This design comes from an exercise in tuning for small area on the open sky130 flow, not from production work. At most, simulation tests tie the RTL to the original design; equivalence was not proved. Some runs may be left out. An edit can pass the tests and still lose a function that they never use. Function not checked in runs 2, 3, 5 and 6: the RTL went through the layout flow alone. Power and IR-drop figures of this design are not reliable: the tool's default activity estimate is inflated in some of its runs.

### Close-up of the layout, run 1

Region (22, 116) to (72, 166) um. Cells in grey, sequential cells in the stronger grey; small squares are vias.
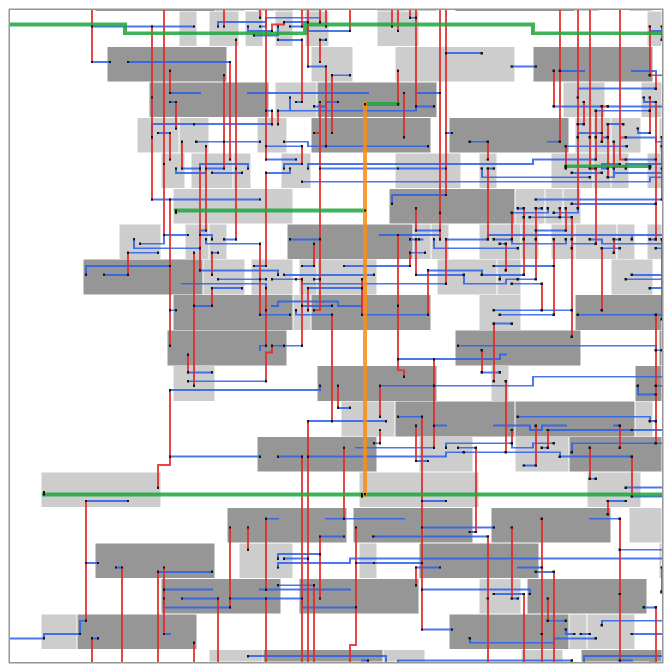
### Sequential cells coloured by netlist name, run 1

Scale: 2 px per um. Other sequential cells in the stronger grey, the rest of the logic in the fainter grey.
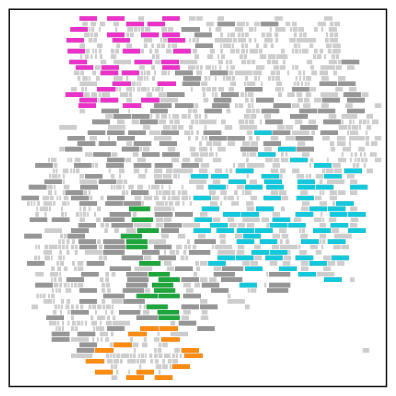
### Selected gate families, run 1

Scale: 3 px per um.
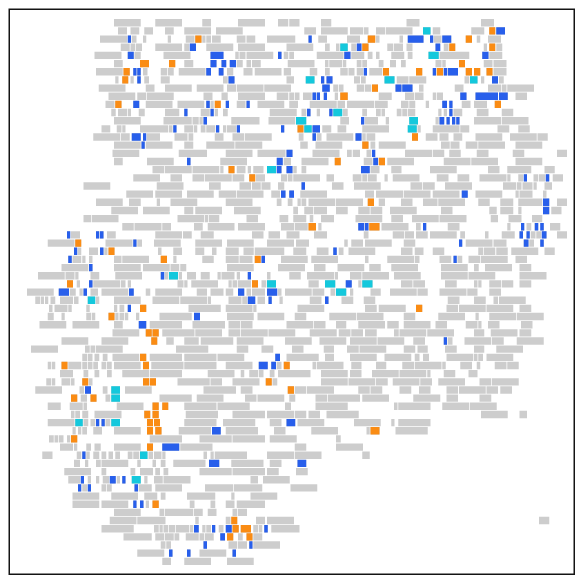
[flow/design.v]
`timescale 1ns / 1ps
module Edge_Detector(
    input clk,
    input rst,
    input pin_in,
    output sig_H2L
);
    reg pin_pre;
    assign sig_H2L = !pin_in & pin_pre;
    always @( posedge clk or posedge rst )
        if( rst )
            pin_pre <= 1'b0;
        else
            pin_pre <= pin_in;
endmodule
`timescale 1ns / 1ps
module Baud_Rate_Generator(
    input clk,
    input rst,
    input band_sig,
    output reg clk_bps
);
    parameter SYS_RATE = 125000000;
    parameter BAND_RATE = 9600;
    parameter CNT_BAND = SYS_RATE / BAND_RATE;
    parameter HALF_CNT_BAND = CNT_BAND / 2;
    reg [13:0] cnt_bps;
    always @( posedge clk or posedge rst )
        if( rst )
        begin
            cnt_bps <= HALF_CNT_BAND;
            clk_bps <= 1'b0;
        end
        else if( !band_sig )
        begin
            cnt_bps <= HALF_CNT_BAND;
            clk_bps <= 1'b0;
        end
        else if( cnt_bps == CNT_BAND )
        begin
            cnt_bps <= 14'd0;
            clk_bps <= 1'b1;
        end
        else
        begin
            cnt_bps <= cnt_bps + 1'b1;
            clk_bps <= 1'b0;
        end
endmodule
`timescale 1ns / 1ps
module UART_Control_Unit (
    input clk,
    input rst,
    input rx_pin_in,
    input rx_pin_H2L,
    output reg rx_band_sig,
    input rx_clk_bps,
    output reg [15:0] out_data,
    output reg rx_done_sig
);
   localparam [2:0] IDLE = 3'b000, BEGIN = 3'b001, DATA=3'b010, END = 3'b011, BFREE = 3'b100 ,FINISH = 3'b101;
    reg [4:0] pos;
    reg [7:0] rx_data;
    reg [2:0] data_bit_count; 
    reg [1:0] count;
    reg [15:0] out_data1;
    always @(posedge clk or posedge rst)
        if (rst) begin
            rx_band_sig <= 1'b0;
            rx_data <= 8'd0;
            pos <= IDLE;
            data_bit_count<=3'd0;
            rx_done_sig <= 1'b0;
            count <= 2'd0;
        end else begin
            case (pos)
                IDLE:
                    if (rx_pin_H2L) begin
                        rx_done_sig <= 1'b0;
                        rx_band_sig <= 1'b1;
                        pos <= BEGIN;
                        rx_data <= 8'd0;
                        data_bit_count<=3'd0;
                    end
                BEGIN:
                    if (rx_clk_bps) begin
                        if (rx_pin_in == 1'b0) begin
                            pos <= DATA;
                        end else begin
                            rx_band_sig <= 1'b0;
                            pos <= IDLE;
                        end
                    end
                DATA: begin
            if (rx_clk_bps) begin
                rx_data[data_bit_count] <= rx_pin_in;
                if (data_bit_count == 3'd7) begin
                    pos <= END;
                end else begin
                    data_bit_count <= data_bit_count + 1'b1;
                end
            end
        end
                END:
                    if (rx_clk_bps) begin
                        rx_band_sig <= 1'b0;
                        pos <= BFREE;                     
                      if (count == 2'd0) begin
                        out_data1 <= {rx_data,out_data1[7:0]};
                      end
                      else if (count == 2'd1) begin
                        out_data1 <= {out_data1[15:8],rx_data};
                      end
                    end
                BFREE:
                    begin
                        if (out_data1[15:8] != 8'h52 && count == 2'd0 ) begin
                                rx_done_sig <= 1'b0;
                                pos <= IDLE;
                                count <= 2'd0;
                        end
                        else  begin
                                rx_done_sig <= 1'b0;
                                pos <= FINISH;
                                count <= count + 2'd1;
                        end
                    end
                FINISH:
                    begin
                        if (count == 2'd2) begin
                            out_data <= out_data1;
                            count <= 2'd0;
                            rx_done_sig <= 1'b1;
                            out_data1 <= 16'd0;
                        end
                        pos <= IDLE;
                    end
            endcase
        end
endmodule
`timescale 1ns / 1ps
module Cmd_Flash_Logic(
    input  wire       sys_clk,        
    input  wire       sys_rst_n,      
    input  wire       rx_done_sig,    
    input  wire [15:0] rx_data,        
    output reg         start_read,
    output reg  [7:0]  addr_offset,
    output reg         write_enable
);
    reg  [7:0] cmd_byte_1, cmd_byte_2;
    reg  [1:0] byte_count;  
    reg  [9:0] count;
    always @(posedge sys_clk or posedge sys_rst_n) begin
        if(sys_rst_n) begin
            byte_count        <= 2'd0;
            cmd_byte_1        <= 8'd0;
            cmd_byte_2        <= 8'd0;
            start_read        <= 1'd0;
            write_enable      <= 1'd0;
            count             <= 10'd0;
        end
        else begin
        if(rx_done_sig) 
        begin
                case(byte_count)
                    2'd0: begin
                        cmd_byte_1 <= rx_data[15:8]; 
                        byte_count <= 2'd1;
                    end
                    2'd1: begin
                        cmd_byte_2 <= rx_data[7:0];
                        byte_count <= 2'd2;
                        write_enable <= 1'd1;
                        if(cmd_byte_1 == 8'h52) begin  
                            if(cmd_byte_2 >= 8'h30 && cmd_byte_2 <= 8'h39) begin
                                addr_offset <= cmd_byte_2 ; 
                            end
                            else if(cmd_byte_2 >= 8'h41 && cmd_byte_2 <= 8'h46) begin
                                addr_offset <= cmd_byte_2 ; 
                            end
                            else begin
                                addr_offset <= 8'b0100_0101;
                            end
                        end
                    end
                    2'd2: begin
                        start_read <= 1'd1;
                        byte_count <= 2'd3;
                        if ( count == 10'd500 ) begin
                            write_enable <= 1'd0;
                            count      <= 10'd0;
                        end
                        else begin
                            count <= count + 1;
                            byte_count <= 2'd2;
                        end
                    end
                    2'd3: begin
                        start_read <= 1'd0;
                        if ( count == 10'd500 ) begin
                            count      <= 10'd0;
                            byte_count <= 2'd0;
                        end
                        else begin
                            count <= count + 1;
                            byte_count <= 2'd3;
                        end  
                    end
                    default: byte_count <= 2'd0;
                endcase
            end
        end
    end
endmodule
module SPI_clock (
    input clk,  
    input rst,    
    input spi_sig,       
    output reg spclk,
    output wire spclk_rise
);
    parameter SYS_RATE = 125000000; 
    parameter BAND_RATE = 1000000; 
    parameter CNT_BAND = 125; 
    parameter HALF_CNT_BAND = 62;    
    reg [31:0] cnt_bps; 
    assign spclk_rise = spi_sig && (cnt_bps == CNT_BAND);
    always @( posedge clk or posedge rst )
        if( rst )
        begin
            cnt_bps <= HALF_CNT_BAND;
            spclk <= 1'b0;
        end
        else if( !spi_sig )
        begin
            cnt_bps <= HALF_CNT_BAND;
            spclk <= 1'b0;
        end
        else if( cnt_bps == CNT_BAND )
        begin
            cnt_bps <= 31'd0;
            spclk <= 1'b1;
        end
        else
        begin
            cnt_bps <= cnt_bps + 1'b1;
            spclk <= 1'b0;
        end
endmodule
module SPI_control_read_only(
    input  wire        sys_clk,
    input  wire        sys_rst_n,    
    input  wire        start_read,
    input  wire [7:0]  addr_offset,          
    input  wire        spclk,
    input  wire        MISO,
    output reg         MOSI,
    output wire        SPI_CLK,
    output reg         CS_n,
    output reg         spi_sig,
    output reg  [7:0]  data_out,
    output reg         read_enable
);
    localparam S_IDLE = 3'd0;
    localparam S_CS   = 3'd1;
    localparam S_CMD  = 3'd2;  
    localparam S_ADDR = 3'd3;  
    localparam S_READ = 3'd4;  
    localparam S_DONE = 3'd5;
    reg [2:0]  current_state, next_state;
    reg [5:0]  bit_cnt;
    reg [7:0]  read_reg;  
    reg [23:0]  addr;
    localparam [7:0] READ_CMD = 8'h03;
    always @(*) begin
    case (addr_offset)
     8'b0011_0000: addr=24'h000000;
     8'b0011_0001: addr=24'h000001;
     8'b0011_0010: addr=24'h000002;
     8'b0011_0011: addr=24'h000003;
     8'b0011_0100: addr=24'h000004;
     8'b0011_0101: addr=24'h000005;
     8'b0011_0110: addr=24'h000006;
     8'b0011_0111: addr=24'h000007;
     8'b0011_1000: addr=24'h000008;
     8'b0011_1001: addr=24'h000009;
     8'b0100_0001: addr=24'h00000A;
     8'b0100_0010: addr=24'h00000B;
     8'b0100_0011: addr=24'h00000C;
     8'b0100_0100: addr=24'h00000D;
     8'b0100_0101: addr=24'h00000E;
     8'b0100_0110: addr=24'h00000F;
     default: addr= 24'h00000E;
    endcase
   end
     always @(posedge sys_clk or posedge sys_rst_n) begin
        if(sys_rst_n) begin
            current_state <= S_IDLE;
            MOSI <= 1'b0;
            read_reg <= 8'd0;
            data_out   <= 8'd0;
            bit_cnt <= 6'd0;
            spi_sig <= 1'b1;
            CS_n <= 1'b1;
            read_enable <= 1'b0;
        end
        else if (spclk) begin
            case(current_state)
                S_IDLE:  begin
                    if (start_read == 1'b1) begin
                        current_state <= S_CS;
                    end
                end
                S_CS : begin
                    CS_n <= 1'b0;
                    current_state <= S_CMD;
                    MOSI <= READ_CMD[7];
                    read_enable <= 1'b1;
                end
                S_CMD:  begin
                    MOSI <= READ_CMD[6 - bit_cnt];
                        if (bit_cnt == 6'd6) begin
                            current_state <= S_ADDR;
                            bit_cnt <= 6'd0;
                            read_enable <= 1'b0;
                        end else begin
                            bit_cnt <= bit_cnt + 1'b1;
                        end
                end
                S_ADDR:  begin
                        MOSI <= addr[23 - bit_cnt];
                            if (bit_cnt == 6'd23) begin
                            current_state <= S_READ;
                            bit_cnt <= 6'd0;
                        end else begin
                            bit_cnt <= bit_cnt + 1'b1;
                        end
                end
                S_READ:   begin
                    MOSI <= 1'b0;
                      if (bit_cnt > 6'd0) begin
                        read_reg[8 - bit_cnt] <= MISO;
                        if (bit_cnt == 6'd8) begin
                                current_state <= S_DONE;
                                bit_cnt <= 6'd0;
                                CS_n <= 1'b1;
                            end 
                        else begin
                            bit_cnt <= bit_cnt + 1'b1;
                        end
                    end
                    else begin
                                bit_cnt <= bit_cnt + 1'b1;
                    end
                end
                S_DONE:  begin
                    data_out <= read_reg;
                    current_state <= S_IDLE;
                end
                default: begin
                     MOSI <= 1'b0;
                     CS_n <= 1'b1;
                end
            endcase
        end
    end
    assign SPI_CLK = spclk;
endmodule
module ASCII_to_7seg(
    input  wire       rst,     
    input  wire [7:0] ASCII,
    output reg  [7:0] seg7_out   
);
    always @(*) begin
        if(rst) begin
            seg7_out = 8'h00; 
        end
        else begin
            case(ASCII)
                8'b0000_0000: seg7_out = 8'b00000011;
                8'b0000_0001: seg7_out = 8'b10011111;
                8'b0000_0010: seg7_out = 8'b00100101;
                8'b0000_0011: seg7_out = 8'b00001101;
                8'b0000_0100: seg7_out = 8'b10011001;
                8'b0000_0101: seg7_out = 8'b01001001;
                8'b0000_0110: seg7_out = 8'b01000001;
                8'b0000_0111: seg7_out = 8'b00011111;
                8'b0000_1000: seg7_out = 8'b00000001;
                8'b0000_1001: seg7_out = 8'b00001001;
                8'b0000_1010: seg7_out = 8'b00010001;
                8'b0000_1011: seg7_out = 8'b11000001;
                8'b0000_1100: seg7_out = 8'b11100101;
                8'b0000_1101: seg7_out = 8'b10000101;
                8'b0000_1110: seg7_out = 8'b01100001;
                8'b0000_1111: seg7_out = 8'b01110001;
                default: seg7_out = 8'b01100001;
            endcase
        end
    end
endmodule
module flip_flop_synch_1bit(
    input wire clk,
    input wire a_ce,            
    input wire a_rst_n,          
    input wire b_ce,           
    input wire b_rst_n,         
    input wire  async_data,   
    output reg  sync_data     
);
    reg  stage1;
    reg  stage2;
    always @(posedge clk or posedge a_rst_n) begin
        if (a_rst_n) begin
            stage1 <= 1'b0;
        end else if (a_ce) begin
            stage1 <= async_data;
        end
    end
    always @(posedge clk or posedge b_rst_n) begin
        if (b_rst_n) begin
            stage2 <= 1'b0;
            sync_data <= 1'b0;
        end else if (b_ce) begin
            stage2 <= stage1;  
            sync_data <= stage2;  
        end
    end
endmodule
module flip_flop_synch(
    input wire clk,
    input wire a_ce,           
    input wire a_rst_n,         
    input wire b_ce,           
    input wire b_rst_n,        
    input wire [3:0] async_data,   
    output reg [3:0] sync_data     
);
    reg [3:0] stage1;
    reg [3:0] stage2;
    always @(posedge clk or posedge a_rst_n) begin
        if (a_rst_n) begin
            stage1 <= 4'b0000;
        end else if (a_ce) begin
            stage1 <= async_data;
        end
    end
    always @(posedge clk or posedge b_rst_n) begin
        if (b_rst_n) begin
            stage2 <= 4'b0000;
            sync_data <= 4'b0000;
        end else if (b_ce) begin
            stage2 <= stage1;  
            sync_data <= stage2;   
        end
    end
endmodule
module fifo_memory (
    input wire [7:0] write_data,
    input wire [3:0] write_addr,
    input wire write_enable,
    input wire write_clk,
    input wire write_rst_n,
    input wire [3:0] read_addr,
    input wire read_enable,
    input wire read_ce,
    input wire read_rst_n,
    output reg [7:0] read_data
);
    reg [7:0] fifo_data[0:7];
    reg [7:0] fifo_data_next[0:7];
    reg [7:0] read_data_comb;
    integer i;
    always @(posedge write_clk or posedge write_rst_n) begin
        if (write_rst_n) begin
            for (i = 0; i < 8; i = i + 1) begin
                fifo_data[i] <= 8'h00;
            end
        end else begin
            for (i = 0; i < 8; i = i + 1) begin
                fifo_data[i] <= fifo_data_next[i];
            end
        end
    end
    always @(posedge write_clk or posedge read_rst_n) begin
        if (read_rst_n) begin
            read_data <= 8'h00;
        end else if (read_ce && read_enable) begin
            read_data <= read_data_comb;
        end
    end
    always @(*) begin
        for (i = 0; i <8; i = i + 1) begin
            fifo_data_next[i] = fifo_data[i];
        end
        if (write_enable) begin
            fifo_data_next[write_addr[2:0]] = write_data;
        end
        if (read_enable) begin
            read_data_comb = fifo_data[read_addr[2:0]];
        end
         else begin
            read_data_comb = read_data;
        end
    end
endmodule
module write_control_logic (
    input wire write_clk,
    input wire write_rst_n,
    input wire write_enable_in,
    input wire [3:0] read_addr_gray_sync,  
    output reg [3:0] write_addr_gray,       
    output reg [3:0] write_addr,            
    output reg write_enable_out,
    output reg fifo_full
);
    reg [3:0] read_addr;
    reg [3:0] write_ptr_next;
    reg full_next;
    always @(posedge write_clk or posedge write_rst_n) begin
        if (write_rst_n) begin
            write_addr <= 4'b0000;
            fifo_full <= 1'b0;
        end else begin
            write_addr <= write_ptr_next;
            fifo_full <= full_next;
        end
    end
    always @(*) begin
        write_ptr_next = write_addr;
        read_addr[3] = read_addr_gray_sync[3];  
        read_addr[2] = read_addr_gray_sync[3] ^ read_addr_gray_sync[2];
        read_addr[1] = read_addr_gray_sync[3] ^ read_addr_gray_sync[2] ^ read_addr_gray_sync[1];
        read_addr[0] = read_addr_gray_sync[3] ^ read_addr_gray_sync[2] ^ read_addr_gray_sync[1] ^ read_addr_gray_sync[0];
        write_addr_gray[3] = write_addr[3];                   
        write_addr_gray[2] = write_addr[3] ^ write_addr[2];     
        write_addr_gray[1] = write_addr[2] ^ write_addr[1];
        write_addr_gray[0] = write_addr[1] ^ write_addr[0];
        if (write_enable_in == 1'b1 && fifo_full == 1'b0) begin
            write_ptr_next = write_addr + 1'b1;  
            write_enable_out = 1'b1;  
        end else begin
            write_enable_out = 1'b0;  
        end
        if ((write_ptr_next[2:0] == read_addr[2:0]) && 
            (write_ptr_next[3] != read_addr[3])) begin
            full_next = 1'b1;  
        end else begin
            full_next = 1'b0;
        end
    end
endmodule
module read_control_logic (
    input wire read_clk,
    input wire read_ce,
    input wire read_rst_n,
    input wire read_enable_in,
    input wire [3:0] write_addr_gray_sync,   
    output reg [3:0] read_addr_gray,         
    output reg [3:0] read_addr,             
    output reg read_enable_out,
    output reg fifo_empty
);
    reg [3:0] read_ptr_next; 
    reg [3:0] write_addr;
    reg empty_next;
    always @(posedge read_clk or posedge read_rst_n) begin
        if (read_rst_n) begin
            read_addr <= 4'b0000;
            fifo_empty <= 1'b1;
        end else if (read_ce) begin
            read_addr <= read_ptr_next;
            fifo_empty <= empty_next;
        end
    end
    always @(*) begin
        read_ptr_next = read_addr;
        write_addr[3] = write_addr_gray_sync[3];  
        write_addr[2] = write_addr_gray_sync[3] ^ write_addr_gray_sync[2];
        write_addr[1] = write_addr_gray_sync[3] ^ write_addr_gray_sync[2] ^ write_addr_gray_sync[1];
        write_addr[0] = write_addr_gray_sync[3] ^ write_addr_gray_sync[2] ^ write_addr_gray_sync[1] ^ write_addr_gray_sync[0];
        read_addr_gray = {read_addr[3], read_addr[3] ^ read_addr[2], 
                               read_addr[2] ^ read_addr[1], read_addr[1] ^ read_addr[0]};
        if (read_enable_in == 1'b1 && fifo_empty == 1'b0) begin
            read_ptr_next = read_addr + 1'b1;  
            read_enable_out = 1'b1;  
        end else begin
            read_enable_out = 1'b0;  
        end
        if (write_addr == read_ptr_next) begin
            empty_next = 1'b1;  
        end else begin
            empty_next = 1'b0;
        end
    end
endmodule
module UART_Data_Processor(
    input clk,
    input rst,
    input rx_pin_in,
    input  wire        MISO,
    output wire        MOSI,
    output wire        SPI_CLK,
    output wire        CS_n,
    output [7:0] seg7
);
    wire       write_enable;
    wire       spclk;
    wire       spclk_rise;
    wire       start_read_spi;
    wire [7:0] read_data;
    wire       read_enable;
    wire rx_pin_H2L;
    Edge_Detector rx_in_detect(
        .clk( clk ),
        .rst( rst ),
        .pin_in( rx_pin_in ),
        .sig_H2L( rx_pin_H2L )
    );
    wire rx_band_sig;
    wire clk_bps;
    Baud_Rate_Generator rx_baud_gen(
        .clk( clk ),
        .rst( rst ),
        .band_sig( rx_band_sig ),
        .clk_bps( clk_bps )
    );
    wire [15:0] rx_data;
    wire       rx_done_sig;
    UART_Control_Unit rx_control(
        .clk( clk ),
        .rst( rst ),
        .rx_pin_in( rx_pin_in ),
        .rx_pin_H2L( rx_pin_H2L ),
        .rx_band_sig( rx_band_sig ),
        .rx_clk_bps( clk_bps ),
        .out_data( rx_data ),
        .rx_done_sig( rx_done_sig )
    );
    wire       start_read;
    wire [7:0]addr_offset;        
    Cmd_Flash_Logic u_cmd_flash_logic (
        .sys_clk         ( clk        ),  
        .sys_rst_n       ( rst       ),  
        .rx_done_sig     ( rx_done_sig),
        .rx_data         ( rx_data    ),
        .start_read      ( start_read ),
        .addr_offset     ( addr_offset ) ,
        .write_enable    ( write_enable )
    );
    wire [7:0] data_out;
    wire       spi_sig;
    SPI_control_read_only u_spi_control (
                .sys_clk    ( clk ),
                .sys_rst_n  ( rst ), 
                .start_read ( start_read_spi ),
                .addr_offset( read_data ),
                .MISO       ( MISO ),
                .MOSI       ( MOSI ),
                .SPI_CLK    ( SPI_CLK ),
                .spclk      ( spclk ),
                .CS_n       ( CS_n ),
                .data_out   ( data_out  ),
                .spi_sig    (spi_sig),
                .read_enable(read_enable)
            );
    SPI_clock u_SPI_clock (
                .clk    ( clk ),
                .spi_sig ( spi_sig ),
                .rst  ( rst ), 
                .spclk ( spclk ),
                .spclk_rise ( spclk_rise )
        );
    ASCII_to_7seg u_ASCII2seg7(
        .rst      ( rst ),  
        .ASCII    ( data_out ),
        .seg7_out ( seg7 )
    );
 flip_flop_synch_1bit flip_flop_synch_1bit(
        .async_data(start_read),      
        .clk(clk),
        .a_ce(1'b1),
        .a_rst_n(rst),          
        .b_ce(spclk_rise),
        .b_rst_n(rst),        
        .sync_data(start_read_spi)  
    );
     wire fifo_full;
     wire fifo_empty;
    wire write_enable_out;
    wire read_enable_out;
    wire [3:0] write_addr;
    wire [3:0] read_addr;
    wire [3:0] write_addr_gray;
    wire [3:0] read_addr_gray;
    wire [3:0] write_addr_gray_sync_1;
    wire [3:0] read_addr_gray_sync_1;
    fifo_memory mem(
        .write_data(addr_offset),
        .write_addr(write_addr),
        .write_enable(write_enable),
        .write_clk(clk),
        .write_rst_n(rst),
        .read_addr(read_addr),
        .read_enable(read_enable),
        .read_ce(spclk_rise),
        .read_rst_n(rst),
        .read_data(read_data)
    );
    write_control_logic wctrl(
        .write_clk(clk),
        .write_rst_n(rst),
        .write_enable_in(write_enable),
        .read_addr_gray_sync(write_addr_gray_sync_1),
        .write_addr_gray(write_addr_gray),
        .write_addr(write_addr),
        .write_enable_out(write_enable_out),
        .fifo_full(fifo_full)
    );
    read_control_logic rctrl(
        .read_clk(clk),
        .read_ce(spclk_rise),
        .read_rst_n(rst),
        .read_enable_in(read_enable),
        .write_addr_gray_sync(read_addr_gray_sync_1),
        .read_addr(read_addr),
        .read_addr_gray(read_addr_gray),
        .read_enable_out(read_enable_out),
        .fifo_empty(fifo_empty)
    );
    flip_flop_synch sync_write(
        .async_data(read_addr_gray),      
        .clk(clk),
        .a_ce(spclk_rise),
        .a_rst_n(rst),           
        .b_ce(1'b1),
        .b_rst_n(rst),         
        .sync_data(write_addr_gray_sync_1)  
    );
    flip_flop_synch sync_read(
        .async_data(write_addr_gray),   
        .clk(clk),
        .a_ce(1'b1),
        .a_rst_n(rst),         
        .b_ce(spclk_rise),
        .b_rst_n(rst),         
        .sync_data(read_addr_gray_sync_1)  
    );
endmodule
[flow/run.sh]
#!/bin/bash
# synth_recipe.tcl (not shown) runs the flow's synth.tcl, then flattens the netlist and writes it again
# the make line also repeats each setting of config.mk as NAME=value (left out here)
make -C /OpenROAD-flow-scripts/flow DESIGN_CONFIG=/design/flow/config.mk WORK_HOME=/design/flow/orfs CLKGATE_MAP_FILE= SYNTH_SCRIPT=/design/flow/synth_recipe.tcl finish
[flow/config.mk]
export PLATFORM = sky130hd
export DESIGN_NAME = UART_Data_Processor
export DESIGN_NICKNAME = UART_Data_Processor
export VERILOG_FILES = /design/flow/design.v
export SDC_FILE = /design/flow/constraint.sdc
export NUM_CORES = 4
export LEC_CHECK = 0
export CAP_MARGIN = 20
export CORE_MARGIN = 2
export CORE_UTILIZATION = 40
export SLEW_MARGIN = 20
[flow/constraint.sdc]
create_clock -name core_clock -period 8.0 [get_ports {clk}]
set_input_delay 1.6000 -clock core_clock [delete_from_list [all_inputs] [get_ports {clk}]]
set_output_delay 1.6000 -clock core_clock [all_outputs]
set_load 0.01 [all_outputs]
==> report_table.html, run 1 <==
<table>
<tr><th>Metric</th><th>Value</th></tr>
<tr><th colspan="2">Layout</th></tr>
<tr><td>Count of antenna diodes in the layout</td><td>0</td></tr>
<tr><td>Max reg flops</td><td>64</td></tr>
<tr><td>Fraction of layout cells with a size suffix above 1</td><td>approximately 18%</td></tr>
<tr><td>Commonest cells after routing, fill and taps aside</td><td>dfrtp_1, mux2_2, nand2_1, nor2_1, ha_1</td></tr>
<tr><td>Final core area utilization</td><td>between 40% and 50%</td></tr>
<tr><td>Final Instance Count excl. Fillers</td><td>roughly 1.7k</td></tr>
<tr><td>Area grow syn2layout</td><td>12.6%</td></tr>
<tr><td>Number of nets in the layout</td><td>1,267</td></tr>
<tr><th colspan="2">Critical path</th></tr>
<tr><td>Biggest fanout along the worst timing path</td><td>42</td></tr>
<tr><td>Data arrival time of the critical path</td><td>about 3.4 ns</td></tr>
<tr><td>Element type at the critical path start</td><td>input port</td></tr>
<tr><td>Top Family by Delay on Critical Path</td><td>buffers and inverters</td></tr>
<tr><td>Cell Chain, Critical Path</td><td>clkdlybuf4s50_1 -&gt; clkinvlp_4 -&gt; buf_4 -&gt; clkdlybuf4s50_1</td></tr>
<tr><td>Origin of the critical flop-to-flop path</td><td>u_spi_control.bit_cnt[0]</td></tr>
<tr><td>Number of buffer and inverter stages on the critical path</td><td>4</td></tr>
<tr><td>Required time worst endpoint</td><td>roughly 6.4 ns</td></tr>
<tr><td>Critical path launch point</td><td>rst</td></tr>
<tr><td>Slowest CP cell</td><td>clkdlybuf4s50_1</td></tr>
<tr><td>Largest stage delay on the critical path</td><td>between 0.6 and 0.7 ns</td></tr>
<tr><td>Type of the worst setup path</td><td>in -&gt; out</td></tr>
<tr><td>Critical path endpoint category</td><td>output port</td></tr>
<tr><th colspan="2">Clocking</th></tr>
<tr><td>Quantity of hold-fixing buffers added after cts</td><td>0</td></tr>
<tr><td>TritonCTS sink count</td><td>between 200 and 300</td></tr>
<tr><td>Buffer type at the clock tree root</td><td>clkbuf_16</td></tr>
<tr><td>Quantity of gates resized following cts</td><td>0</td></tr>
<tr><td>Insertion delay to the later sink of the worst-skew pair</td><td>~0.51 ns</td></tr>
<tr><td>CTS H-Tree Depth</td><td>2</td></tr>
<tr><td>Clock buffers created by TritonCTS</td><td>34</td></tr>
<tr><td>Clock tree from TritonCTS</td><td>built</td></tr>
<tr><td>Number of buffers added for setup after CTS</td><td>0</td></tr>
<tr><td>Clock input transition at the sequential cells of the worst setup and hold paths</td><td>around 0.060 ns</td></tr>
<tr><th colspan="2">Floorplanning</th></tr>
<tr><td>Die outline area</td><td>approximately 0.035 mm^2</td></tr>
<tr><td>Number of placement rows</td><td>67</td></tr>
<tr><td>Overall die width</td><td>~190 um</td></tr>
<tr><td>Number of top-level pins</td><td>15</td></tr>
<tr><td>Core outline area</td><td>between 0.03 and 0.04 mm^2</td></tr>
<tr><td>Die span in y</td><td>roughly 190 um</td></tr>
<tr><th colspan="2">Logic synthesis</th></tr>
<tr><td>Sequential element share of the synthesized area</td><td>around 52%</td></tr>
<tr><td>Average size of a mapped cell</td><td>about 11 um^2</td></tr>
<tr><td>Number of instances in the synthesized netlist</td><td>between 1k and 1.5k</td></tr>
<tr><td>Top post-synthesis cells by area</td><td>dfrtp_1, mux2_2, edfxtp_1</td></tr>
<tr><td>Largest family of logic cells by synthesized area</td><td>simple AND/OR/NAND/NOR gates</td></tr>
<tr><td>Mux share of post-synthesis cell area</td><td>a little under an eighth</td></tr>
<tr><td>YS warnings</td><td>14</td></tr>
<tr><td>Yosys top cell area share</td><td>between 40% and 50%</td></tr>
<tr><td>Most area-hungry cell type in the Yosys netlist</td><td>dfrtp_1</td></tr>
<tr><td>Post-synthesis simple-gate area fraction</td><td>~15%</td></tr>
<tr><td>EDFF count, synth</td><td>40</td></tr>
<tr><td>Area fraction in compound gates after synthesis</td><td>under 10%</td></tr>
<tr><td>Xor-xnor portion of the synthesized cell area</td><td>~4.4%</td></tr>
<tr><td>Post-Synthesis Net Count</td><td>around 1.2k</td></tr>
<tr><td>Summed instance area of the synthesized netlist</td><td>between 0.01 and 0.015 mm^2</td></tr>
<tr><td>Flip-flop cell with the highest count after synthesis</td><td>dfrtp_1</td></tr>
<tr><td>Number of distinct library cells after synthesis</td><td>77</td></tr>
<tr><td>Synth Area in Adders</td><td>approximately 5.3%</td></tr>
<tr><th colspan="2">Global routing</th></tr>
<tr><td>Maximum number of pins on one net before global-route repair</td><td>73</td></tr>
<tr><td>Met1 Track Usage GR</td><td>~22%</td></tr>
<tr><td>Met3 Use GR</td><td>2.30%</td></tr>
<tr><td>Most used routing layer</td><td>met2</td></tr>
<tr><td>Via count of the first global-routing pass</td><td>8,881</td></tr>
<tr><td>Final global-route overflow total</td><td>0</td></tr>
<tr><td>Global routing met2 resource utilization</td><td>between 20% and 30%</td></tr>
<tr><td>Global-route usage over all layers</td><td>between 15 and 20%</td></tr>
<tr><td>Wire length of the first global-routing pass</td><td>about 45 mm</td></tr>
<tr><th colspan="2">Route</th></tr>
<tr><td>Routed met3 length</td><td>748 um</td></tr>
<tr><td>Detailed router's first-iteration violation count</td><td>480</td></tr>
<tr><td>Wire length on met1</td><td>approximately 13 mm</td></tr>
<tr><td>Number of optimization iterations in the first detailed-route pass</td><td>5</td></tr>
<tr><td>Final routed wirelength across all metal layers</td><td>26.3 mm</td></tr>
<tr><td>Topmost layer with routed signal wires</td><td>met4</td></tr>
<tr><td>Via count</td><td>between 8k and 9k</td></tr>
<tr><td>Met2 wire length</td><td>around 12 mm</td></tr>
<tr><td>DRT antenna net count</td><td>0</td></tr>
<tr><td>Routed wirelength normalized by instance count</td><td>15.7 um</td></tr>
<tr><td>Per-cell via count in the routed design</td><td>roughly 5.2</td></tr>
<tr><th colspan="2">Timing</th></tr>
<tr><td>Setup-failing EPs final</td><td>0</td></tr>
<tr><td>Peak clock frequency supported by timing</td><td>0.201 GHz</td></tr>
<tr><td>Setup Skew</td><td>roughly 0.019 ns</td></tr>
<tr><td>Slew HR</td><td>roughly 30%</td></tr>
<tr><td>Number of endpoints with negative hold slack in the final report</td><td>0</td></tr>
<tr><td>Slew at the pin closest to its max-slew limit</td><td>between 1 and 1.5 ns</td></tr>
<tr><td>Final setup TNS</td><td>0 ns</td></tr>
<tr><td>Final max-slew violation count</td><td>0</td></tr>
<tr><td>Time the final worst path needs with I/O delays and setup</td><td>approximately 5 ns</td></tr>
<tr><td>Unrepaired setup endpoints after global routing</td><td>no</td></tr>
<tr><th colspan="2">Placed design</th></tr>
<tr><td>HPWL Detailed</td><td>approximately 18 mm</td></tr>
<tr><td>Gpl congestion</td><td>0.786</td></tr>
<tr><td>Number of placed instances, taps included</td><td>1,618</td></tr>
<tr><th colspan="2">Run status</th></tr>
<tr><td>Status</td><td>finished clean</td></tr>
<tr><th colspan="2">Min path</th></tr>
<tr><td>Classification of the worst-slack hold path</td><td>reg -&gt; reg</td></tr>
<tr><th colspan="2">Job</th></tr>
<tr><td># Max-Cap Violations</td><td>0</td></tr>
</table>
Back to the opening pictures, 'Close-up of the layout':
| layer | colour |
|---|---|
| metal 4 | orange |
| metal 1 | blue |
| metal 2 | red |
| metal 3 | green |
netlist names of flops here include: u_SPI_clock.cnt_bps (14), sync_write.stage1 (3), sync_read.stage1 (2)
sequential cells in the window: 29
cells with their middle in the window: 96
most frequent: dfrtp_1 (25), nor2_1 (10), xnor2_1 (9)

Back to the opening pictures, 'Sequential cells coloured by netlist name':
| name in the netlist | colour | placed flops |
|---|---|---|
| rx_baud_gen.cnt_bps | orange | 14 |
| rx_control.out_data | green | 16 |
| u_SPI_clock.cnt_bps | magenta | 32 |
| mem.fifo_data | cyan | 64 |
not coloured: 148

Back to the opening pictures, 'Selected gate families':
| family | colour | cells |
|---|---|---|
| AND-OR and OR-AND gates | cyan | 24 |
| NOR gates | blue | 151 |
| AND and OR gates | orange | 73 |

==> run 1: worst paths after layout <==
| path | to | slack [ns] | cells past startpoint |
|---|---|---|---|
| max reg2reg | u_spi_control.read_reg[2] | 3.62 | 11 |
| min | sync_write.sync_data[2] | 0.35 | 0 |
| max in group asynchronous | u_cmd_flash_logic.count[6] | 4.73 | 4 |
| min in group asynchronous | mem.fifo_data[5][0] | 1.79 | 3 |
| max | seg7[0] | 3.02 | 4 |
| min reg2reg | sync_write.sync_data[2] | 0.35 | 0 |
==> run 1: layout make-up <==
cell class                 instances  area [um^2]  share of cell area, %
inverter                          39          150                  0.986
clock buffer                      45          922                   6.06
clock inverter                    17          150                  0.986
multi-input combinational        836         6170                   40.5
tap                              448          561                   3.68
sequential                       274         7080                   46.5
timing repair buffer              21          193                   1.27
==> run 1: stage by stage <==
stage                     cell area, um^2  setup WS (ns)  hold slack (ns)
after floorplan                     13500          0.701            0.331
after global placement              14100           2.95            0.334
after detailed placement            14100           2.94            0.335
after CTS                           15200           2.94            0.349
after global routing                15200           2.85            0.357
final                               15200           3.02            0.347
==> run 1: synthesized netlist by cell type, types with 8 or more instances <==
| master | count |
|---|---|
| ha_1 | 57 |
| dfstp_2 | 15 |
| a222oi_1 | 11 |
| xor2_1 | 24 |
| mux2_2 | 121 |
| xnor2_1 | 44 |
| nand2_1 | 85 |
| nand3_1 | 43 |
| o2111ai_1 | 8 |
| a21oi_1 | 45 |
| and2_1 | 30 |
| nand2b_1 | 15 |
| clkbuf_1 | 27 |
| o21ai_0 | 54 |
| dfrtp_1 | 219 |
| nor4b_1 | 9 |
| nand4_1 | 16 |
| and3_1 | 13 |
| inv_1 | 39 |
| nor2_1 | 86 |
| edfxtp_1 | 40 |
| nor3_1 | 19 |
| nor2b_1 | 10 |
| or3_1 | 15 |
| nor4_1 | 16 |
--- run 2 (changed files replaced; the others as in run 1) ---
==> flow/design.v <==
module UART_Data_Processor(
    input clk,
    input rst,
    input rx_pin_in,
    input  wire        MISO,
    output wire        MOSI,
    output wire        SPI_CLK,
    output wire        CS_n,
    output [7:0] seg7
);
    reg pin_pre;
    always @(posedge clk or posedge rst)
        if (rst) pin_pre <= 1'b0;
        else     pin_pre <= rx_pin_in;
    wire h2l = ~rx_pin_in & pin_pre;
    reg        band;
    reg [13:0] bcnt;
    reg        bps;
    always @(posedge clk)
        if (!band) begin
            bcnt <= 14'd15646;
            bps  <= 1'b0;
        end else if (bcnt == 14'd15665) begin
            bcnt <= 14'd0;
            bps  <= 1'b1;
        end else begin
            bcnt <= {bcnt[12:0], ~(bcnt[0] ^ bcnt[1] ^ bcnt[13])};
            bps  <= 1'b0;
        end
    localparam [2:0] IDLE = 3'd0, BEGIN = 3'd1, DATA = 3'd2, END = 3'd3,
                     BFREE = 3'd4, FINISH = 3'd5;
    reg [2:0] pos;
    reg [2:0] dbc;
    reg       done;
    reg       cnt1;        
    reg [7:0] rxd;
    always @(posedge clk or posedge rst)
        if (rst) begin
            band <= 1'b0;
            pos  <= IDLE;
            dbc  <= 3'd0;
            done <= 1'b0;
            cnt1 <= 1'b0;
        end else begin
            case (pos)
                IDLE:
                    if (h2l) begin
                        done <= 1'b0;
                        band <= 1'b1;
                        pos  <= BEGIN;
                    end
                BEGIN:
                    if (bps) begin
                        if (!rx_pin_in) pos <= DATA;
                        else begin
                            band <= 1'b0;
                            pos  <= IDLE;
                        end
                    end
                DATA:
                    if (bps) begin
                        dbc <= dbc + 1'b1;
                        if (dbc == 3'd7) pos <= END;
                    end
                END:
                    if (bps) begin
                        band <= 1'b0;
                        pos  <= BFREE;
                    end
                BFREE:
                    if (!cnt1 && rxd != 8'h52) pos <= IDLE;
                    else begin
                        pos  <= FINISH;
                        cnt1 <= ~cnt1;
                    end
                FINISH: begin
                    if (!cnt1) done <= 1'b1;
                    pos <= IDLE;
                end
                default: ;
            endcase
        end
    always @(posedge clk)
        if (pos == DATA && bps) rxd <= {rx_pin_in, rxd[7:1]};
    function [3:0] amap(input [7:0] b);
        if (b >= 8'h30 && b <= 8'h39)      amap = b[3:0];
        else if (b >= 8'h41 && b <= 8'h46) amap = b[3:0] + 4'd9;
        else                               amap = 4'hE;
    endfunction
    reg [1:0] bc;
    reg [9:0] ccnt;
    reg       sr;          
    reg       we;          
    reg [3:0] cb2;         
    reg [3:0] aoff;        
    localparam [9:0] CEND = 10'd611;    
    wire [9:0] cstep = {ccnt[8:0], ~(ccnt[2] ^ ccnt[9])};
    always @(posedge clk or posedge rst)
        if (rst) begin
            bc   <= 2'd0;
            ccnt <= 10'd0;
            sr   <= 1'b0;
            we   <= 1'b0;
            cb2  <= 4'hE;
        end else if (done) begin
            case (bc)
                2'd0: bc <= 2'd1;
                2'd1: begin
                    cb2 <= amap(rxd);
                    bc  <= 2'd2;
                    we  <= 1'b1;
                end
                2'd2: begin
                    sr <= 1'b1;
                    if (ccnt == CEND) begin
                        we   <= 1'b0;
                        ccnt <= 10'd0;
                        bc   <= 2'd3;
                    end else
                        ccnt <= cstep;
                end
                2'd3: begin
                    sr <= 1'b0;
                    if (ccnt == CEND) begin
                        ccnt <= 10'd0;
                        bc   <= 2'd0;
                    end else
                        ccnt <= cstep;
                end
            endcase
        end
    always @(posedge clk)
        if (done && bc == 2'd1) aoff <= cb2;
    reg [6:0] scnt;
    always @(posedge clk or posedge rst)
        if (rst)                scnt <= 7'd60;
        else if (scnt == 7'd32) scnt <= 7'd0;
        else                    scnt <= {scnt[5:0], ~(scnt[5] ^ scnt[6])};
    wire spclk = (scnt == 7'd0);
    wire e1    = (scnt == 7'd1);
    wire e124  = (scnt == 7'd80);
    wire e125  = (scnt == 7'd32);
    assign SPI_CLK = spclk;
    reg sra, srb;
    always @(posedge clk or posedge rst)
        if (rst)       sra <= 1'b0;
        else if (e124) sra <= sr;
    always @(posedge clk)
        if (e124) srb <= sra;
    reg [5:0] p;
    always @(posedge clk or posedge rst)
        if (rst) p <= 6'd0;
        else if (spclk) begin
            if (p == 6'd0) begin
                if (srb) p <= 6'd1;
            end else if (p == 6'd42) p <= 6'd0;
            else p <= p + 1'b1;
        end
    wire re = (p >= 6'd2) && (p <= 6'd8);
    assign CS_n = ~((p >= 6'd2) && (p <= 6'd41));
    reg [3:0] rdat;
    assign MOSI = (p == 6'd8) | (p == 6'd9) |
                  ((p == 6'd30) & rdat[3]) | ((p == 6'd31) & rdat[2]) |
                  ((p == 6'd32) & rdat[1]) | ((p == 6'd33) & rdat[0]);
    reg       hi;
    reg [3:0] lo;
    always @(posedge clk)
        if (spclk) begin
            if (p == 6'd34) hi <= MISO;
            else if (p >= 6'd35 && p <= 6'd37) hi <= hi | MISO;
            if (p >= 6'd38 && p <= 6'd41) lo <= {lo[2:0], MISO};
        end
    reg [3:0] dout;
    always @(posedge clk or posedge rst)
        if (rst) dout <= 4'd0;
        else if (spclk && p == 6'd42) dout <= hi ? 4'hE : lo;
    reg [3:0] mem [0:7];
    reg [3:0] wa, ra, s1, s3, x1, x2;
    reg       full, empty;
    wire [3:0] wnext = (we && !full) ? wa + 1'b1 : wa;
    always @(posedge clk or posedge rst)
        if (rst) begin
            wa   <= 4'd0;
            full <= 1'b0;
        end else begin
            wa   <= wnext;
            full <= (wnext == (s3 ^ 4'b1000));
        end
    always @(posedge clk)
        if (we) mem[wa[2:0]] <= aoff;
    wire [3:0] rnext = (re && !empty) ? ra + 1'b1 : ra;
    always @(posedge clk or posedge rst)
        if (rst) begin
            ra    <= 4'd0;
            empty <= 1'b1;
            x1    <= 4'd0;
            x2    <= 4'd0;
        end else if (e124) begin
            ra    <= rnext;
            empty <= (x2 == rnext);
            x1    <= wa;
            x2    <= x1;
        end
    always @(posedge clk)
        if (e124) s1 <= ra;
    always @(posedge clk or posedge rst)
        if (rst)     s3 <= 4'd0;
        else if (e1) s3 <= s1;
    always @(posedge clk)
        if (e125 && re) rdat <= mem[s1[2:0]];
    reg [7:0] seg;
    always @(*)
        case (dout)
            4'h0: seg = 8'b00000011;
            4'h1: seg = 8'b10011111;
            4'h2: seg = 8'b00100101;
            4'h3: seg = 8'b00001101;
            4'h4: seg = 8'b10011001;
            4'h5: seg = 8'b01001001;
            4'h6: seg = 8'b01000001;
            4'h7: seg = 8'b00011111;
            4'h8: seg = 8'b00000001;
            4'h9: seg = 8'b00001001;
            4'hA: seg = 8'b00010001;
            4'hB: seg = 8'b11000001;
            4'hC: seg = 8'b11100101;
            4'hD: seg = 8'b10000101;
            4'hE: seg = 8'b01100001;
            default: seg = 8'b01110001;
        endcase
    assign seg7 = rst ? 8'h00 : seg;
endmodule
==> flow/config.mk <==
export PLATFORM = sky130hd
export DESIGN_NAME = UART_Data_Processor
export DESIGN_NICKNAME = UART_Data_Processor
export VERILOG_FILES = /design/flow/design.v
export SDC_FILE = /design/flow/constraint.sdc
export NUM_CORES = 4
export LEC_CHECK = 0
export CAP_MARGIN = 20
export CORE_MARGIN = 2
export CORE_UTILIZATION = 60
export CTS_BUF_LIST = sky130_fd_sc_hd__clkbuf_4
export CTS_CLUSTER_DIAMETER = 60
export CTS_CLUSTER_SIZE = 30
export SLEW_MARGIN = 20
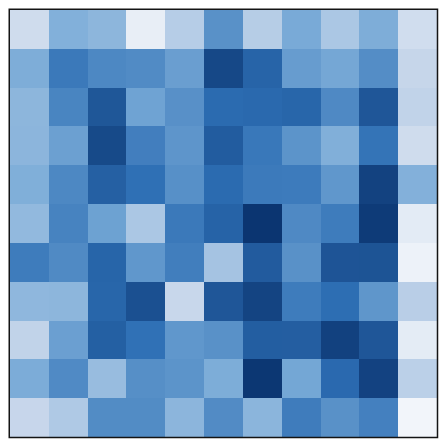
*Placement density heat map, run 2*
Scale: 4 px per um. The die is cut into 11 by 11 equal tiles; white is low, dark blue is high, 0 to 100% covered.
tiles over 75% full: 26%
mean over tiles: 59%
densest ninth of the die: centre

==> run 2 against run 1 <==
Non-clock buffer count decreased by 5. Core utilization increased by 22 points. Routed wire length decreased by 60%. Global-route usage increased by 5.1 points. Via count decreased by 57%. Fmax decreased by 0.84%. Setup slack got worse by 0.042 ns. Final cell count decreased by 60%. Critical path type unchanged.
==> report_table.html, run 2 <==
<table>
<tr><th>Metric</th><th>Value</th></tr>
<tr><th colspan="2">Critical path</th></tr>
<tr><td>Required time worst endpoint</td><td>about 6.4 ns</td></tr>
<tr><td>Cell Chain, Critical Path</td><td>clkdlybuf4s50_1 -&gt; inv_2 -&gt; and2_1 -&gt; clkdlybuf4s50_1</td></tr>
<tr><td>Element type at the critical path start</td><td>input port</td></tr>
<tr><td>Type of the worst setup path</td><td>in -&gt; out</td></tr>
<tr><td>Largest stage delay on the critical path</td><td>about 0.56 ns</td></tr>
<tr><td>Worst path most repeated cell</td><td>clkdlybuf4s50_1</td></tr>
<tr><td>Critical path endpoint category</td><td>output port</td></tr>
<tr><td>Data arrival time of the critical path</td><td>roughly 3.4 ns</td></tr>
<tr><td>Slowest CP cell</td><td>inv_2</td></tr>
<tr><td>Biggest fanout along the worst timing path</td><td>33</td></tr>
<tr><td>Origin of the critical flop-to-flop path</td><td>scnt[1]</td></tr>
<tr><td>Worst reg-to-reg path cell count</td><td>4</td></tr>
<tr><td>Worst flop-to-flop path endpoint</td><td>ra[1]</td></tr>
<tr><th colspan="2">Route</th></tr>
<tr><td>Final routed wirelength across all metal layers</td><td>10.5 mm</td></tr>
<tr><td>Detailed router's first-iteration violation count</td><td>roughly 200</td></tr>
<tr><td>Number of optimization iterations in the first detailed-route pass</td><td>4</td></tr>
<tr><td>Per-cell via count in the routed design</td><td>between 5 and 6</td></tr>
<tr><td>Post-route DRC</td><td>0</td></tr>
<tr><td>DRT antenna net count</td><td>0</td></tr>
<tr><td>Routed wirelength normalized by instance count</td><td>about 16 um</td></tr>
<tr><td>Via count</td><td>about 3.8k</td></tr>
<tr><th colspan="2">Layout</th></tr>
<tr><td>Number of inserted filler cells in the final layout</td><td>768</td></tr>
<tr><td>Commonest cells after routing, fill and taps aside</td><td>dfrtp_1, nand2_1, edfxtp_1</td></tr>
<tr><td>Fraction of layout cells with a size suffix above 1</td><td>about 17%</td></tr>
<tr><td>Max reg flops</td><td>32</td></tr>
<tr><td>Count of antenna diodes in the layout</td><td>0</td></tr>
<tr><td>Area grow syn2layout</td><td>9.21%</td></tr>
<tr><td>Most common library cell in the layout ignoring fill and taps</td><td>dfrtp_1</td></tr>
<tr><td>Number of nets in the layout</td><td>550</td></tr>
<tr><td>Final Instance Count excl. Fillers</td><td>670</td></tr>
<tr><th colspan="2">Logic synthesis</th></tr>
<tr><td>Most area-hungry cell type in the Yosys netlist</td><td>edfxtp_1</td></tr>
<tr><td>Top post-synthesis cells by area</td><td>edfxtp_1, dfrtp_1, ha_1</td></tr>
<tr><td>Flops &amp; latches, synth</td><td>roughly 140</td></tr>
<tr><td>Flip-flop cell with the highest count after synthesis</td><td>dfrtp_1</td></tr>
<tr><td>Leading post-synthesis cells by instance count</td><td>dfrtp_1, nand2_1, edfxtp_1</td></tr>
<tr><td>Post-Synthesis Net Count</td><td>about 530</td></tr>
<tr><td>Number of distinct library cells after synthesis</td><td>59</td></tr>
<tr><td>Average size of a mapped cell</td><td>between 10 and 15 um^2</td></tr>
<tr><td>Summed instance area of the synthesized netlist</td><td>around 0.0063 mm^2</td></tr>
<tr><td>Most frequent cell after synthesis</td><td>dfrtp_1</td></tr>
<tr><td>EDFF count, synth</td><td>58</td></tr>
<tr><td>YS warnings</td><td>1</td></tr>
<tr><td>Sequential element share of the synthesized area</td><td>around 59%</td></tr>
<tr><td>Proportion of synthesized flip-flops having asynchronous set or reset</td><td>48.2%</td></tr>
<tr><td>Yosys top cell area share</td><td>between 20 and 30%</td></tr>
<tr><td>Number of instances in the synthesized netlist</td><td>~500</td></tr>
<tr><th colspan="2">Placed design</th></tr>
<tr><td>Gpl congestion</td><td>0.822</td></tr>
<tr><td>Post-place setup slack</td><td>slightly below 3 ns</td></tr>
<tr><td>Number of placed instances, taps included</td><td>roughly 640</td></tr>
<tr><td>HPWL Detailed</td><td>approximately 7.3 mm</td></tr>
<tr><td>Count of buffers inserted at the top-level ports</td><td>14</td></tr>
<tr><th colspan="2">Run status</th></tr>
<tr><td>Status</td><td>finished clean</td></tr>
<tr><th colspan="2">Global routing</th></tr>
<tr><td>Global-route usage over all layers</td><td>20.5%</td></tr>
<tr><td>Wire length of the first global-routing pass</td><td>approximately 18 mm</td></tr>
<tr><td>Maximum number of pins on one net before global-route repair</td><td>40</td></tr>
<tr><td>Via count of the first global-routing pass</td><td>between 3k and 4k</td></tr>
<tr><td>Final global-route overflow total</td><td>0</td></tr>
<tr><td>Number of antenna violations at the first check in global routing</td><td>0</td></tr>
<tr><th colspan="2">Clocking</th></tr>
<tr><td>Clock input transition at the sequential cells of the worst setup and hold paths</td><td>0.11 ns</td></tr>
<tr><td>Deepest clock path buffer count</td><td>2</td></tr>
<tr><td>Quantity of gates resized following cts</td><td>0</td></tr>
<tr><td>Buffer type at the clock tree root</td><td>clkbuf_4</td></tr>
<tr><td>Clock tree from TritonCTS</td><td>built</td></tr>
<tr><td>Quantity of hold-fixing buffers added after cts</td><td>0</td></tr>
<tr><td>Number of buffers added for setup after CTS</td><td>0</td></tr>
<tr><td>Clock buffers created by TritonCTS</td><td>17</td></tr>
<tr><td>TritonCTS sink count</td><td>about 140</td></tr>
<tr><td>CTS H-Tree Depth</td><td>4</td></tr>
<tr><td>Insertion delay to the later sink of the worst-skew pair</td><td>roughly 0.52 ns</td></tr>
<tr><th colspan="2">Timing</th></tr>
<tr><td>Part of the cycle the worst path needs</td><td>between 60% and 70%</td></tr>
<tr><td>Number of endpoints with negative hold slack in the final report</td><td>0</td></tr>
<tr><td>Slew HR</td><td>about a third</td></tr>
<tr><td>Peak clock frequency supported by timing</td><td>approximately 0.2 GHz</td></tr>
<tr><td>Final setup margin</td><td>2.98 ns</td></tr>
<tr><td>Setup-failing EPs final</td><td>0</td></tr>
<tr><td>Setup Skew</td><td>roughly 0.017 ns</td></tr>
<tr><td>Final setup TNS</td><td>0 ns</td></tr>
<tr><td>Slew at the pin closest to its max-slew limit</td><td>between 1 and 1.5 ns</td></tr>
<tr><td>Unrepaired setup endpoints after global routing</td><td>no</td></tr>
<tr><td>Final max-slew violation count</td><td>0</td></tr>
<tr><td>Time the final worst path needs with I/O delays and setup</td><td>roughly 5 ns</td></tr>
<tr><th colspan="2">Min path</th></tr>
<tr><td>Classification of the worst-slack hold path</td><td>reg -&gt; reg</td></tr>
<tr><td>Number of stages on the worst hold path</td><td>0</td></tr>
<tr><td>Startpoint of the tightest hold check path</td><td>scnt[3]</td></tr>
<tr><td>Sink of the worst hold path</td><td>scnt[4]</td></tr>
<tr><th colspan="2">Floorplanning</th></tr>
<tr><td>Number of placement rows</td><td>37</td></tr>
<tr><td>Initial standard-cell utilization of the core</td><td>61.6%</td></tr>
<tr><td>Core outline area</td><td>approximately 0.010 mm^2</td></tr>
<tr><td>Die span in y</td><td>about 110 um</td></tr>
<tr><td>Overall die width</td><td>around 110 um</td></tr>
<tr><td>Die outline area</td><td>about 0.011 mm^2</td></tr>
<tr><td>Number of top-level pins</td><td>15</td></tr>
<tr><th colspan="2">Job</th></tr>
<tr><td># Max-Cap Violations</td><td>0</td></tr>
</table>
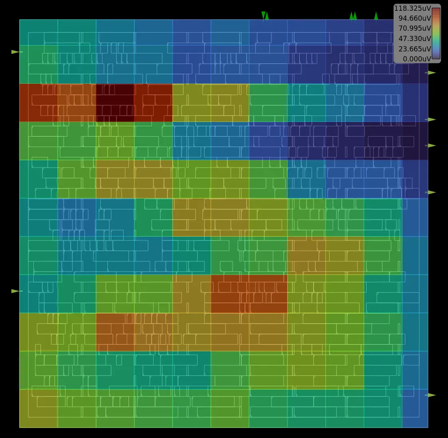
*IR drop map, run 2*

==> run 2: worst max-delay path by stage <==
stage | from | end | slack [ns] | cells after the start
global placement | rst | seg7[4] | 2.92 | 4
global route | rst | seg7[4] | 2.77 | 4
finish | rst | seg7[7] | 2.98 | 4
floorplan | rst | seg7[4] | 2.98 | 2
CTS | rst | seg7[7] | 2.90 | 4
detailed placement | rst | seg7[7] | 2.90 | 4
==> run 2: routing by layer <==
| layer | track usage [%] | part of all wire (%) | vias up |
|---|---|---|---|
| met4 | 6.86 | 1.4 | 0 |
| met5 | 0 | 0 | - |
| li1 | - | - | 1831 |
| met2 | 32.4 | 49 | 65 |
| met3 | 5.78 | 3.5 | 13 |
| met1 | 27.6 | 46 | 1887 |
==> run 2: area by class of cell <==
class / instances / area (um^2) / share of cell area [%]
clock inverter: 13 / 190 / 2.75
multi-input combinational: 328 / 2440 / 35.3
timing repair buffer: 16 / 155 / 2.24
tap: 136 / 170 / 2.46
inverter: 17 / 63.8 / 0.923
sequential: 141 / 3750 / 54.3
clock buffer: 19 / 143 / 2.06
==> run 2: stage by stage <==
step | hold slack (ns) | util [%] | area (um^2)
after floorplan | 0.401 | - | 6330
after global placement | 0.356 | 64.0 | 6580
after detailed placement | 0.359 | 64.0 | 6580
after CTS | 0.375 | 67.3 | 6910
after global routing | 0.384 | 67.3 | 6910
final | 0.363 | 67.3 | 6910
==> run 2: critical path, delay by kind of cell <==
kind / cells / cell delay [ns]
AND/OR/NAND/NOR: 1 / 0.22
buffers and inverters: 3 / 1.60
==> run 2: logic make-up (layout without fill, tap and decap cells) <==
family	count (synthesis)	count (layout)	share of synthesized area, %
simple gates	167	167	13.7
flops	141	141	59.3
compound gates	74	74	7.99
mux	36	36	8.14
buf+inv	36	65	2.29
xor+xnor	26	26	3.60
fa+ha+maj	25	25	4.94
==> run 3, diff against run 2 <==
--- a/flow/config.mk
+++ b/flow/config.mk
@@ -7,8 +7,8 @@
 export LEC_CHECK = 0
 export CAP_MARGIN = 20
 export CORE_MARGIN = 2
-export CORE_UTILIZATION = 60
-export CTS_BUF_LIST = sky130_fd_sc_hd__clkbuf_4
-export CTS_CLUSTER_DIAMETER = 60
-export CTS_CLUSTER_SIZE = 30
+export CORE_UTILIZATION = 40
+export CTS_BUF_LIST = sky130_fd_sc_hd__clkbuf_8
+export CTS_CLUSTER_DIAMETER = 100
+export CTS_CLUSTER_SIZE = 40
 export SLEW_MARGIN = 20
==> run 3 against run 2 <==
Via count decreased by 1.8%. Clock skew shrank 0.0036 ns. Die area grew 48%. Core utilization down 21 points. Highest routed layer unchanged. Clock-buffer cell count down 1. Sequential cell count unchanged. Routed wire length decreased by 1.3%. Critical path type unchanged. Critical endpoint unchanged. Still clean.
==> report_table.html, run 3 <==
<table>
<tr><th>Metric</th><th>Value</th></tr>
<tr><th colspan="2">Timing</th></tr>
<tr><td>Final setup TNS</td><td>0 ns</td></tr>
<tr><td>Number of endpoints with negative hold slack in the final report</td><td>0</td></tr>
<tr><td>Peak clock frequency supported by timing</td><td>about 0.20 GHz</td></tr>
<tr><td>Part of the cycle the worst path needs</td><td>approximately three fifths</td></tr>
<tr><td>Final max-slew violation count</td><td>0</td></tr>
<tr><td>Setup-failing EPs final</td><td>0</td></tr>
<tr><td>Slew at the pin closest to its max-slew limit</td><td>~1 ns</td></tr>
<tr><td>Setup Skew</td><td>~0.013 ns</td></tr>
<tr><td>Final hold slack</td><td>between 0.3 and 0.4 ns</td></tr>
<tr><td>Time the final worst path needs with I/O delays and setup</td><td>about 4.9 ns</td></tr>
<tr><td>Slew HR</td><td>33.4%</td></tr>
<tr><td>Unrepaired setup endpoints after global routing</td><td>no</td></tr>
<tr><th colspan="2">Floorplanning</th></tr>
<tr><td>Overall die width</td><td>between 100 and 150 um</td></tr>
<tr><td>Die outline area</td><td>approximately 0.017 mm^2</td></tr>
<tr><td>Core outline area</td><td>about 0.015 mm^2</td></tr>
<tr><td>Die span in y</td><td>between 100 and 150 um</td></tr>
<tr><td>Number of placement rows</td><td>45</td></tr>
<tr><td>Number of top-level pins</td><td>15</td></tr>
<tr><td>Initial standard-cell utilization of the core</td><td>41.3%</td></tr>
<tr><th colspan="2">Logic synthesis</th></tr>
<tr><td>Most area-hungry cell type in the Yosys netlist</td><td>edfxtp_1</td></tr>
<tr><td>Post-Synthesis Net Count</td><td>approximately 530</td></tr>
<tr><td>Average size of a mapped cell</td><td>12.5 um^2</td></tr>
<tr><td>Yosys top cell area share</td><td>about 28%</td></tr>
<tr><td>Top post-synthesis cells by area</td><td>edfxtp_1, dfrtp_1, ha_1</td></tr>
<tr><td>Flip-flop cell with the highest count after synthesis</td><td>dfrtp_1</td></tr>
<tr><td>Proportion of synthesized flip-flops having asynchronous set or reset</td><td>48.2%</td></tr>
<tr><td>Flops &amp; latches, synth</td><td>141</td></tr>
<tr><td>Largest family of logic cells by synthesized area</td><td>simple AND/OR/NAND/NOR gates</td></tr>
<tr><td>Synth Area in Adders</td><td>4.94%</td></tr>
<tr><td>Leading post-synthesis cells by instance count</td><td>dfrtp_1, nand2_1, edfxtp_1</td></tr>
<tr><td>Most frequent cell after synthesis</td><td>dfrtp_1</td></tr>
<tr><td>Summed instance area of the synthesized netlist</td><td>between 0.006 and 0.007 mm^2</td></tr>
<tr><td>EDFF count, synth</td><td>58</td></tr>
<tr><td>Area fraction in compound gates after synthesis</td><td>between 7 and 8%</td></tr>
<tr><td>Xor-xnor portion of the synthesized cell area</td><td>3.60%</td></tr>
<tr><td>Sequential element share of the synthesized area</td><td>approximately 59%</td></tr>
<tr><td>Mux share of post-synthesis cell area</td><td>a little over 8%</td></tr>
<tr><td>Post-synthesis simple-gate area fraction</td><td>around 14%</td></tr>
<tr><td>YS warnings</td><td>1</td></tr>
<tr><td>Number of instances in the synthesized netlist</td><td>between 500 and 600</td></tr>
<tr><td>Number of distinct library cells after synthesis</td><td>just under 60</td></tr>
<tr><th colspan="2">Global routing</th></tr>
<tr><td>Most used routing layer</td><td>met2</td></tr>
<tr><td>Global routing met2 resource utilization</td><td>22.5%</td></tr>
<tr><td>Via count of the first global-routing pass</td><td>~3.8k</td></tr>
<tr><td>Wire length of the first global-routing pass</td><td>approximately 18 mm</td></tr>
<tr><td>Met1 Track Usage GR</td><td>between 15 and 20%</td></tr>
<tr><td>Number of antenna violations at the first check in global routing</td><td>0</td></tr>
<tr><td>Met3 Use GR</td><td>~4.8%</td></tr>
<tr><td>Global-route usage over all layers</td><td>a little over an eighth</td></tr>
<tr><td>Maximum number of pins on one net before global-route repair</td><td>between 40 and 50</td></tr>
<tr><td>Final global-route overflow total</td><td>0</td></tr>
<tr><th colspan="2">Clocking</th></tr>
<tr><td>Quantity of gates resized following cts</td><td>0</td></tr>
<tr><td>CTS H-Tree Depth</td><td>4</td></tr>
<tr><td>Number of buffers added for setup after CTS</td><td>0</td></tr>
<tr><td>Clock input transition at the sequential cells of the worst setup and hold paths</td><td>0.07 ns</td></tr>
<tr><td>Deepest clock path buffer count</td><td>2</td></tr>
<tr><td>Insertion delay to the later sink of the worst-skew pair</td><td>between 0.4 and 0.5 ns</td></tr>
<tr><td>Quantity of hold-fixing buffers added after cts</td><td>0</td></tr>
<tr><td>TritonCTS sink count</td><td>roughly 140</td></tr>
<tr><td>Clock buffers created by TritonCTS</td><td>17</td></tr>
<tr><td>Clock tree from TritonCTS</td><td>built</td></tr>
<tr><td>Buffer type at the clock tree root</td><td>clkbuf_8</td></tr>
<tr><th colspan="2">Critical path</th></tr>
<tr><td>Worst path most repeated cell</td><td>clkdlybuf4s50_1</td></tr>
<tr><td>Required time worst endpoint</td><td>6.40 ns</td></tr>
<tr><td>Data arrival time of the critical path</td><td>between 3 and 4 ns</td></tr>
<tr><td>Largest stage delay on the critical path</td><td>0.53 ns</td></tr>
<tr><td>Biggest fanout along the worst timing path</td><td>25</td></tr>
<tr><td>Critical path endpoint category</td><td>output port</td></tr>
<tr><td>Element type at the critical path start</td><td>input port</td></tr>
<tr><td>Slowest CP cell</td><td>clkdlybuf4s50_1</td></tr>
<tr><td>Type of the worst setup path</td><td>in -&gt; out</td></tr>
<tr><td>Cell Chain, Critical Path</td><td>clkdlybuf4s50_1 -&gt; inv_2 -&gt; and2_1 -&gt; clkdlybuf4s50_1</td></tr>
<tr><th colspan="2">Route</th></tr>
<tr><td>Detailed router's first-iteration violation count</td><td>about 250</td></tr>
<tr><td>DRT antenna net count</td><td>0</td></tr>
<tr><td>Number of optimization iterations in the first detailed-route pass</td><td>4</td></tr>
<tr><td>Final routed wirelength across all metal layers</td><td>between 10 and 15 mm</td></tr>
<tr><td>Via count</td><td>between 3k and 4k</td></tr>
<tr><td>Per-cell via count in the routed design</td><td>around 5</td></tr>
<tr><td>Post-route DRC</td><td>0</td></tr>
<tr><td>Routed wirelength normalized by instance count</td><td>roughly 14 um</td></tr>
<tr><th colspan="2">Run status</th></tr>
<tr><td>Status</td><td>finished clean</td></tr>
<tr><th colspan="2">Placed design</th></tr>
<tr><td>Count of buffers inserted at the top-level ports</td><td>14</td></tr>
<tr><td>HPWL Detailed</td><td>7.10 mm</td></tr>
<tr><td>Gpl congestion</td><td>between 0.7 and 0.8</td></tr>
<tr><td>Placed instance area</td><td>~0.0067 mm^2</td></tr>
<tr><th colspan="2">Min path</th></tr>
<tr><td>Classification of the worst-slack hold path</td><td>reg -&gt; reg</td></tr>
<tr><th colspan="2">Layout</th></tr>
<tr><td>Number of nets in the layout</td><td>around 550</td></tr>
<tr><td>Area grow syn2layout</td><td>13.0%</td></tr>
<tr><td>Area of all placed cells without fillers</td><td>0.00715 mm^2</td></tr>
<tr><td>Max reg flops</td><td>32</td></tr>
<tr><td>Fraction of layout cells with a size suffix above 1</td><td>16.4%</td></tr>
<tr><td>Commonest cells after routing, fill and taps aside</td><td>dfrtp_1, nand2_1, edfxtp_1</td></tr>
<tr><td>Count of antenna diodes in the layout</td><td>0</td></tr>
<tr><td>Number of inserted filler cells in the final layout</td><td>between 1k and 1.5k</td></tr>
<tr><th colspan="2">Job</th></tr>
<tr><td># Max-Cap Violations</td><td>0</td></tr>
</table>
[run 3: cell counts after synthesis]
Identical to the previous run, type by type.
[run 3: worst max-delay path: cells and delay by family]
family                 cells  cell delay (ns)
buffers and inverters      3             1.47
AND/OR/NAND/NOR            1             0.20
[run 3: logic make-up (layout without fill, tap and decap cells)]
family                   after synthesis  in the layout
flip-flops                           141            141
adder cells (fa/ha/maj)               25             25
multiplexers                          36             36
AND/OR/NAND/NOR                      167            167
XOR/XNOR                              26             26
AO/OA/AOI/OAI                         74             74
buffers and inverters                 36             66
[run 3: worst paths after layout]
| path | startpoint | slack, ns | endpoint | depth (start not counted) |
|---|---|---|---|---|
| worst max-delay path | rst | 3.12 | seg7[7] | 4 |
| worst min-delay path | scnt[2] | 0.37 | scnt[3] | 0 |
| worst max register to register | scnt[1] | 5.56 | ra[1] | 4 |
| worst min register to register | scnt[2] | 0.37 | scnt[3] | 0 |
| max in group asynchronous | rst | 5.37 | pos[0] | 3 |
| min in group asynchronous | rst | 1.66 | dout[2] | 2 |
[run 3: layout make-up]
cell class | count | area (um^2) | share of cell area [%]
Clock buffer | 18 | 248 | 3.46
Multi-Input combinational cell | 328 | 2440 | 34.1
Tap cell | 211 | 264 | 3.69
Timing Repair Buffer | 17 | 163 | 2.27
Sequential cell | 141 | 3750 | 52.5
Inverter | 17 | 63.8 | 0.892
Clock inverter | 14 | 223 | 3.11
[run 3: through the flow]
step	std cells	utilization (%)	setup slack [ns]
floorplan	505	-	2.98
CTS	746	46.7	3.03
detailed placement	714	43.6	3.05
global placement	714	43.6	3.04
global route	746	46.7	2.93
finish	746	46.7	3.12
[run 3: routing by layer]
layer,wire length (um),part of all wire [%],vias to the layer above
met5,0,0,-
met4,80,0.77,0
met3,338,3.3,8
met2,5150,50,40
met1,4770,46,1841
li1,-,-,1837
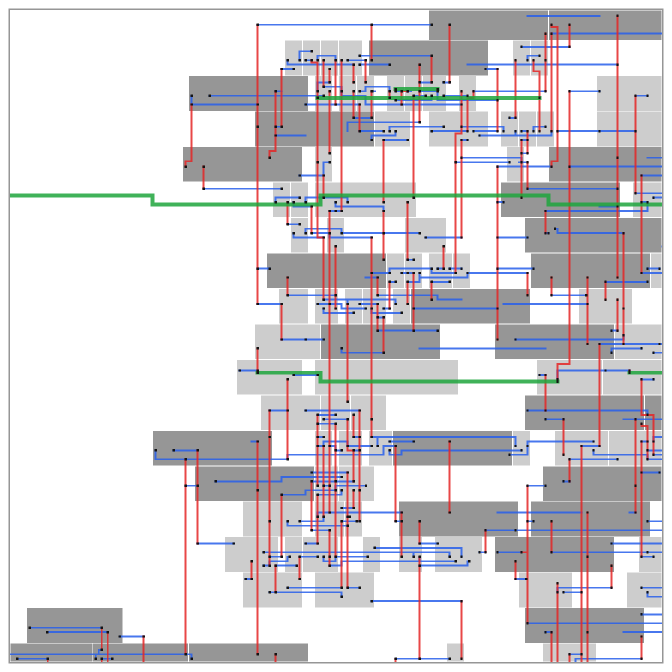
*Close-up of the layout, run 3*
Region (7, 72) to (57, 122) um. Cells in grey, sequential cells in the stronger grey; small squares are vias.

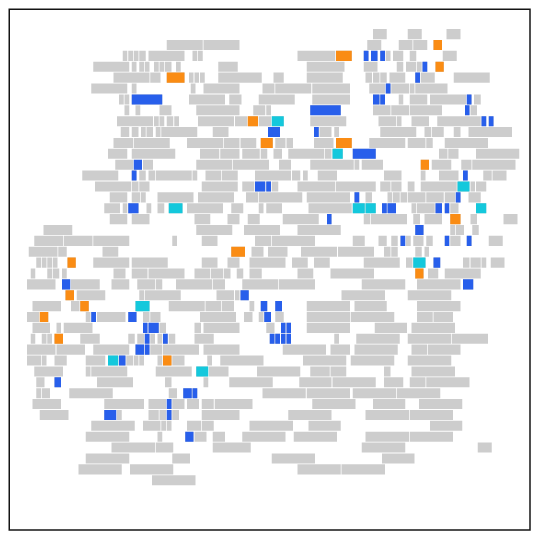
*Selected gate families, run 3*
Scale: 4 px per um.
Final Instance Count excl. Fillers: 746
most common library cell in the layout ignoring fill and taps: dfrtp_1
multi-input combinational area share: 34.1%

==> run 4, diff against run 3 <==
--- a/flow/design.v
+++ b/flow/design.v
@@ -16,15 +16,18 @@
     reg        band;
     reg [13:0] bcnt;
     reg        bps;
-    always @(posedge clk)
-        if (!band) begin
-            bcnt <= 14'd15646;
+    always @(posedge clk or posedge rst)
+        if (rst) begin
+            bcnt <= 14'd6510;
             bps  <= 1'b0;
-        end else if (bcnt == 14'd15665) begin
+        end else if (!band) begin
+            bcnt <= 14'd6510;
+            bps  <= 1'b0;
+        end else if (bcnt == 14'd13020) begin
             bcnt <= 14'd0;
             bps  <= 1'b1;
         end else begin
-            bcnt <= {bcnt[12:0], ~(bcnt[0] ^ bcnt[1] ^ bcnt[13])};
+            bcnt <= bcnt + 1'b1;
             bps  <= 1'b0;
         end
     localparam [2:0] IDLE = 3'd0, BEGIN = 3'd1, DATA = 3'd2, END = 3'd3,
@@ -93,8 +96,6 @@
     reg       we;          
     reg [3:0] cb2;         
     reg [3:0] aoff;        
-    localparam [9:0] CEND = 10'd611;    
-    wire [9:0] cstep = {ccnt[8:0], ~(ccnt[2] ^ ccnt[9])};
     always @(posedge clk or posedge rst)
         if (rst) begin
             bc   <= 2'd0;
@@ -112,20 +113,20 @@
                 end
                 2'd2: begin
                     sr <= 1'b1;
-                    if (ccnt == CEND) begin
+                    if (ccnt == 10'd500) begin
                         we   <= 1'b0;
                         ccnt <= 10'd0;
                         bc   <= 2'd3;
                     end else
-                        ccnt <= cstep;
+                        ccnt <= ccnt + 1'b1;
                 end
                 2'd3: begin
                     sr <= 1'b0;
-                    if (ccnt == CEND) begin
+                    if (ccnt == 10'd500) begin
                         ccnt <= 10'd0;
                         bc   <= 2'd0;
                     end else
-                        ccnt <= cstep;
+                        ccnt <= ccnt + 1'b1;
                 end
             endcase
         end
@@ -133,20 +134,23 @@
         if (done && bc == 2'd1) aoff <= cb2;
     reg [6:0] scnt;
     always @(posedge clk or posedge rst)
-        if (rst)                scnt <= 7'd60;
-        else if (scnt == 7'd32) scnt <= 7'd0;
-        else                    scnt <= {scnt[5:0], ~(scnt[5] ^ scnt[6])};
+        if (rst)                 scnt <= 7'd62;
+        else if (scnt == 7'd125) scnt <= 7'd0;
+        else                     scnt <= scnt + 1'b1;
     wire spclk = (scnt == 7'd0);
     wire e1    = (scnt == 7'd1);
-    wire e124  = (scnt == 7'd80);
-    wire e125  = (scnt == 7'd32);
+    wire e124  = (scnt == 7'd124);
+    wire e125  = (scnt == 7'd125);
     assign SPI_CLK = spclk;
     reg sra, srb;
     always @(posedge clk or posedge rst)
-        if (rst)       sra <= 1'b0;
-        else if (e124) sra <= sr;
-    always @(posedge clk)
-        if (e124) srb <= sra;
+        if (rst) begin
+            sra <= 1'b0;
+            srb <= 1'b0;
+        end else if (e124) begin
+            sra <= sr;
+            srb <= sra;
+        end
     reg [5:0] p;
     always @(posedge clk or posedge rst)
         if (rst) p <= 6'd0;
@@ -193,16 +197,16 @@
         if (rst) begin
             ra    <= 4'd0;
             empty <= 1'b1;
+            s1    <= 4'd0;
             x1    <= 4'd0;
             x2    <= 4'd0;
         end else if (e124) begin
             ra    <= rnext;
             empty <= (x2 == rnext);
+            s1    <= ra;
             x1    <= wa;
             x2    <= x1;
         end
-    always @(posedge clk)
-        if (e124) s1 <= ra;
     always @(posedge clk or posedge rst)
         if (rst)     s3 <= 4'd0;
         else if (e1) s3 <= s1;
--- a/flow/config.mk
+++ b/flow/config.mk
@@ -8,7 +8,4 @@
 export CAP_MARGIN = 20
 export CORE_MARGIN = 2
 export CORE_UTILIZATION = 40
-export CTS_BUF_LIST = sky130_fd_sc_hd__clkbuf_8
-export CTS_CLUSTER_DIAMETER = 100
-export CTS_CLUSTER_SIZE = 40
 export SLEW_MARGIN = 20
==> run 4 against run 3 <==
Sequential cell count is the same. Sequential share of layout area shrank 4.3 points. Synthesized area grew 11%. Still clean. Clock skew shrank 0.0043 ns.
==> report_table.html, run 4 <==
<table>
<tr><th>Metric</th><th>Value</th></tr>
<tr><th colspan="2">Route</th></tr>
<tr><td>Detailed router's first-iteration violation count</td><td>between 200 and 250</td></tr>
<tr><td>Post-route DRC</td><td>0</td></tr>
<tr><td>DRT antenna net count</td><td>0</td></tr>
<tr><td>Via count</td><td>~4.5k</td></tr>
<tr><td>Per-cell via count in the routed design</td><td>approximately 5.2</td></tr>
<tr><td>Number of optimization iterations in the first detailed-route pass</td><td>4</td></tr>
<tr><td>Final routed wirelength across all metal layers</td><td>12.3 mm</td></tr>
<tr><th colspan="2">Layout</th></tr>
<tr><td>Number of nets in the layout</td><td>665</td></tr>
<tr><td>Area grow syn2layout</td><td>13.1%</td></tr>
<tr><td>Max reg flops</td><td>32</td></tr>
<tr><td>Most common library cell in the layout ignoring fill and taps</td><td>nand2_1</td></tr>
<tr><td>Count of antenna diodes in the layout</td><td>0</td></tr>
<tr><td>Fraction of layout cells with a size suffix above 1</td><td>14.3%</td></tr>
<tr><td>Commonest cells after routing, fill and taps aside</td><td>nand2_1, dfrtp_1, edfxtp_1</td></tr>
<tr><th colspan="2">Critical path</th></tr>
<tr><td>Worst reg-to-reg path cell count</td><td>5</td></tr>
<tr><td>Element type at the critical path start</td><td>input port</td></tr>
<tr><td>Largest stage delay on the critical path</td><td>0.58 ns</td></tr>
<tr><td>Worst flop-to-flop path endpoint</td><td>rdat[2]</td></tr>
<tr><td>Biggest fanout along the worst timing path</td><td>23</td></tr>
<tr><td>Critical path endpoint category</td><td>output port</td></tr>
<tr><td>Slowest CP cell</td><td>clkdlybuf4s50_1</td></tr>
<tr><td>Data arrival time of the critical path</td><td>between 3 and 4 ns</td></tr>
<tr><td>Instance count on the critical path</td><td>4</td></tr>
<tr><td>Origin of the critical flop-to-flop path</td><td>p[1]</td></tr>
<tr><td>Number of buffer and inverter stages on the critical path</td><td>3</td></tr>
<tr><th colspan="2">Timing</th></tr>
<tr><td>Number of endpoints with negative hold slack in the final report</td><td>0</td></tr>
<tr><td>Final max-slew violation count</td><td>0</td></tr>
<tr><td>Setup-failing EPs final</td><td>0</td></tr>
<tr><td>Final setup TNS</td><td>0 ns</td></tr>
<tr><td>Time the final worst path needs with I/O delays and setup</td><td>4.89 ns</td></tr>
<tr><td>Setup Skew</td><td>just under 0.009 ns</td></tr>
<tr><td>Part of the cycle the worst path needs</td><td>around three fifths</td></tr>
<tr><td>Final hold slack</td><td>0.452 ns</td></tr>
<tr><td>Unrepaired setup endpoints after global routing</td><td>no</td></tr>
<tr><td>Peak clock frequency supported by timing</td><td>a little over 0.2 GHz</td></tr>
<tr><th colspan="2">Floorplanning</th></tr>
<tr><td>Number of placement rows</td><td>48</td></tr>
<tr><td>Number of top-level pins</td><td>15</td></tr>
<tr><td>Overall die width</td><td>around 140 um</td></tr>
<tr><td>Initial standard-cell utilization of the core</td><td>about 40%</td></tr>
<tr><td>Die span in y</td><td>136 um</td></tr>
<tr><td>Die outline area</td><td>0.0186 mm^2</td></tr>
<tr><th colspan="2">Logic synthesis</th></tr>
<tr><td>Flops &amp; latches, synth</td><td>between 100 and 150</td></tr>
<tr><td>Proportion of synthesized flip-flops having asynchronous set or reset</td><td>62.4%</td></tr>
<tr><td>Sequential element share of the synthesized area</td><td>54.4%</td></tr>
<tr><td>YS warnings</td><td>1</td></tr>
<tr><td>Summed instance area of the synthesized netlist</td><td>between 0.007 and 0.008 mm^2</td></tr>
<tr><td>EDFF count, synth</td><td>53</td></tr>
<tr><td>Average size of a mapped cell</td><td>around 11 um^2</td></tr>
<tr><td>Flip-flop cell with the highest count after synthesis</td><td>dfrtp_1</td></tr>
<tr><td>Leading post-synthesis cells by instance count</td><td>nand2_1, dfrtp_1, edfxtp_1</td></tr>
<tr><td>Number of instances in the synthesized netlist</td><td>614</td></tr>
<tr><th colspan="2">Min path</th></tr>
<tr><td>Classification of the worst-slack hold path</td><td>reg -&gt; reg</td></tr>
<tr><td>Startpoint of the tightest hold check path</td><td>cb2[0]</td></tr>
<tr><th colspan="2">Clocking</th></tr>
<tr><td>TritonCTS sink count</td><td>~140</td></tr>
<tr><td>Number of buffers added for setup after CTS</td><td>0</td></tr>
<tr><td>Insertion delay to the later sink of the worst-skew pair</td><td>0.42 ns</td></tr>
<tr><td>Clock input transition at the sequential cells of the worst setup and hold paths</td><td>about 0.060 ns</td></tr>
<tr><td>Clock buffers created by TritonCTS</td><td>17</td></tr>
<tr><td>Deepest clock path buffer count</td><td>2</td></tr>
<tr><td>Quantity of hold-fixing buffers added after cts</td><td>0</td></tr>
<tr><td>CTS H-Tree Depth</td><td>4</td></tr>
<tr><td>Clock tree from TritonCTS</td><td>built</td></tr>
<tr><td>Quantity of gates resized following cts</td><td>0</td></tr>
<tr><th colspan="2">Run status</th></tr>
<tr><td>Status</td><td>finished clean</td></tr>
<tr><th colspan="2">Global routing</th></tr>
<tr><td>Number of antenna violations at the first check in global routing</td><td>0</td></tr>
<tr><td>Final global-route overflow total</td><td>0</td></tr>
<tr><td>Via count of the first global-routing pass</td><td>4,388</td></tr>
<tr><td>Wire length of the first global-routing pass</td><td>about 21 mm</td></tr>
<tr><td>Global-route usage over all layers</td><td>between 10% and 20%</td></tr>
<tr><th colspan="2">Placed design</th></tr>
<tr><td>Count of buffers inserted at the top-level ports</td><td>14</td></tr>
<tr><td>Gpl congestion</td><td>slightly above 0.8</td></tr>
<tr><th colspan="2">Job</th></tr>
<tr><td># Max-Cap Violations</td><td>0</td></tr>
</table>
run 4: changes by cell type after synthesis, moves of 8 or more:
cell	delta
inv_1	+17
dfxtp_1	-15
nand2_1	+13
nand3_1	+13
dfrtp_1	+11
xnor2_1	+10
dfstp_2	+9
mux2_2	-8
nor2_1	+8
run 4: routing by layer:
layer	GRT usage, %	wire length, um	vias to the layer above
li1	-	-	2225
met1	18.3	5730	2213
met2	23.6	6000	59
met3	4.18	381	15
met4	5.56	166	0
met5	0	0	-
run 4: stage by stage:
stage          std cells  worst slack, ns  cell area [um^2]
5_1_grt              867             2.97              7930
4_1_cts              867             3.05              7930
6_report             867             3.11              7930
3_5_place_dp         835             3.07              7360
2_1_floorplan        614             2.55              7010
3_3_place_gp         835             3.07              7360
run 4: cell type report:
cell class / instances / area, um^2
multi-input combinational: 420 / 2980
tap: 225 / 282
clock buffer: 20 / 447
sequential: 141 / 3810
timing repair buffer: 15 / 148
clock inverter: 12 / 121
inverter: 34 / 129
fill: 1551 / 9310
run 4: logic make-up (layout without fill, tap and decap cells):
logic type               count (synthesis)  count (layout)  share of synthesized area (%)
AND/OR/NAND/NOR                        223             223                           16.7
flip-flops                             141             141                           54.4
XOR/XNOR                                38              38                           4.95
multiplexers                            28              28                           6.09
AO/OA/AOI/OAI                           99              99                           9.14
adder cells (fa/ha/maj)                 32              32                           5.71
buffers and inverters                   53              81                           2.96
run 4: worst min-delay path by stage:
stage / cells after the start / to / slack, ns
after floorplan: 0 / aoff[0] / 0.42
after CTS: 0 / aoff[0] / 0.45
after global routing: 0 / aoff[0] / 0.47
after global placement: 0 / aoff[0] / 0.43
final: 0 / aoff[0] / 0.45
after detailed placement: 0 / lo[2] / 0.44
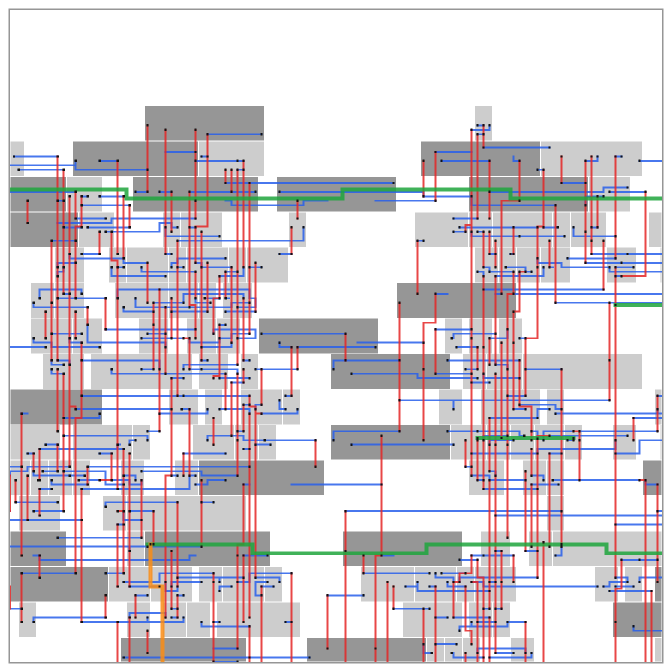
*Close-up of the layout, run 4*
Region (9, 77) to (59, 127) um. Cells in grey, sequential cells in the stronger grey; small squares are vias.
| layer | colour |
|---|---|
| metal 2 | red |
| metal 1 | blue |
| metal 3 | green |
| metal 4 | orange |
netlist names of flops here include: bcnt (11), ccnt (5), bc (2)
most frequent: dfrtp_1 (12), inv_1 (11), o21ai_0 (10)
sequential cells in the window: 18
cells with their middle in the window: 125

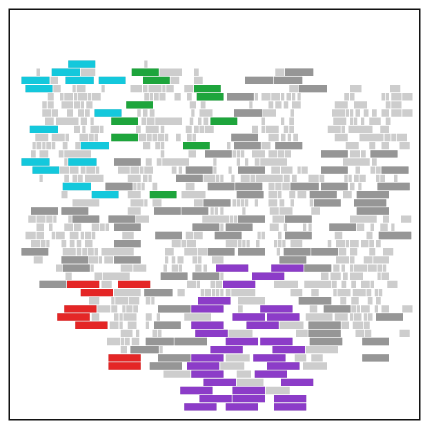
*Sequential cells coloured by netlist name, run 4*
Scale: 3 px per um. Other sequential cells in the stronger grey, the rest of the logic in the fainter grey.
| name in the netlist | colour | placed flops |
|---|---|---|
| mem | purple | 32 |
| bcnt | cyan | 14 |
| ccnt | green | 10 |
| rxd | red | 8 |
fraction of standard cell area that is sequential: 48.1%
final core area utilization: 46.0%
sequential cell area in the final layout: 0.00381 mm^2

## Run 5: files that changed since run 4, shown whole
removed: flow/run.sh
==> flow/design.v <==
module UART_Data_Processor(
    input clk,
    input rst,
    input rx_pin_in,
    input  wire        MISO,
    output wire        MOSI,
    output wire        SPI_CLK,
    output wire        CS_n,
    output [7:0] seg7
);
    function [2:0] inc3(input [2:0] x);
        inc3 = x ^ {&x[1:0], x[0], 1'b1};
    endfunction
    function [5:0] inc6(input [5:0] x);
        inc6 = x ^ {&x[4:0], &x[3:0], &x[2:0], &x[1:0], x[0], 1'b1};
    endfunction
    function [3:0] inc4(input [3:0] x);
        inc4 = x ^ {&x[2:0], &x[1:0], x[0], 1'b1};
    endfunction
    reg pin_pre;
    always @(posedge clk or posedge rst)
        if (rst) pin_pre <= 1'b0;
        else     pin_pre <= rx_pin_in;
    wire h2l = ~rx_pin_in & pin_pre;
    reg        band;
    reg [13:0] bcnt;
    reg        bps;
    always @(posedge clk)
        if (!band) begin
            bcnt <= 14'd15646;
            bps  <= 1'b0;
        end else if (bcnt == 14'd15665) begin
            bcnt <= 14'd0;
            bps  <= 1'b1;
        end else begin
            bcnt <= {bcnt[12:0], ~(bcnt[0] ^ bcnt[1] ^ bcnt[13])};
            bps  <= 1'b0;
        end
    localparam [3:0] IDLE = 4'd0, BEGIN = 4'd1, END = 4'd2, BFREE = 4'd3,
                     FINISH = 4'd4, DATA0 = 4'd8;
    reg [3:0] pos;
    reg       done;
    reg       cnt1;        
    reg [7:0] rxd;
    always @(posedge clk or posedge rst)
        if (rst) begin
            band <= 1'b0;
            pos  <= IDLE;
            done <= 1'b0;
            cnt1 <= 1'b0;
        end else if (pos[3]) begin
            if (bps) pos <= (pos[2:0] == 3'd7) ? END : {1'b1, inc3(pos[2:0])};
        end else begin
            case (pos[2:0])
                IDLE[2:0]:
                    if (h2l) begin
                        done <= 1'b0;
                        band <= 1'b1;
                        pos  <= BEGIN;
                    end
                BEGIN[2:0]:
                    if (bps) begin
                        if (!rx_pin_in) pos <= DATA0;
                        else begin
                            band <= 1'b0;
                            pos  <= IDLE;
                        end
                    end
                END[2:0]:
                    if (bps) begin
                        band <= 1'b0;
                        pos  <= BFREE;
                    end
                BFREE[2:0]:
                    if (!cnt1 && rxd != 8'h52) pos <= IDLE;
                    else begin
                        pos  <= FINISH;
                        cnt1 <= ~cnt1;
                    end
                FINISH[2:0]: begin
                    if (!cnt1) done <= 1'b1;
                    pos <= IDLE;
                end
                default: ;
            endcase
        end
    always @(posedge clk)
        if (pos[3] && bps) rxd <= {rx_pin_in, rxd[7:1]};
    function [3:0] amap(input [7:0] b);
        case (b[7:4])
            4'h3: amap = (b[3] & (b[2] | b[1])) ? 4'hE : b[3:0];
            4'h4:
                case (b[3:0])
                    4'h1: amap = 4'hA;
                    4'h2: amap = 4'hB;
                    4'h3: amap = 4'hC;
                    4'h4: amap = 4'hD;
                    4'h6: amap = 4'hF;
                    default: amap = 4'hE;
                endcase
            default: amap = 4'hE;
        endcase
    endfunction
    reg [1:0] bc;
    reg [9:0] ccnt;
    reg       sr;          
    reg [3:0] cb2;         
    reg [3:0] aoff;        
    wire      we = (bc == 2'd2);    
    localparam [9:0] CEND = 10'd611;    
    wire [9:0] cstep = {ccnt[8:0], ~(ccnt[2] ^ ccnt[9])};
    always @(posedge clk or posedge rst)
        if (rst) begin
            bc   <= 2'd0;
            ccnt <= 10'd0;
            sr   <= 1'b0;
            cb2  <= 4'hE;
        end else if (done) begin
            case (bc)
                2'd0: bc <= 2'd1;
                2'd1: begin
                    cb2 <= amap(rxd);
                    bc  <= 2'd2;
                end
                2'd2: begin
                    sr <= 1'b1;
                    if (ccnt == CEND) begin
                        ccnt <= 10'd0;
                        bc   <= 2'd3;
                    end else
                        ccnt <= cstep;
                end
                2'd3: begin
                    sr <= 1'b0;
                    if (ccnt == CEND) begin
                        ccnt <= 10'd0;
                        bc   <= 2'd0;
                    end else
                        ccnt <= cstep;
                end
            endcase
        end
    always @(posedge clk)
        if (done && bc == 2'd1) aoff <= cb2;
    reg [6:0] scnt;
    always @(posedge clk or posedge rst)
        if (rst)                scnt <= 7'd60;
        else if (scnt == 7'd32) scnt <= 7'd0;
        else                    scnt <= {scnt[5:0], ~(scnt[5] ^ scnt[6])};
    wire spclk = (scnt == 7'd0);
    wire e1    = (scnt == 7'd1);
    wire e124  = (scnt == 7'd80);
    wire e125  = (scnt == 7'd32);
    assign SPI_CLK = spclk;
    reg sra, srb;
    always @(posedge clk or posedge rst)
        if (rst)       sra <= 1'b0;
        else if (e124) sra <= sr;
    always @(posedge clk)
        if (e124) srb <= sra;
    reg [5:0] p;
    reg re_d, cs_d, mosi_d, hi_first, hi_en, lo_en, p_last;
    always @(*) begin
        re_d = 1'b0; cs_d = 1'b0; mosi_d = 1'b0;
        hi_first = 1'b0; hi_en = 1'b0; lo_en = 1'b0; p_last = 1'b0;
        case (p)
            6'd2, 6'd3, 6'd4, 6'd5, 6'd6, 6'd7: begin re_d = 1'b1; cs_d = 1'b1; end
            6'd8: begin re_d = 1'b1; cs_d = 1'b1; mosi_d = 1'b1; end
            6'd9: begin cs_d = 1'b1; mosi_d = 1'b1; end
            6'd30: begin cs_d = 1'b1; mosi_d = rdat[3]; end
            6'd31: begin cs_d = 1'b1; mosi_d = rdat[2]; end
            6'd32: begin cs_d = 1'b1; mosi_d = rdat[1]; end
            6'd33: begin cs_d = 1'b1; mosi_d = rdat[0]; end
            6'd34: begin cs_d = 1'b1; hi_first = 1'b1; end
            6'd35, 6'd36, 6'd37: begin cs_d = 1'b1; hi_en = 1'b1; end
            6'd38, 6'd39, 6'd40, 6'd41: begin cs_d = 1'b1; lo_en = 1'b1; end
            6'd42: p_last = 1'b1;
            6'd0, 6'd1: ;
            default: cs_d = 1'b1;    
        endcase
    end
    always @(posedge clk or posedge rst)
        if (rst) p <= 6'd0;
        else if (spclk) begin
            if (p == 6'd0) begin
                if (srb) p <= 6'd1;
            end else if (p_last) p <= 6'd0;
            else p <= inc6(p);
        end
    wire re = re_d;
    assign CS_n = ~cs_d;
    reg [3:0] rdat;
    assign MOSI = mosi_d;
    reg       hi;
    reg [3:0] lo;
    always @(posedge clk)
        if (spclk) begin
            if (hi_first) hi <= MISO;
            else if (hi_en) hi <= hi | MISO;
            if (lo_en) lo <= {lo[2:0], MISO};
        end
    reg [3:0] dout;
    always @(posedge clk or posedge rst)
        if (rst) dout <= 4'd0;
        else if (spclk && p_last) dout <= hi ? 4'hE : lo;
    reg [3:0] mem [0:7];
    reg [3:0] wa, ra, s1, s3, x1, x2;
    reg       full, empty;
    wire [3:0] wnext = (we && !full) ? inc4(wa) : wa;
    always @(posedge clk or posedge rst)
        if (rst) begin
            wa   <= 4'd0;
            full <= 1'b0;
        end else begin
            wa   <= wnext;
            full <= (wnext == (s3 ^ 4'b1000));
        end
    always @(posedge clk)
        if (we) mem[wa[2:0]] <= aoff;
    wire [3:0] rnext = (re && !empty) ? inc4(ra) : ra;
    always @(posedge clk or posedge rst)
        if (rst) begin
            ra    <= 4'd0;
            empty <= 1'b1;
            x1    <= 4'd0;
            x2    <= 4'd0;
        end else if (e124) begin
            ra    <= rnext;
            empty <= (x2 == rnext);
            x1    <= wa;
            x2    <= x1;
        end
    always @(posedge clk)
        if (e124) s1 <= ra;
    always @(posedge clk or posedge rst)
        if (rst)     s3 <= 4'd0;
        else if (e1) s3 <= s1;
    always @(posedge clk)
        if (e125 && re) rdat <= mem[s1[2:0]];
    reg [7:0] seg;
    always @(*)
        case (dout)
            4'h0: seg = 8'b00000011;
            4'h1: seg = 8'b10011111;
            4'h2: seg = 8'b00100101;
            4'h3: seg = 8'b00001101;
            4'h4: seg = 8'b10011001;
            4'h5: seg = 8'b01001001;
            4'h6: seg = 8'b01000001;
            4'h7: seg = 8'b00011111;
            4'h8: seg = 8'b00000001;
            4'h9: seg = 8'b00001001;
            4'hA: seg = 8'b00010001;
            4'hB: seg = 8'b11000001;
            4'hC: seg = 8'b11100101;
            4'hD: seg = 8'b10000101;
            4'hE: seg = 8'b01100001;
            default: seg = 8'b01110001;
        endcase
    assign seg7 = rst ? 8'h00 : seg;
endmodule
==> flow/flow/run.sh <==
#!/bin/bash
# Standard ORFS layout with tuned clock-tree and port-buffer options.
set -euo pipefail
export CTS_ARGS="-sink_clustering_enable -repair_clock_nets -dont_use_dummy_load -buf_list {sky130_fd_sc_hd__clkbuf_4} -sink_clustering_size 20 -sink_clustering_max_diameter 60"
export BUFFER_PORTS_ARGS="-buffer_cell sky130_fd_sc_hd__buf_1"
bash standard.sh > standard.log 2>&1
==> flow/standard.sh <==
#!/bin/bash
# synth_recipe.tcl (not shown) runs the flow's synth.tcl, then flattens the netlist and writes it again
# the make line also repeats each setting of config.mk as NAME=value (left out here)
make -C /OpenROAD-flow-scripts/flow DESIGN_CONFIG=/design/flow/config.mk WORK_HOME=/design/flow/orfs CLKGATE_MAP_FILE= SYNTH_SCRIPT=/design/flow/synth_recipe.tcl "${@:-finish}"
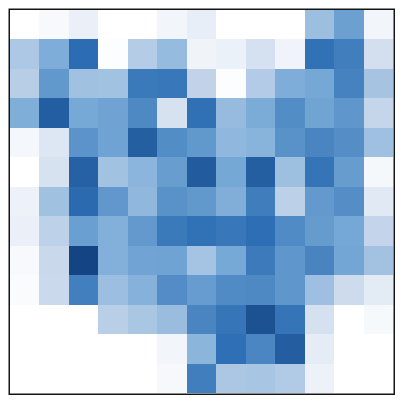
*Placement density heat map, run 5*
Scale: 3 px per um. The die is cut into 13 by 13 equal tiles; white is low, dark blue is high, 0 to 100% covered.
tiles over 75% full: 6.5%
emptiest ninth of the die: lower left
nearly empty tiles: 16%
fullest tile: 92%
mean over tiles: 38%

==> run 5 against run 4 <==
Via count decreased by 20%. Clock skew is 0.039 ns higher. Highest routed layer unchanged. Global-route usage shrank 0.66 points. Fmax rose by 10%. Final cell count is 20% lower. Clock-buffer cell count is 3 lower. Non-clock buffer count unchanged.
==> report_table.html, run 5 <==
<table>
<tr><th>Metric</th><th>Value</th></tr>
<tr><th colspan="2">Run status</th></tr>
<tr><td>Status</td><td>finished clean</td></tr>
<tr><th colspan="2">Global routing</th></tr>
<tr><td>Final global-route overflow total</td><td>0</td></tr>
<tr><td>Met1 Track Usage GR</td><td>17.5%</td></tr>
<tr><td>Number of antenna violations at the first check in global routing</td><td>0</td></tr>
<tr><td>Met3 Use GR</td><td>3.38%</td></tr>
<tr><td>Maximum number of pins on one net before global-route repair</td><td>~70</td></tr>
<tr><td>Via count of the first global-routing pass</td><td>around 3.7k</td></tr>
<tr><td>Global-route usage over all layers</td><td>between 10% and 20%</td></tr>
<tr><td>Global routing met2 resource utilization</td><td>between 20 and 25%</td></tr>
<tr><td>Most used routing layer</td><td>met2</td></tr>
<tr><td>Wire length of the first global-routing pass</td><td>approximately 18 mm</td></tr>
<tr><th colspan="2">Route</th></tr>
<tr><td>Detailed router's first-iteration violation count</td><td>between 100 and 150</td></tr>
<tr><td>DRT antenna net count</td><td>0</td></tr>
<tr><td>Post-route DRC</td><td>0</td></tr>
<tr><td>Per-cell via count in the routed design</td><td>5.23</td></tr>
<tr><td>Final routed wirelength across all metal layers</td><td>10.3 mm</td></tr>
<tr><td>Routed wirelength normalized by instance count</td><td>between 10 and 15 um</td></tr>
<tr><td>Via count</td><td>3,629</td></tr>
<tr><td>Number of optimization iterations in the first detailed-route pass</td><td>4</td></tr>
<tr><th colspan="2">Critical path</th></tr>
<tr><td>Data arrival time of the critical path</td><td>2.83 ns</td></tr>
<tr><td>Element type at the critical path start</td><td>input port</td></tr>
<tr><td>Termination of the worst setup path</td><td>seg7[7]</td></tr>
<tr><td>Required time worst endpoint</td><td>about 6.4 ns</td></tr>
<tr><td>Critical path endpoint category</td><td>output port</td></tr>
<tr><td>Worst path most repeated cell</td><td>buf_1</td></tr>
<tr><td>Slowest CP cell</td><td>buf_4</td></tr>
<tr><td>Critical path launch point</td><td>rst</td></tr>
<tr><td>Cell Chain, Critical Path</td><td>buf_1 -&gt; inv_2 -&gt; buf_4 -&gt; and2_1 -&gt; buf_1</td></tr>
<tr><td>Worst flop-to-flop path endpoint</td><td>empty</td></tr>
<tr><td>Type of the worst setup path</td><td>in -&gt; out</td></tr>
<tr><td>Origin of the critical flop-to-flop path</td><td>p[0]</td></tr>
<tr><td>Largest stage delay on the critical path</td><td>between 0.6 and 0.7 ns</td></tr>
<tr><td>Biggest fanout along the worst timing path</td><td>67</td></tr>
<tr><td>Worst reg-to-reg path cell count</td><td>8</td></tr>
<tr><th colspan="2">Logic synthesis</th></tr>
<tr><td>Average size of a mapped cell</td><td>12.4 um^2</td></tr>
<tr><td>Most frequent cell after synthesis</td><td>edfxtp_1</td></tr>
<tr><td>Yosys top cell area share</td><td>between 20% and 30%</td></tr>
<tr><td>Flops &amp; latches, synth</td><td>around 140</td></tr>
<tr><td>YS warnings</td><td>1</td></tr>
<tr><td>Top post-synthesis cells by area</td><td>edfxtp_1, dfrtp_1, ha_1</td></tr>
<tr><td>Number of instances in the synthesized netlist</td><td>slightly below 500</td></tr>
<tr><td>EDFF count, synth</td><td>58</td></tr>
<tr><td>Summed instance area of the synthesized netlist</td><td>between 0.006 and 0.007 mm^2</td></tr>
<tr><td>Flip-flop cell with the highest count after synthesis</td><td>edfxtp_1</td></tr>
<tr><td>Most area-hungry cell type in the Yosys netlist</td><td>edfxtp_1</td></tr>
<tr><td>Proportion of synthesized flip-flops having asynchronous set or reset</td><td>about 47%</td></tr>
<tr><td>Number of distinct library cells after synthesis</td><td>52</td></tr>
<tr><td>Leading post-synthesis cells by instance count</td><td>edfxtp_1, dfrtp_1, nand2_1</td></tr>
<tr><td>Post-Synthesis Net Count</td><td>around 530</td></tr>
<tr><td>Sequential element share of the synthesized area</td><td>about 60%</td></tr>
<tr><th colspan="2">Clocking</th></tr>
<tr><td>CTS H-Tree Depth</td><td>4</td></tr>
<tr><td>Clock buffers created by TritonCTS</td><td>17</td></tr>
<tr><td>Clock input transition at the sequential cells of the worst setup and hold paths</td><td>~0.09 ns</td></tr>
<tr><td>TritonCTS sink count</td><td>approximately 140</td></tr>
<tr><td>Buffer type at the clock tree root</td><td>clkbuf_4</td></tr>
<tr><td>Insertion delay to the later sink of the worst-skew pair</td><td>around 0.54 ns</td></tr>
<tr><td>Number of buffers added for setup after CTS</td><td>0</td></tr>
<tr><td>Quantity of hold-fixing buffers added after cts</td><td>0</td></tr>
<tr><td>Quantity of gates resized following cts</td><td>0</td></tr>
<tr><td>Deepest clock path buffer count</td><td>2</td></tr>
<tr><td>Clock tree from TritonCTS</td><td>built</td></tr>
<tr><th colspan="2">Floorplanning</th></tr>
<tr><td>Core outline area</td><td>about 0.015 mm^2</td></tr>
<tr><td>Overall die width</td><td>roughly 130 um</td></tr>
<tr><td>Die outline area</td><td>~0.016 mm^2</td></tr>
<tr><td>Die span in y</td><td>between 100 and 150 um</td></tr>
<tr><td>Number of top-level pins</td><td>15</td></tr>
<tr><td>Number of placement rows</td><td>45</td></tr>
<tr><td>Initial standard-cell utilization of the core</td><td>between 40% and 50%</td></tr>
<tr><th colspan="2">Job</th></tr>
<tr><td># Max-Cap Violations</td><td>0</td></tr>
<tr><th colspan="2">Timing</th></tr>
<tr><td>Unrepaired setup endpoints after global routing</td><td>no</td></tr>
<tr><td>Peak clock frequency supported by timing</td><td>0.226 GHz</td></tr>
<tr><td>Final hold slack</td><td>between 0.3 and 0.4 ns</td></tr>
<tr><td>Final max-slew violation count</td><td>0</td></tr>
<tr><td>Slew at the pin closest to its max-slew limit</td><td>a little under 0.9 ns</td></tr>
<tr><td>Number of endpoints with negative hold slack in the final report</td><td>0</td></tr>
<tr><td>Setup Skew</td><td>0.0483 ns</td></tr>
<tr><td>Time the final worst path needs with I/O delays and setup</td><td>~4.4 ns</td></tr>
<tr><td>Setup-failing EPs final</td><td>0</td></tr>
<tr><td>Part of the cycle the worst path needs</td><td>~55%</td></tr>
<tr><td>Slew HR</td><td>just over 40%</td></tr>
<tr><td>Final setup TNS</td><td>0 ns</td></tr>
<tr><th colspan="2">Placed design</th></tr>
<tr><td>Count of buffers inserted at the top-level ports</td><td>14</td></tr>
<tr><td>Gpl congestion</td><td>about 0.81</td></tr>
<tr><td>Placed instance area</td><td>about 0.0063 mm^2</td></tr>
<tr><td>HPWL Detailed</td><td>about 7 mm</td></tr>
<tr><th colspan="2">Layout</th></tr>
<tr><td>Fraction of layout cells with a size suffix above 1</td><td>13.0%</td></tr>
<tr><td>Area of all placed cells without fillers</td><td>between 0.006 and 0.007 mm^2</td></tr>
<tr><td>Max reg flops</td><td>32</td></tr>
<tr><td>Commonest cells after routing, fill and taps aside</td><td>edfxtp_1, dfrtp_1, nand2_1</td></tr>
<tr><td>Number of nets in the layout</td><td>between 500 and 600</td></tr>
<tr><td>Area grow syn2layout</td><td>5.55%</td></tr>
<tr><td>Most common library cell in the layout ignoring fill and taps</td><td>edfxtp_1</td></tr>
<tr><td>Count of antenna diodes in the layout</td><td>0</td></tr>
<tr><th colspan="2">Min path</th></tr>
<tr><td>Classification of the worst-slack hold path</td><td>reg -&gt; reg</td></tr>
</table>
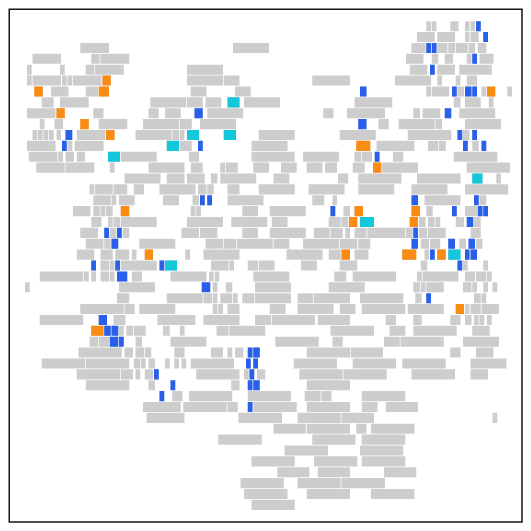
*Selected gate families, run 5*
Scale: 4 px per um.
| family | colour | cells |
|---|---|---|
| NOR gates | blue | 63 |
| AND and OR gates | orange | 20 |
| AND-OR and OR-AND gates | cyan | 9 |
multi-input combinational area share: 35.5%
Final Instance Count excl. Fillers: 694

-- run 5: cell count changes in the layout (fill, tap and decap cells not counted), moves of 14 or more --
cell	previous run	this run
clkdlybuf4s50_1	14	0
dfrtp_1	71	57
inv_1	33	19
clkbuf_4	0	17
nand3_1	22	4
clkbuf_16	17	0
buf_1	0	14
dfxtp_1	0	15
nand2_1	72	43
-- run 5: worst max-delay path, delay by kind of cell --
| kind | cells | cell delay, ns |
|---|---|---|
| buf+inv | 4 | 1.00 |
| simple gates | 1 | 0.22 |
-- run 5: through the flow --
stage	cells	util (%)	worst slack (ns)
floorplan	495	-	3.06
CTS	694	42.9	3.47
detailed placement	677	42.0	3.46
finish	694	42.9	3.57
global placement	677	42.0	3.50
global route	694	42.9	3.34
-- run 5: cell families after synthesis --
logic type	after synthesis	synth area share [%]
flip-flops	138	60.0
buffers and inverters	41	2.57
multiplexers	41	9.08
AO/OA/AOI/OAI	71	7.29
XOR/XNOR	18	2.57
adder cells (fa/ha/maj)	28	5.71
AND/OR/NAND/NOR	158	12.8
-- run 5: area by class of cell --
type / instances / area (um^2)
tap: 188 / 235
sequential: 138 / 3680
fill: 1424 / 8620
multi-input combinational: 316 / 2290
timing repair buffer: 15 / 60.1
clock buffer: 17 / 128
inverter: 20 / 75.1
-- run 5: how the worst min path moves through the flow --
stage / to / start / cells past startpoint / slack [ns]
after floorplan: bcnt[3] / bcnt[2] / 1 / 0.40
after global placement: scnt[4] / scnt[3] / 0 / 0.37
after detailed placement: scnt[5] / scnt[4] / 0 / 0.37
after CTS: scnt[3] / scnt[2] / 0 / 0.37
after global routing: scnt[3] / scnt[2] / 0 / 0.38
final: scnt[3] / scnt[2] / 0 / 0.38
-- run 5: layer usage --
| metal | vias to the layer above | part of all wire (%) |
|---|---|---|
| met2 | 39 | 50 |
| met3 | 14 | 2.7 |
| met4 | 0 | 1.6 |
| met5 | - | 0 |
| met1 | 1783 | 46 |
| li1 | 1793 | - |
### IR drop map, run 5

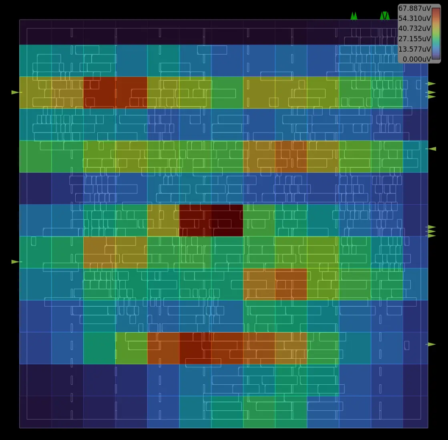

==> run 6, diff against run 5 <==
==> flow/flow/run.sh (replaced) <==
#!/bin/bash
# Standard ORFS layout with tuned clock-tree and port-buffer options.
set -euo pipefail
export CTS_ARGS="-sink_clustering_enable -repair_clock_nets -dont_use_dummy_load -buf_list {sky130_fd_sc_hd__clkbuf_8} -sink_clustering_size 30 -sink_clustering_max_diameter 80"
export BUFFER_PORTS_ARGS="-buffer_cell sky130_fd_sc_hd__buf_1"
bash standard.sh > standard.log 2>&1
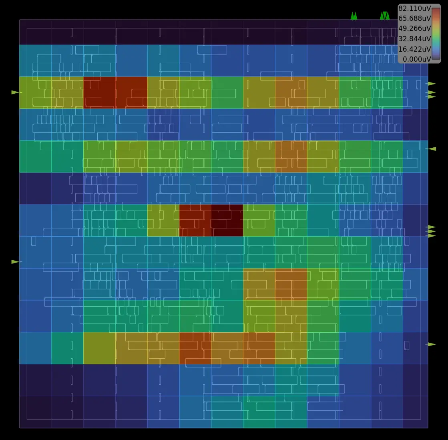
*IR drop map, run 6*

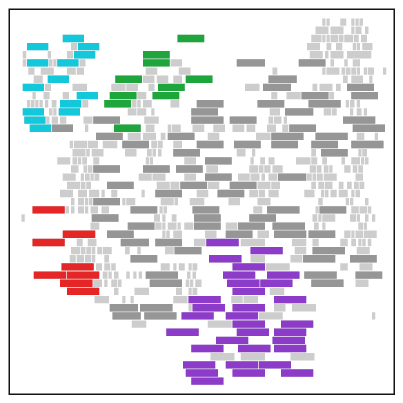
*Sequential cells coloured by netlist name, run 6*
Scale: 3 px per um. Other sequential cells in the stronger grey, the rest of the logic in the fainter grey.
sequential cell area in the final layout: 0.00368 mm^2
fraction of standard cell area that is sequential: 55.9%

==> run 6 against run 5 <==
Still clean. Routed wire length grew 0.18%. Synthesized cell count is the same. Global-route usage shrank 0.070 points. Synthesized area is the same. Via count is the same. Clock skew shrank 0.020 ns. Critical path type unchanged. Highest routed layer unchanged.
==> report_table.html, run 6 <==
<table>
<tr><th>Metric</th><th>Value</th></tr>
<tr><th colspan="2">Critical path</th></tr>
<tr><td>Worst reg-to-reg path cell count</td><td>8</td></tr>
<tr><td>Element type at the critical path start</td><td>input port</td></tr>
<tr><td>Required time worst endpoint</td><td>between 6 and 7 ns</td></tr>
<tr><td>Critical path launch point</td><td>rst</td></tr>
<tr><td>Origin of the critical flop-to-flop path</td><td>p[0]</td></tr>
<tr><td>Biggest fanout along the worst timing path</td><td>between 60 and 70</td></tr>
<tr><td>Data arrival time of the critical path</td><td>roughly 2.8 ns</td></tr>
<tr><td>Worst flop-to-flop path endpoint</td><td>empty</td></tr>
<tr><td>Critical path endpoint category</td><td>output port</td></tr>
<tr><td>Type of the worst setup path</td><td>in -&gt; out</td></tr>
<tr><td>Termination of the worst setup path</td><td>seg7[7]</td></tr>
<tr><th colspan="2">Min path</th></tr>
<tr><td>Classification of the worst-slack hold path</td><td>reg -&gt; reg</td></tr>
<tr><th colspan="2">Run status</th></tr>
<tr><td>Status</td><td>finished clean</td></tr>
<tr><th colspan="2">Logic synthesis</th></tr>
<tr><td>Top post-synthesis cells by area</td><td>edfxtp_1, dfrtp_1, ha_1</td></tr>
<tr><td>Average size of a mapped cell</td><td>12.4 um^2</td></tr>
<tr><td>EDFF count, synth</td><td>slightly below 60</td></tr>
<tr><td>Post-Synthesis Net Count</td><td>527</td></tr>
<tr><td>Yosys top cell area share</td><td>between 20% and 30%</td></tr>
<tr><td>Flops &amp; latches, synth</td><td>roughly 140</td></tr>
<tr><td>Leading post-synthesis cells by instance count</td><td>edfxtp_1, dfrtp_1, nand2_1</td></tr>
<tr><td>YS warnings</td><td>1</td></tr>
<tr><td>Proportion of synthesized flip-flops having asynchronous set or reset</td><td>between 40% and 50%</td></tr>
<tr><td>Summed instance area of the synthesized netlist</td><td>0.00613 mm^2</td></tr>
<tr><td>Flip-flop cell with the highest count after synthesis</td><td>edfxtp_1</td></tr>
<tr><td>Sequential element share of the synthesized area</td><td>between 60% and 70%</td></tr>
<tr><td>Number of distinct library cells after synthesis</td><td>52</td></tr>
<tr><th colspan="2">Timing</th></tr>
<tr><td>Setup-failing EPs final</td><td>0</td></tr>
<tr><td>Slew at the pin closest to its max-slew limit</td><td>~0.9 ns</td></tr>
<tr><td>Setup Skew</td><td>roughly 0.028 ns</td></tr>
<tr><td>Final max-slew violation count</td><td>0</td></tr>
<tr><td>Number of endpoints with negative hold slack in the final report</td><td>0</td></tr>
<tr><td>Time the final worst path needs with I/O delays and setup</td><td>4.44 ns</td></tr>
<tr><td>Unrepaired setup endpoints after global routing</td><td>no</td></tr>
<tr><td>Peak clock frequency supported by timing</td><td>approximately 0.23 GHz</td></tr>
<tr><td>Part of the cycle the worst path needs</td><td>55.4%</td></tr>
<tr><td>Slew HR</td><td>just over 40%</td></tr>
<tr><th colspan="2">Layout</th></tr>
<tr><td>Max reg flops</td><td>32</td></tr>
<tr><td>Most common library cell in the layout ignoring fill and taps</td><td>edfxtp_1</td></tr>
<tr><td>Fraction of layout cells with a size suffix above 1</td><td>a little over an eighth</td></tr>
<tr><td>Count of antenna diodes in the layout</td><td>0</td></tr>
<tr><td>Number of inserted filler cells in the final layout</td><td>around 1.4k</td></tr>
<tr><td>Commonest cells after routing, fill and taps aside</td><td>edfxtp_1, dfrtp_1, nand2_1</td></tr>
<tr><td>Area grow syn2layout</td><td>7.29%</td></tr>
<tr><td>Number of nets in the layout</td><td>540</td></tr>
<tr><td>Final core area utilization</td><td>a little over two fifths</td></tr>
<tr><th colspan="2">Clocking</th></tr>
<tr><td>TritonCTS sink count</td><td>138</td></tr>
<tr><td>CTS H-Tree Depth</td><td>4</td></tr>
<tr><td>Insertion delay to the later sink of the worst-skew pair</td><td>about 0.43 ns</td></tr>
<tr><td>Quantity of hold-fixing buffers added after cts</td><td>0</td></tr>
<tr><td>Buffer type at the clock tree root</td><td>clkbuf_8</td></tr>
<tr><td>Quantity of gates resized following cts</td><td>0</td></tr>
<tr><td>Deepest clock path buffer count</td><td>2</td></tr>
<tr><td>Clock input transition at the sequential cells of the worst setup and hold paths</td><td>0.06 ns</td></tr>
<tr><td>Clock tree from TritonCTS</td><td>built</td></tr>
<tr><td>Clock buffers created by TritonCTS</td><td>17</td></tr>
<tr><th colspan="2">Floorplanning</th></tr>
<tr><td>Initial standard-cell utilization of the core</td><td>40.6%</td></tr>
<tr><td>Core outline area</td><td>~0.015 mm^2</td></tr>
<tr><td>Overall die width</td><td>128 um</td></tr>
<tr><td>Die outline area</td><td>roughly 0.016 mm^2</td></tr>
<tr><td>Die span in y</td><td>between 100 and 150 um</td></tr>
<tr><td>Number of placement rows</td><td>45</td></tr>
<tr><th colspan="2">Route</th></tr>
<tr><td>Detailed router's first-iteration violation count</td><td>around 140</td></tr>
<tr><td>Final routed wirelength across all metal layers</td><td>10.3 mm</td></tr>
<tr><td>Routed wirelength normalized by instance count</td><td>14.8 um</td></tr>
<tr><td>Via count</td><td>around 3.6k</td></tr>
<tr><th colspan="2">Global routing</th></tr>
<tr><td>Maximum number of pins on one net before global-route repair</td><td>between 60 and 70</td></tr>
<tr><td>Number of antenna violations at the first check in global routing</td><td>0</td></tr>
<tr><td>Via count of the first global-routing pass</td><td>roughly 3.7k</td></tr>
<tr><td>Wire length of the first global-routing pass</td><td>around 18 mm</td></tr>
<tr><td>Final global-route overflow total</td><td>0</td></tr>
<tr><td>Global-route usage over all layers</td><td>13.8%</td></tr>
<tr><th colspan="2">Placed design</th></tr>
<tr><td>Placed instance area</td><td>0.00634 mm^2</td></tr>
<tr><td>HPWL Detailed</td><td>roughly 7 mm</td></tr>
<tr><td>Count of buffers inserted at the top-level ports</td><td>14</td></tr>
<tr><th colspan="2">Job</th></tr>
<tr><td># Max-Cap Violations</td><td>0</td></tr>
</table>
[run 6: cell counts after synthesis]
Identical to the previous run, type by type.
[run 6: stage by stage]
| step | worst slack (ns) | hold slack [ns] | std cells |
|---|---|---|---|
| 5_1_grt | 3.34 | 0.378 | 694 |
| 3_3_place_gp | 3.50 | 0.365 | 677 |
| 2_1_floorplan | 3.06 | 0.402 | 495 |
| 6_report | 3.56 | 0.375 | 694 |
| 3_5_place_dp | 3.46 | 0.367 | 677 |
| 4_1_cts | 3.47 | 0.376 | 694 |
[run 6: worst min-delay path by stage]
stage,start,to,slack [ns],cells after the start
2_1_floorplan,bcnt[2],bcnt[3],0.40,1
3_3_place_gp,scnt[3],scnt[4],0.37,0
4_1_cts,scnt[4],scnt[5],0.38,0
6_report,scnt[4],scnt[5],0.38,0
3_5_place_dp,scnt[4],scnt[5],0.37,0
5_1_grt,scnt[4],scnt[5],0.38,0
[run 6: area by class of cell]
cell class	instances	area (um^2)	area share, %
inverters	20	75.1	1.14
flip-flops and latches	138	3680	55.9
repair buffers	15	60.1	0.913
clock buffers	17	234	3.56
well taps	188	235	3.58
multi-input cells	316	2290	34.9
[run 6: layer usage]
layer	up-vias	GRT usage, %	wire length [um]
met5	-	0	0
met4	0	3.88	87
met3	8	4.01	302
met2	41	23.0	5140
met1	1789	17.5	4750
li1	1791	-	-
[run 6: kinds of logic after synthesis]
kind of cell | count (synthesis) | share of synthesized area (%)
compound gates | 71 | 7.29
xor+xnor | 18 | 2.57
fa+ha+maj | 28 | 5.71
buf+inv | 41 | 2.57
flops | 138 | 60.0
mux | 41 | 9.08
simple gates | 158 | 12.8
[run 6: critical path, stage by stage]
cell and delay, ns:
buf_1 0.16, inv_2 0.07, buf_4 0.63, and2_1 0.22, buf_1 0.14
==> run 7: too many edits to list; what changed since run 6 <==
flow/design.v: 261 -> 249 lines; modules unchanged: 0
  UART_Data_Processor: edited, 261 -> 249 lines
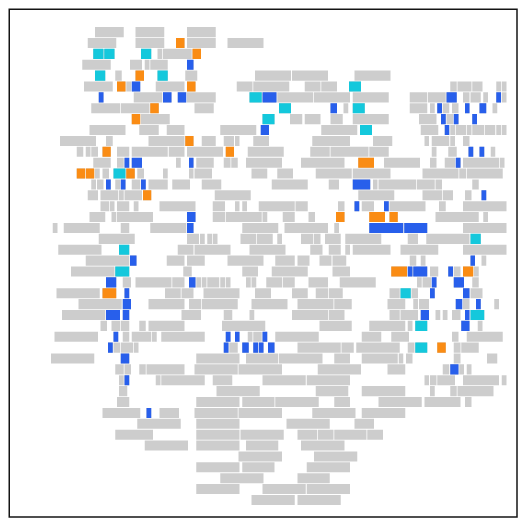
*Selected gate families, run 7*
Scale: 4 px per um.
multi-input combinational area share: 35.9%
Final Instance Count excl. Fillers: 678

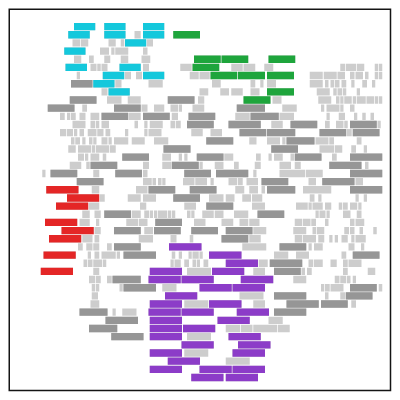
*Sequential cells coloured by netlist name, run 7*
Scale: 3 px per um. Other sequential cells in the stronger grey, the rest of the logic in the fainter grey.
| name in the netlist | colour | placed flops | where |
|---|---|---|---|
| mem | purple | 32 | bottom centre |
| bcnt | cyan | 14 | upper left |
| ccnt | green | 10 | top centre |
| rxd | red | 8 | middle left |

==> run 7 against run 6 <==
Critical path type unchanged. Fmax increased by 17%. Clock-buffer cell count unchanged. Still clean on timing, DRC and antenna. Final cell count is 2.3% lower. Critical endpoint unchanged.
==> report_table.html, run 7 <==
<table>
<tr><th>Metric</th><th>Value</th></tr>
<tr><th colspan="2">Logic synthesis</th></tr>
<tr><td>YS warnings</td><td>1</td></tr>
<tr><td>Proportion of synthesized flip-flops having asynchronous set or reset</td><td>47.4%</td></tr>
<tr><td>Summed instance area of the synthesized netlist</td><td>between 0.006 and 0.007 mm^2</td></tr>
<tr><td>Post-Synthesis Net Count</td><td>between 500 and 600</td></tr>
<tr><td>Sequential element share of the synthesized area</td><td>around three fifths</td></tr>
<tr><td>Average size of a mapped cell</td><td>~12 um^2</td></tr>
<tr><td>Area fraction in compound gates after synthesis</td><td>9.41%</td></tr>
<tr><td>Mux share of post-synthesis cell area</td><td>about 8.0%</td></tr>
<tr><td>Number of distinct library cells after synthesis</td><td>58</td></tr>
<tr><td>Post-synthesis simple-gate area fraction</td><td>a little over an eighth</td></tr>
<tr><td>Most area-hungry cell type in the Yosys netlist</td><td>edfxtp_1</td></tr>
<tr><th colspan="2">Layout</th></tr>
<tr><td>Max reg flops</td><td>32</td></tr>
<tr><td>Area grow syn2layout</td><td>7.31%</td></tr>
<tr><td>Commonest cells after routing, fill and taps aside</td><td>edfxtp_1, dfrtp_1, nand2_1</td></tr>
<tr><td>Fraction of layout cells with a size suffix above 1</td><td>between 10% and 20%</td></tr>
<tr><td>Count of antenna diodes in the layout</td><td>0</td></tr>
<tr><td>Area of the multi-input gates</td><td>0.00231 mm^2</td></tr>
<tr><th colspan="2">Route</th></tr>
<tr><td>Via count</td><td>3,544</td></tr>
<tr><td>Per-cell via count in the routed design</td><td>about 5.2</td></tr>
<tr><td>Final routed wirelength across all metal layers</td><td>between 9 and 10 mm</td></tr>
<tr><td>Detailed router's first-iteration violation count</td><td>151</td></tr>
<tr><td>DRT antenna net count</td><td>0</td></tr>
<tr><td>Routed wirelength normalized by instance count</td><td>roughly 14 um</td></tr>
<tr><th colspan="2">Run status</th></tr>
<tr><td>Status</td><td>finished clean</td></tr>
<tr><th colspan="2">Clocking</th></tr>
<tr><td>TritonCTS sink count</td><td>133</td></tr>
<tr><td>Clock tree from TritonCTS</td><td>built</td></tr>
<tr><td>Quantity of gates resized following cts</td><td>0</td></tr>
<tr><td>CTS H-Tree Depth</td><td>4</td></tr>
<tr><td>Deepest clock path buffer count</td><td>2</td></tr>
<tr><td>Clock buffers created by TritonCTS</td><td>17</td></tr>
<tr><td>Clock input transition at the sequential cells of the worst setup and hold paths</td><td>0.06 ns</td></tr>
<tr><th colspan="2">Global routing</th></tr>
<tr><td>Number of antenna violations at the first check in global routing</td><td>0</td></tr>
<tr><td>Final global-route overflow total</td><td>0</td></tr>
<tr><td>Maximum number of pins on one net before global-route repair</td><td>64</td></tr>
<tr><td>Met3 Use GR</td><td>4.09%</td></tr>
<tr><td>Global-route usage over all layers</td><td>between 10% and 20%</td></tr>
<tr><td>Met1 Track Usage GR</td><td>between 10% and 20%</td></tr>
<tr><th colspan="2">Floorplanning</th></tr>
<tr><td>Overall die width</td><td>127 um</td></tr>
<tr><td>Die outline area</td><td>0.0160 mm^2</td></tr>
<tr><td>Number of placement rows</td><td>44</td></tr>
<tr><th colspan="2">Timing</th></tr>
<tr><td>Time the final worst path needs with I/O delays and setup</td><td>~3.8 ns</td></tr>
<tr><td>Peak clock frequency supported by timing</td><td>~0.26 GHz</td></tr>
<tr><td>Number of endpoints with negative hold slack in the final report</td><td>0</td></tr>
<tr><td>Slew HR</td><td>45.6%</td></tr>
<tr><th colspan="2">Placed design</th></tr>
<tr><td>Count of buffers inserted at the top-level ports</td><td>14</td></tr>
<tr><td>Gpl congestion</td><td>roughly 0.84</td></tr>
<tr><th colspan="2">Critical path</th></tr>
<tr><td>Biggest fanout along the worst timing path</td><td>8</td></tr>
<tr><td>Required time worst endpoint</td><td>6.40 ns</td></tr>
<tr><td>Critical path endpoint category</td><td>output port</td></tr>
</table>
[run 7: area by class of cell]
| cell class | count | area share, % |
|---|---|---|
| Clock buffer | 17 | 3.63 |
| Inverter | 17 | 0.990 |
| Multi-Input combinational cell | 311 | 35.9 |
| Sequential cell | 133 | 54.9 |
| Tap cell | 184 | 3.57 |
| Timing Repair Buffer | 16 | 1.05 |
[run 7: worst paths after layout]
check,from,cells after the start,to,slack (ns)
max,rst,3,seg7[7],4.22
min,scnt[4],0,scnt[5],0.36
max reg2reg,scnt[1],3,rdat[2],5.74
min reg2reg,scnt[4],0,scnt[5],0.36
max in group asynchronous,rst,3,x2[3],5.88
min in group asynchronous,rst,3,p[3],1.56
[run 7: cells by family after synthesis]
| logic type | Yosys count |
|---|---|
| and+or+nand+nor | 152 |
| DFF | 133 |
| AOI/OAI and AO/OA | 82 |
| buffers and inverters | 40 |
| muxes | 35 |
| adders and majority gates | 25 |
| xor gates and xnor gates | 17 |
[run 7: routing by layer]
metal / vias up / wire [um]
met1: 1728 / 4680
met4: 0 / 162
li1: 1757 / -
met2: 43 / 4640
met3: 16 / 311
met5: - / 0
[run 7: critical path: stages]
cell and delay [ns]:
buf_1 0.17, a311oi_1 0.24, buf_1 0.18
[run 7: through the flow]
stage | cells | worst slack (ns) | hold slack (ns) | area (um^2)
after global placement | 661 | 4.24 | 0.357 | 6210
after floorplan | 484 | 3.27 | 0.417 | 6010
after detailed placement | 661 | 4.22 | 0.357 | 6210
after CTS | 678 | 4.22 | 0.365 | 6450
after global routing | 678 | 4.15 | 0.364 | 6450
final | 678 | 4.22 | 0.363 | 6450

## Gallery

IR drop map.
Plate I
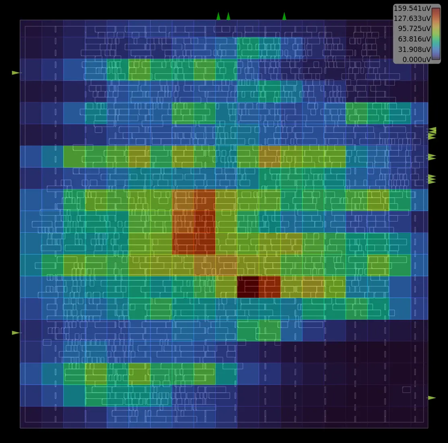
Plate II
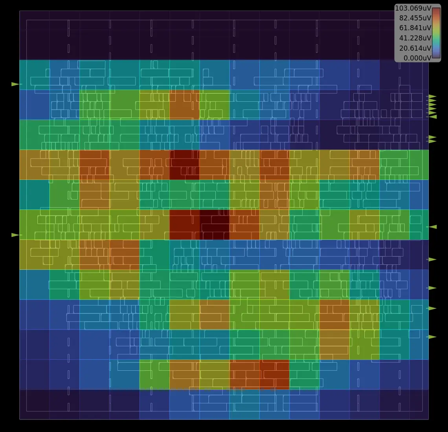
Plate III
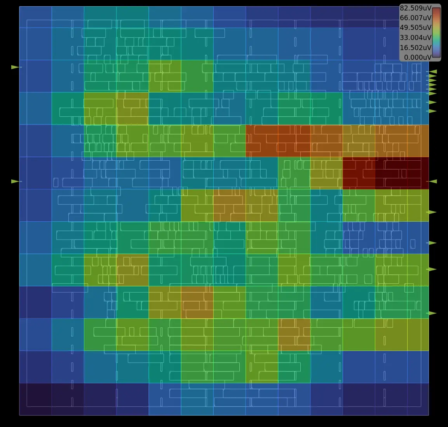
Plate IV
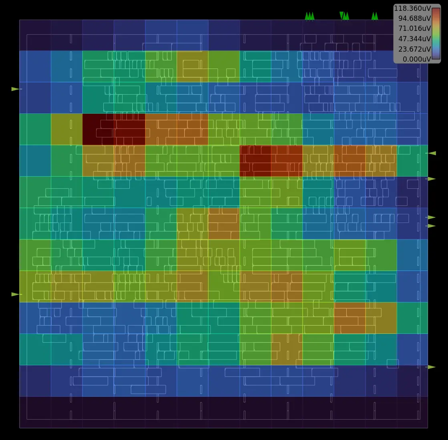
Plate III comes from run 7.
Plate II comes from run 4.
Plate IV comes from run 3.
Plate I comes from run 1.


## Gallery

Selected gate families.
panel A
Scale: 4 px per um.
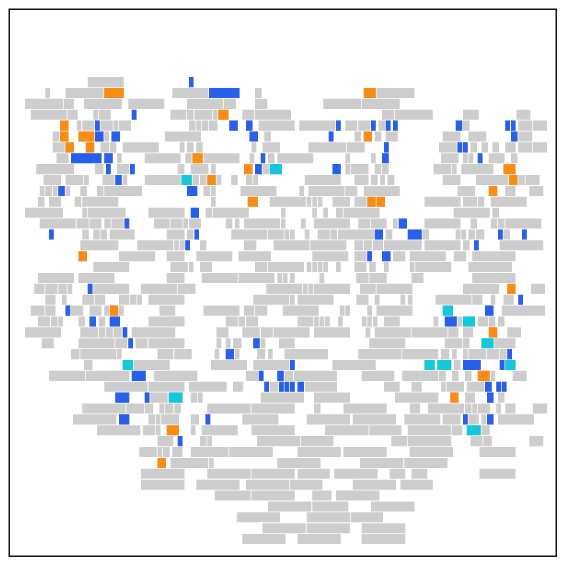
panel B
Scale: 6 px per um.
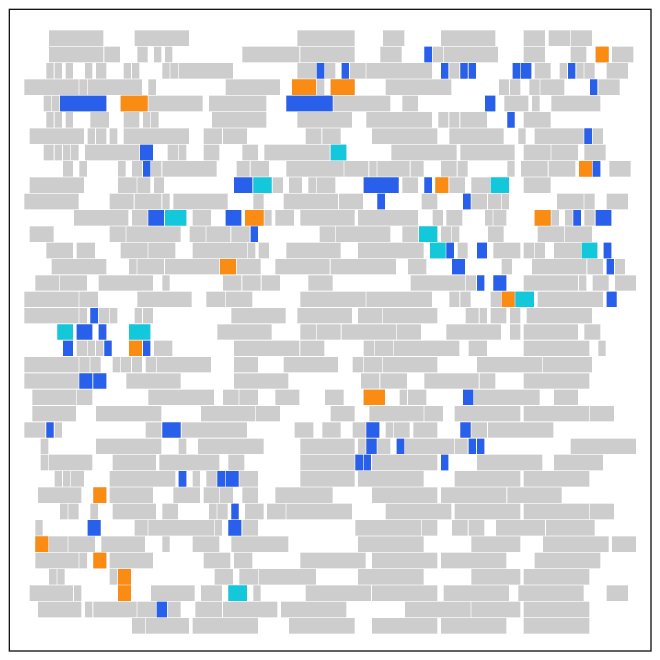
panel C
Scale: 4 px per um.
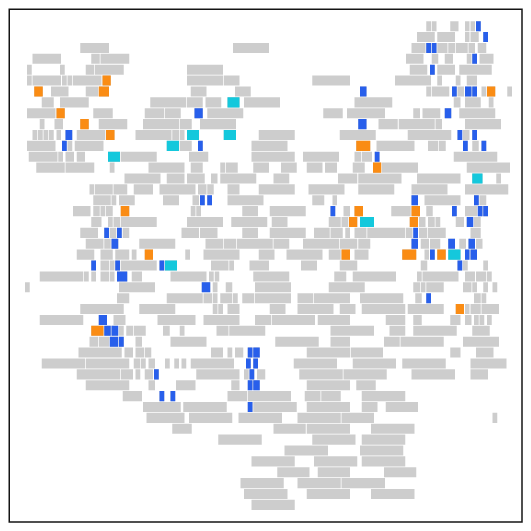
- most cells: panel A
- smallest die: panel B
Panel C comes from run 6.
Panel A comes from run 4.
Panel B comes from run 2.

-- re-timing with driven ports --
Ports are ideal in the flow. The routed layouts listed here were re-timed in OpenROAD.
Step 1 assumes that a clkbuf_16 drives the clock port and a buf_2 every other input.
Step 2 also shifts input and output timing later by t, the mid clock arrival at the registers, as if the neighbouring blocks saw the same clock.
Three values: ideal ports, drivers, drivers and shift; two values: the first two.
run	t, ns	slack for setup (ns)	latest minus earliest clock arrival (ns)	pins driven straight from the clock port
run 1	0.547	3.021 / 2.997 / 2.997	0.023 / 0.022	1
run 2	0.540	2.979 / 2.956 / 2.956	0.018 / 0.017	1
run 3	0.463	3.121 / 3.096 / 3.096	0.016 / 0.016	1
run 4	0.457	3.110 / 3.086 / 3.086	0.009 / 0.009	1
run 5	0.545	3.569 / 3.549 / 3.549	0.050 / 0.050	1
run 6	0.450	3.565 / 3.544 / 3.544	0.029 / 0.029	1
run 7	0.459	4.218 / 4.198 / 4.198	0.028 / 0.028	1
After both steps setup and hold are still met in every run listed. For run 3, which loses most, drivers alone change the setup slack by -0.025 ns; drivers and shift together by -0.025 ns.
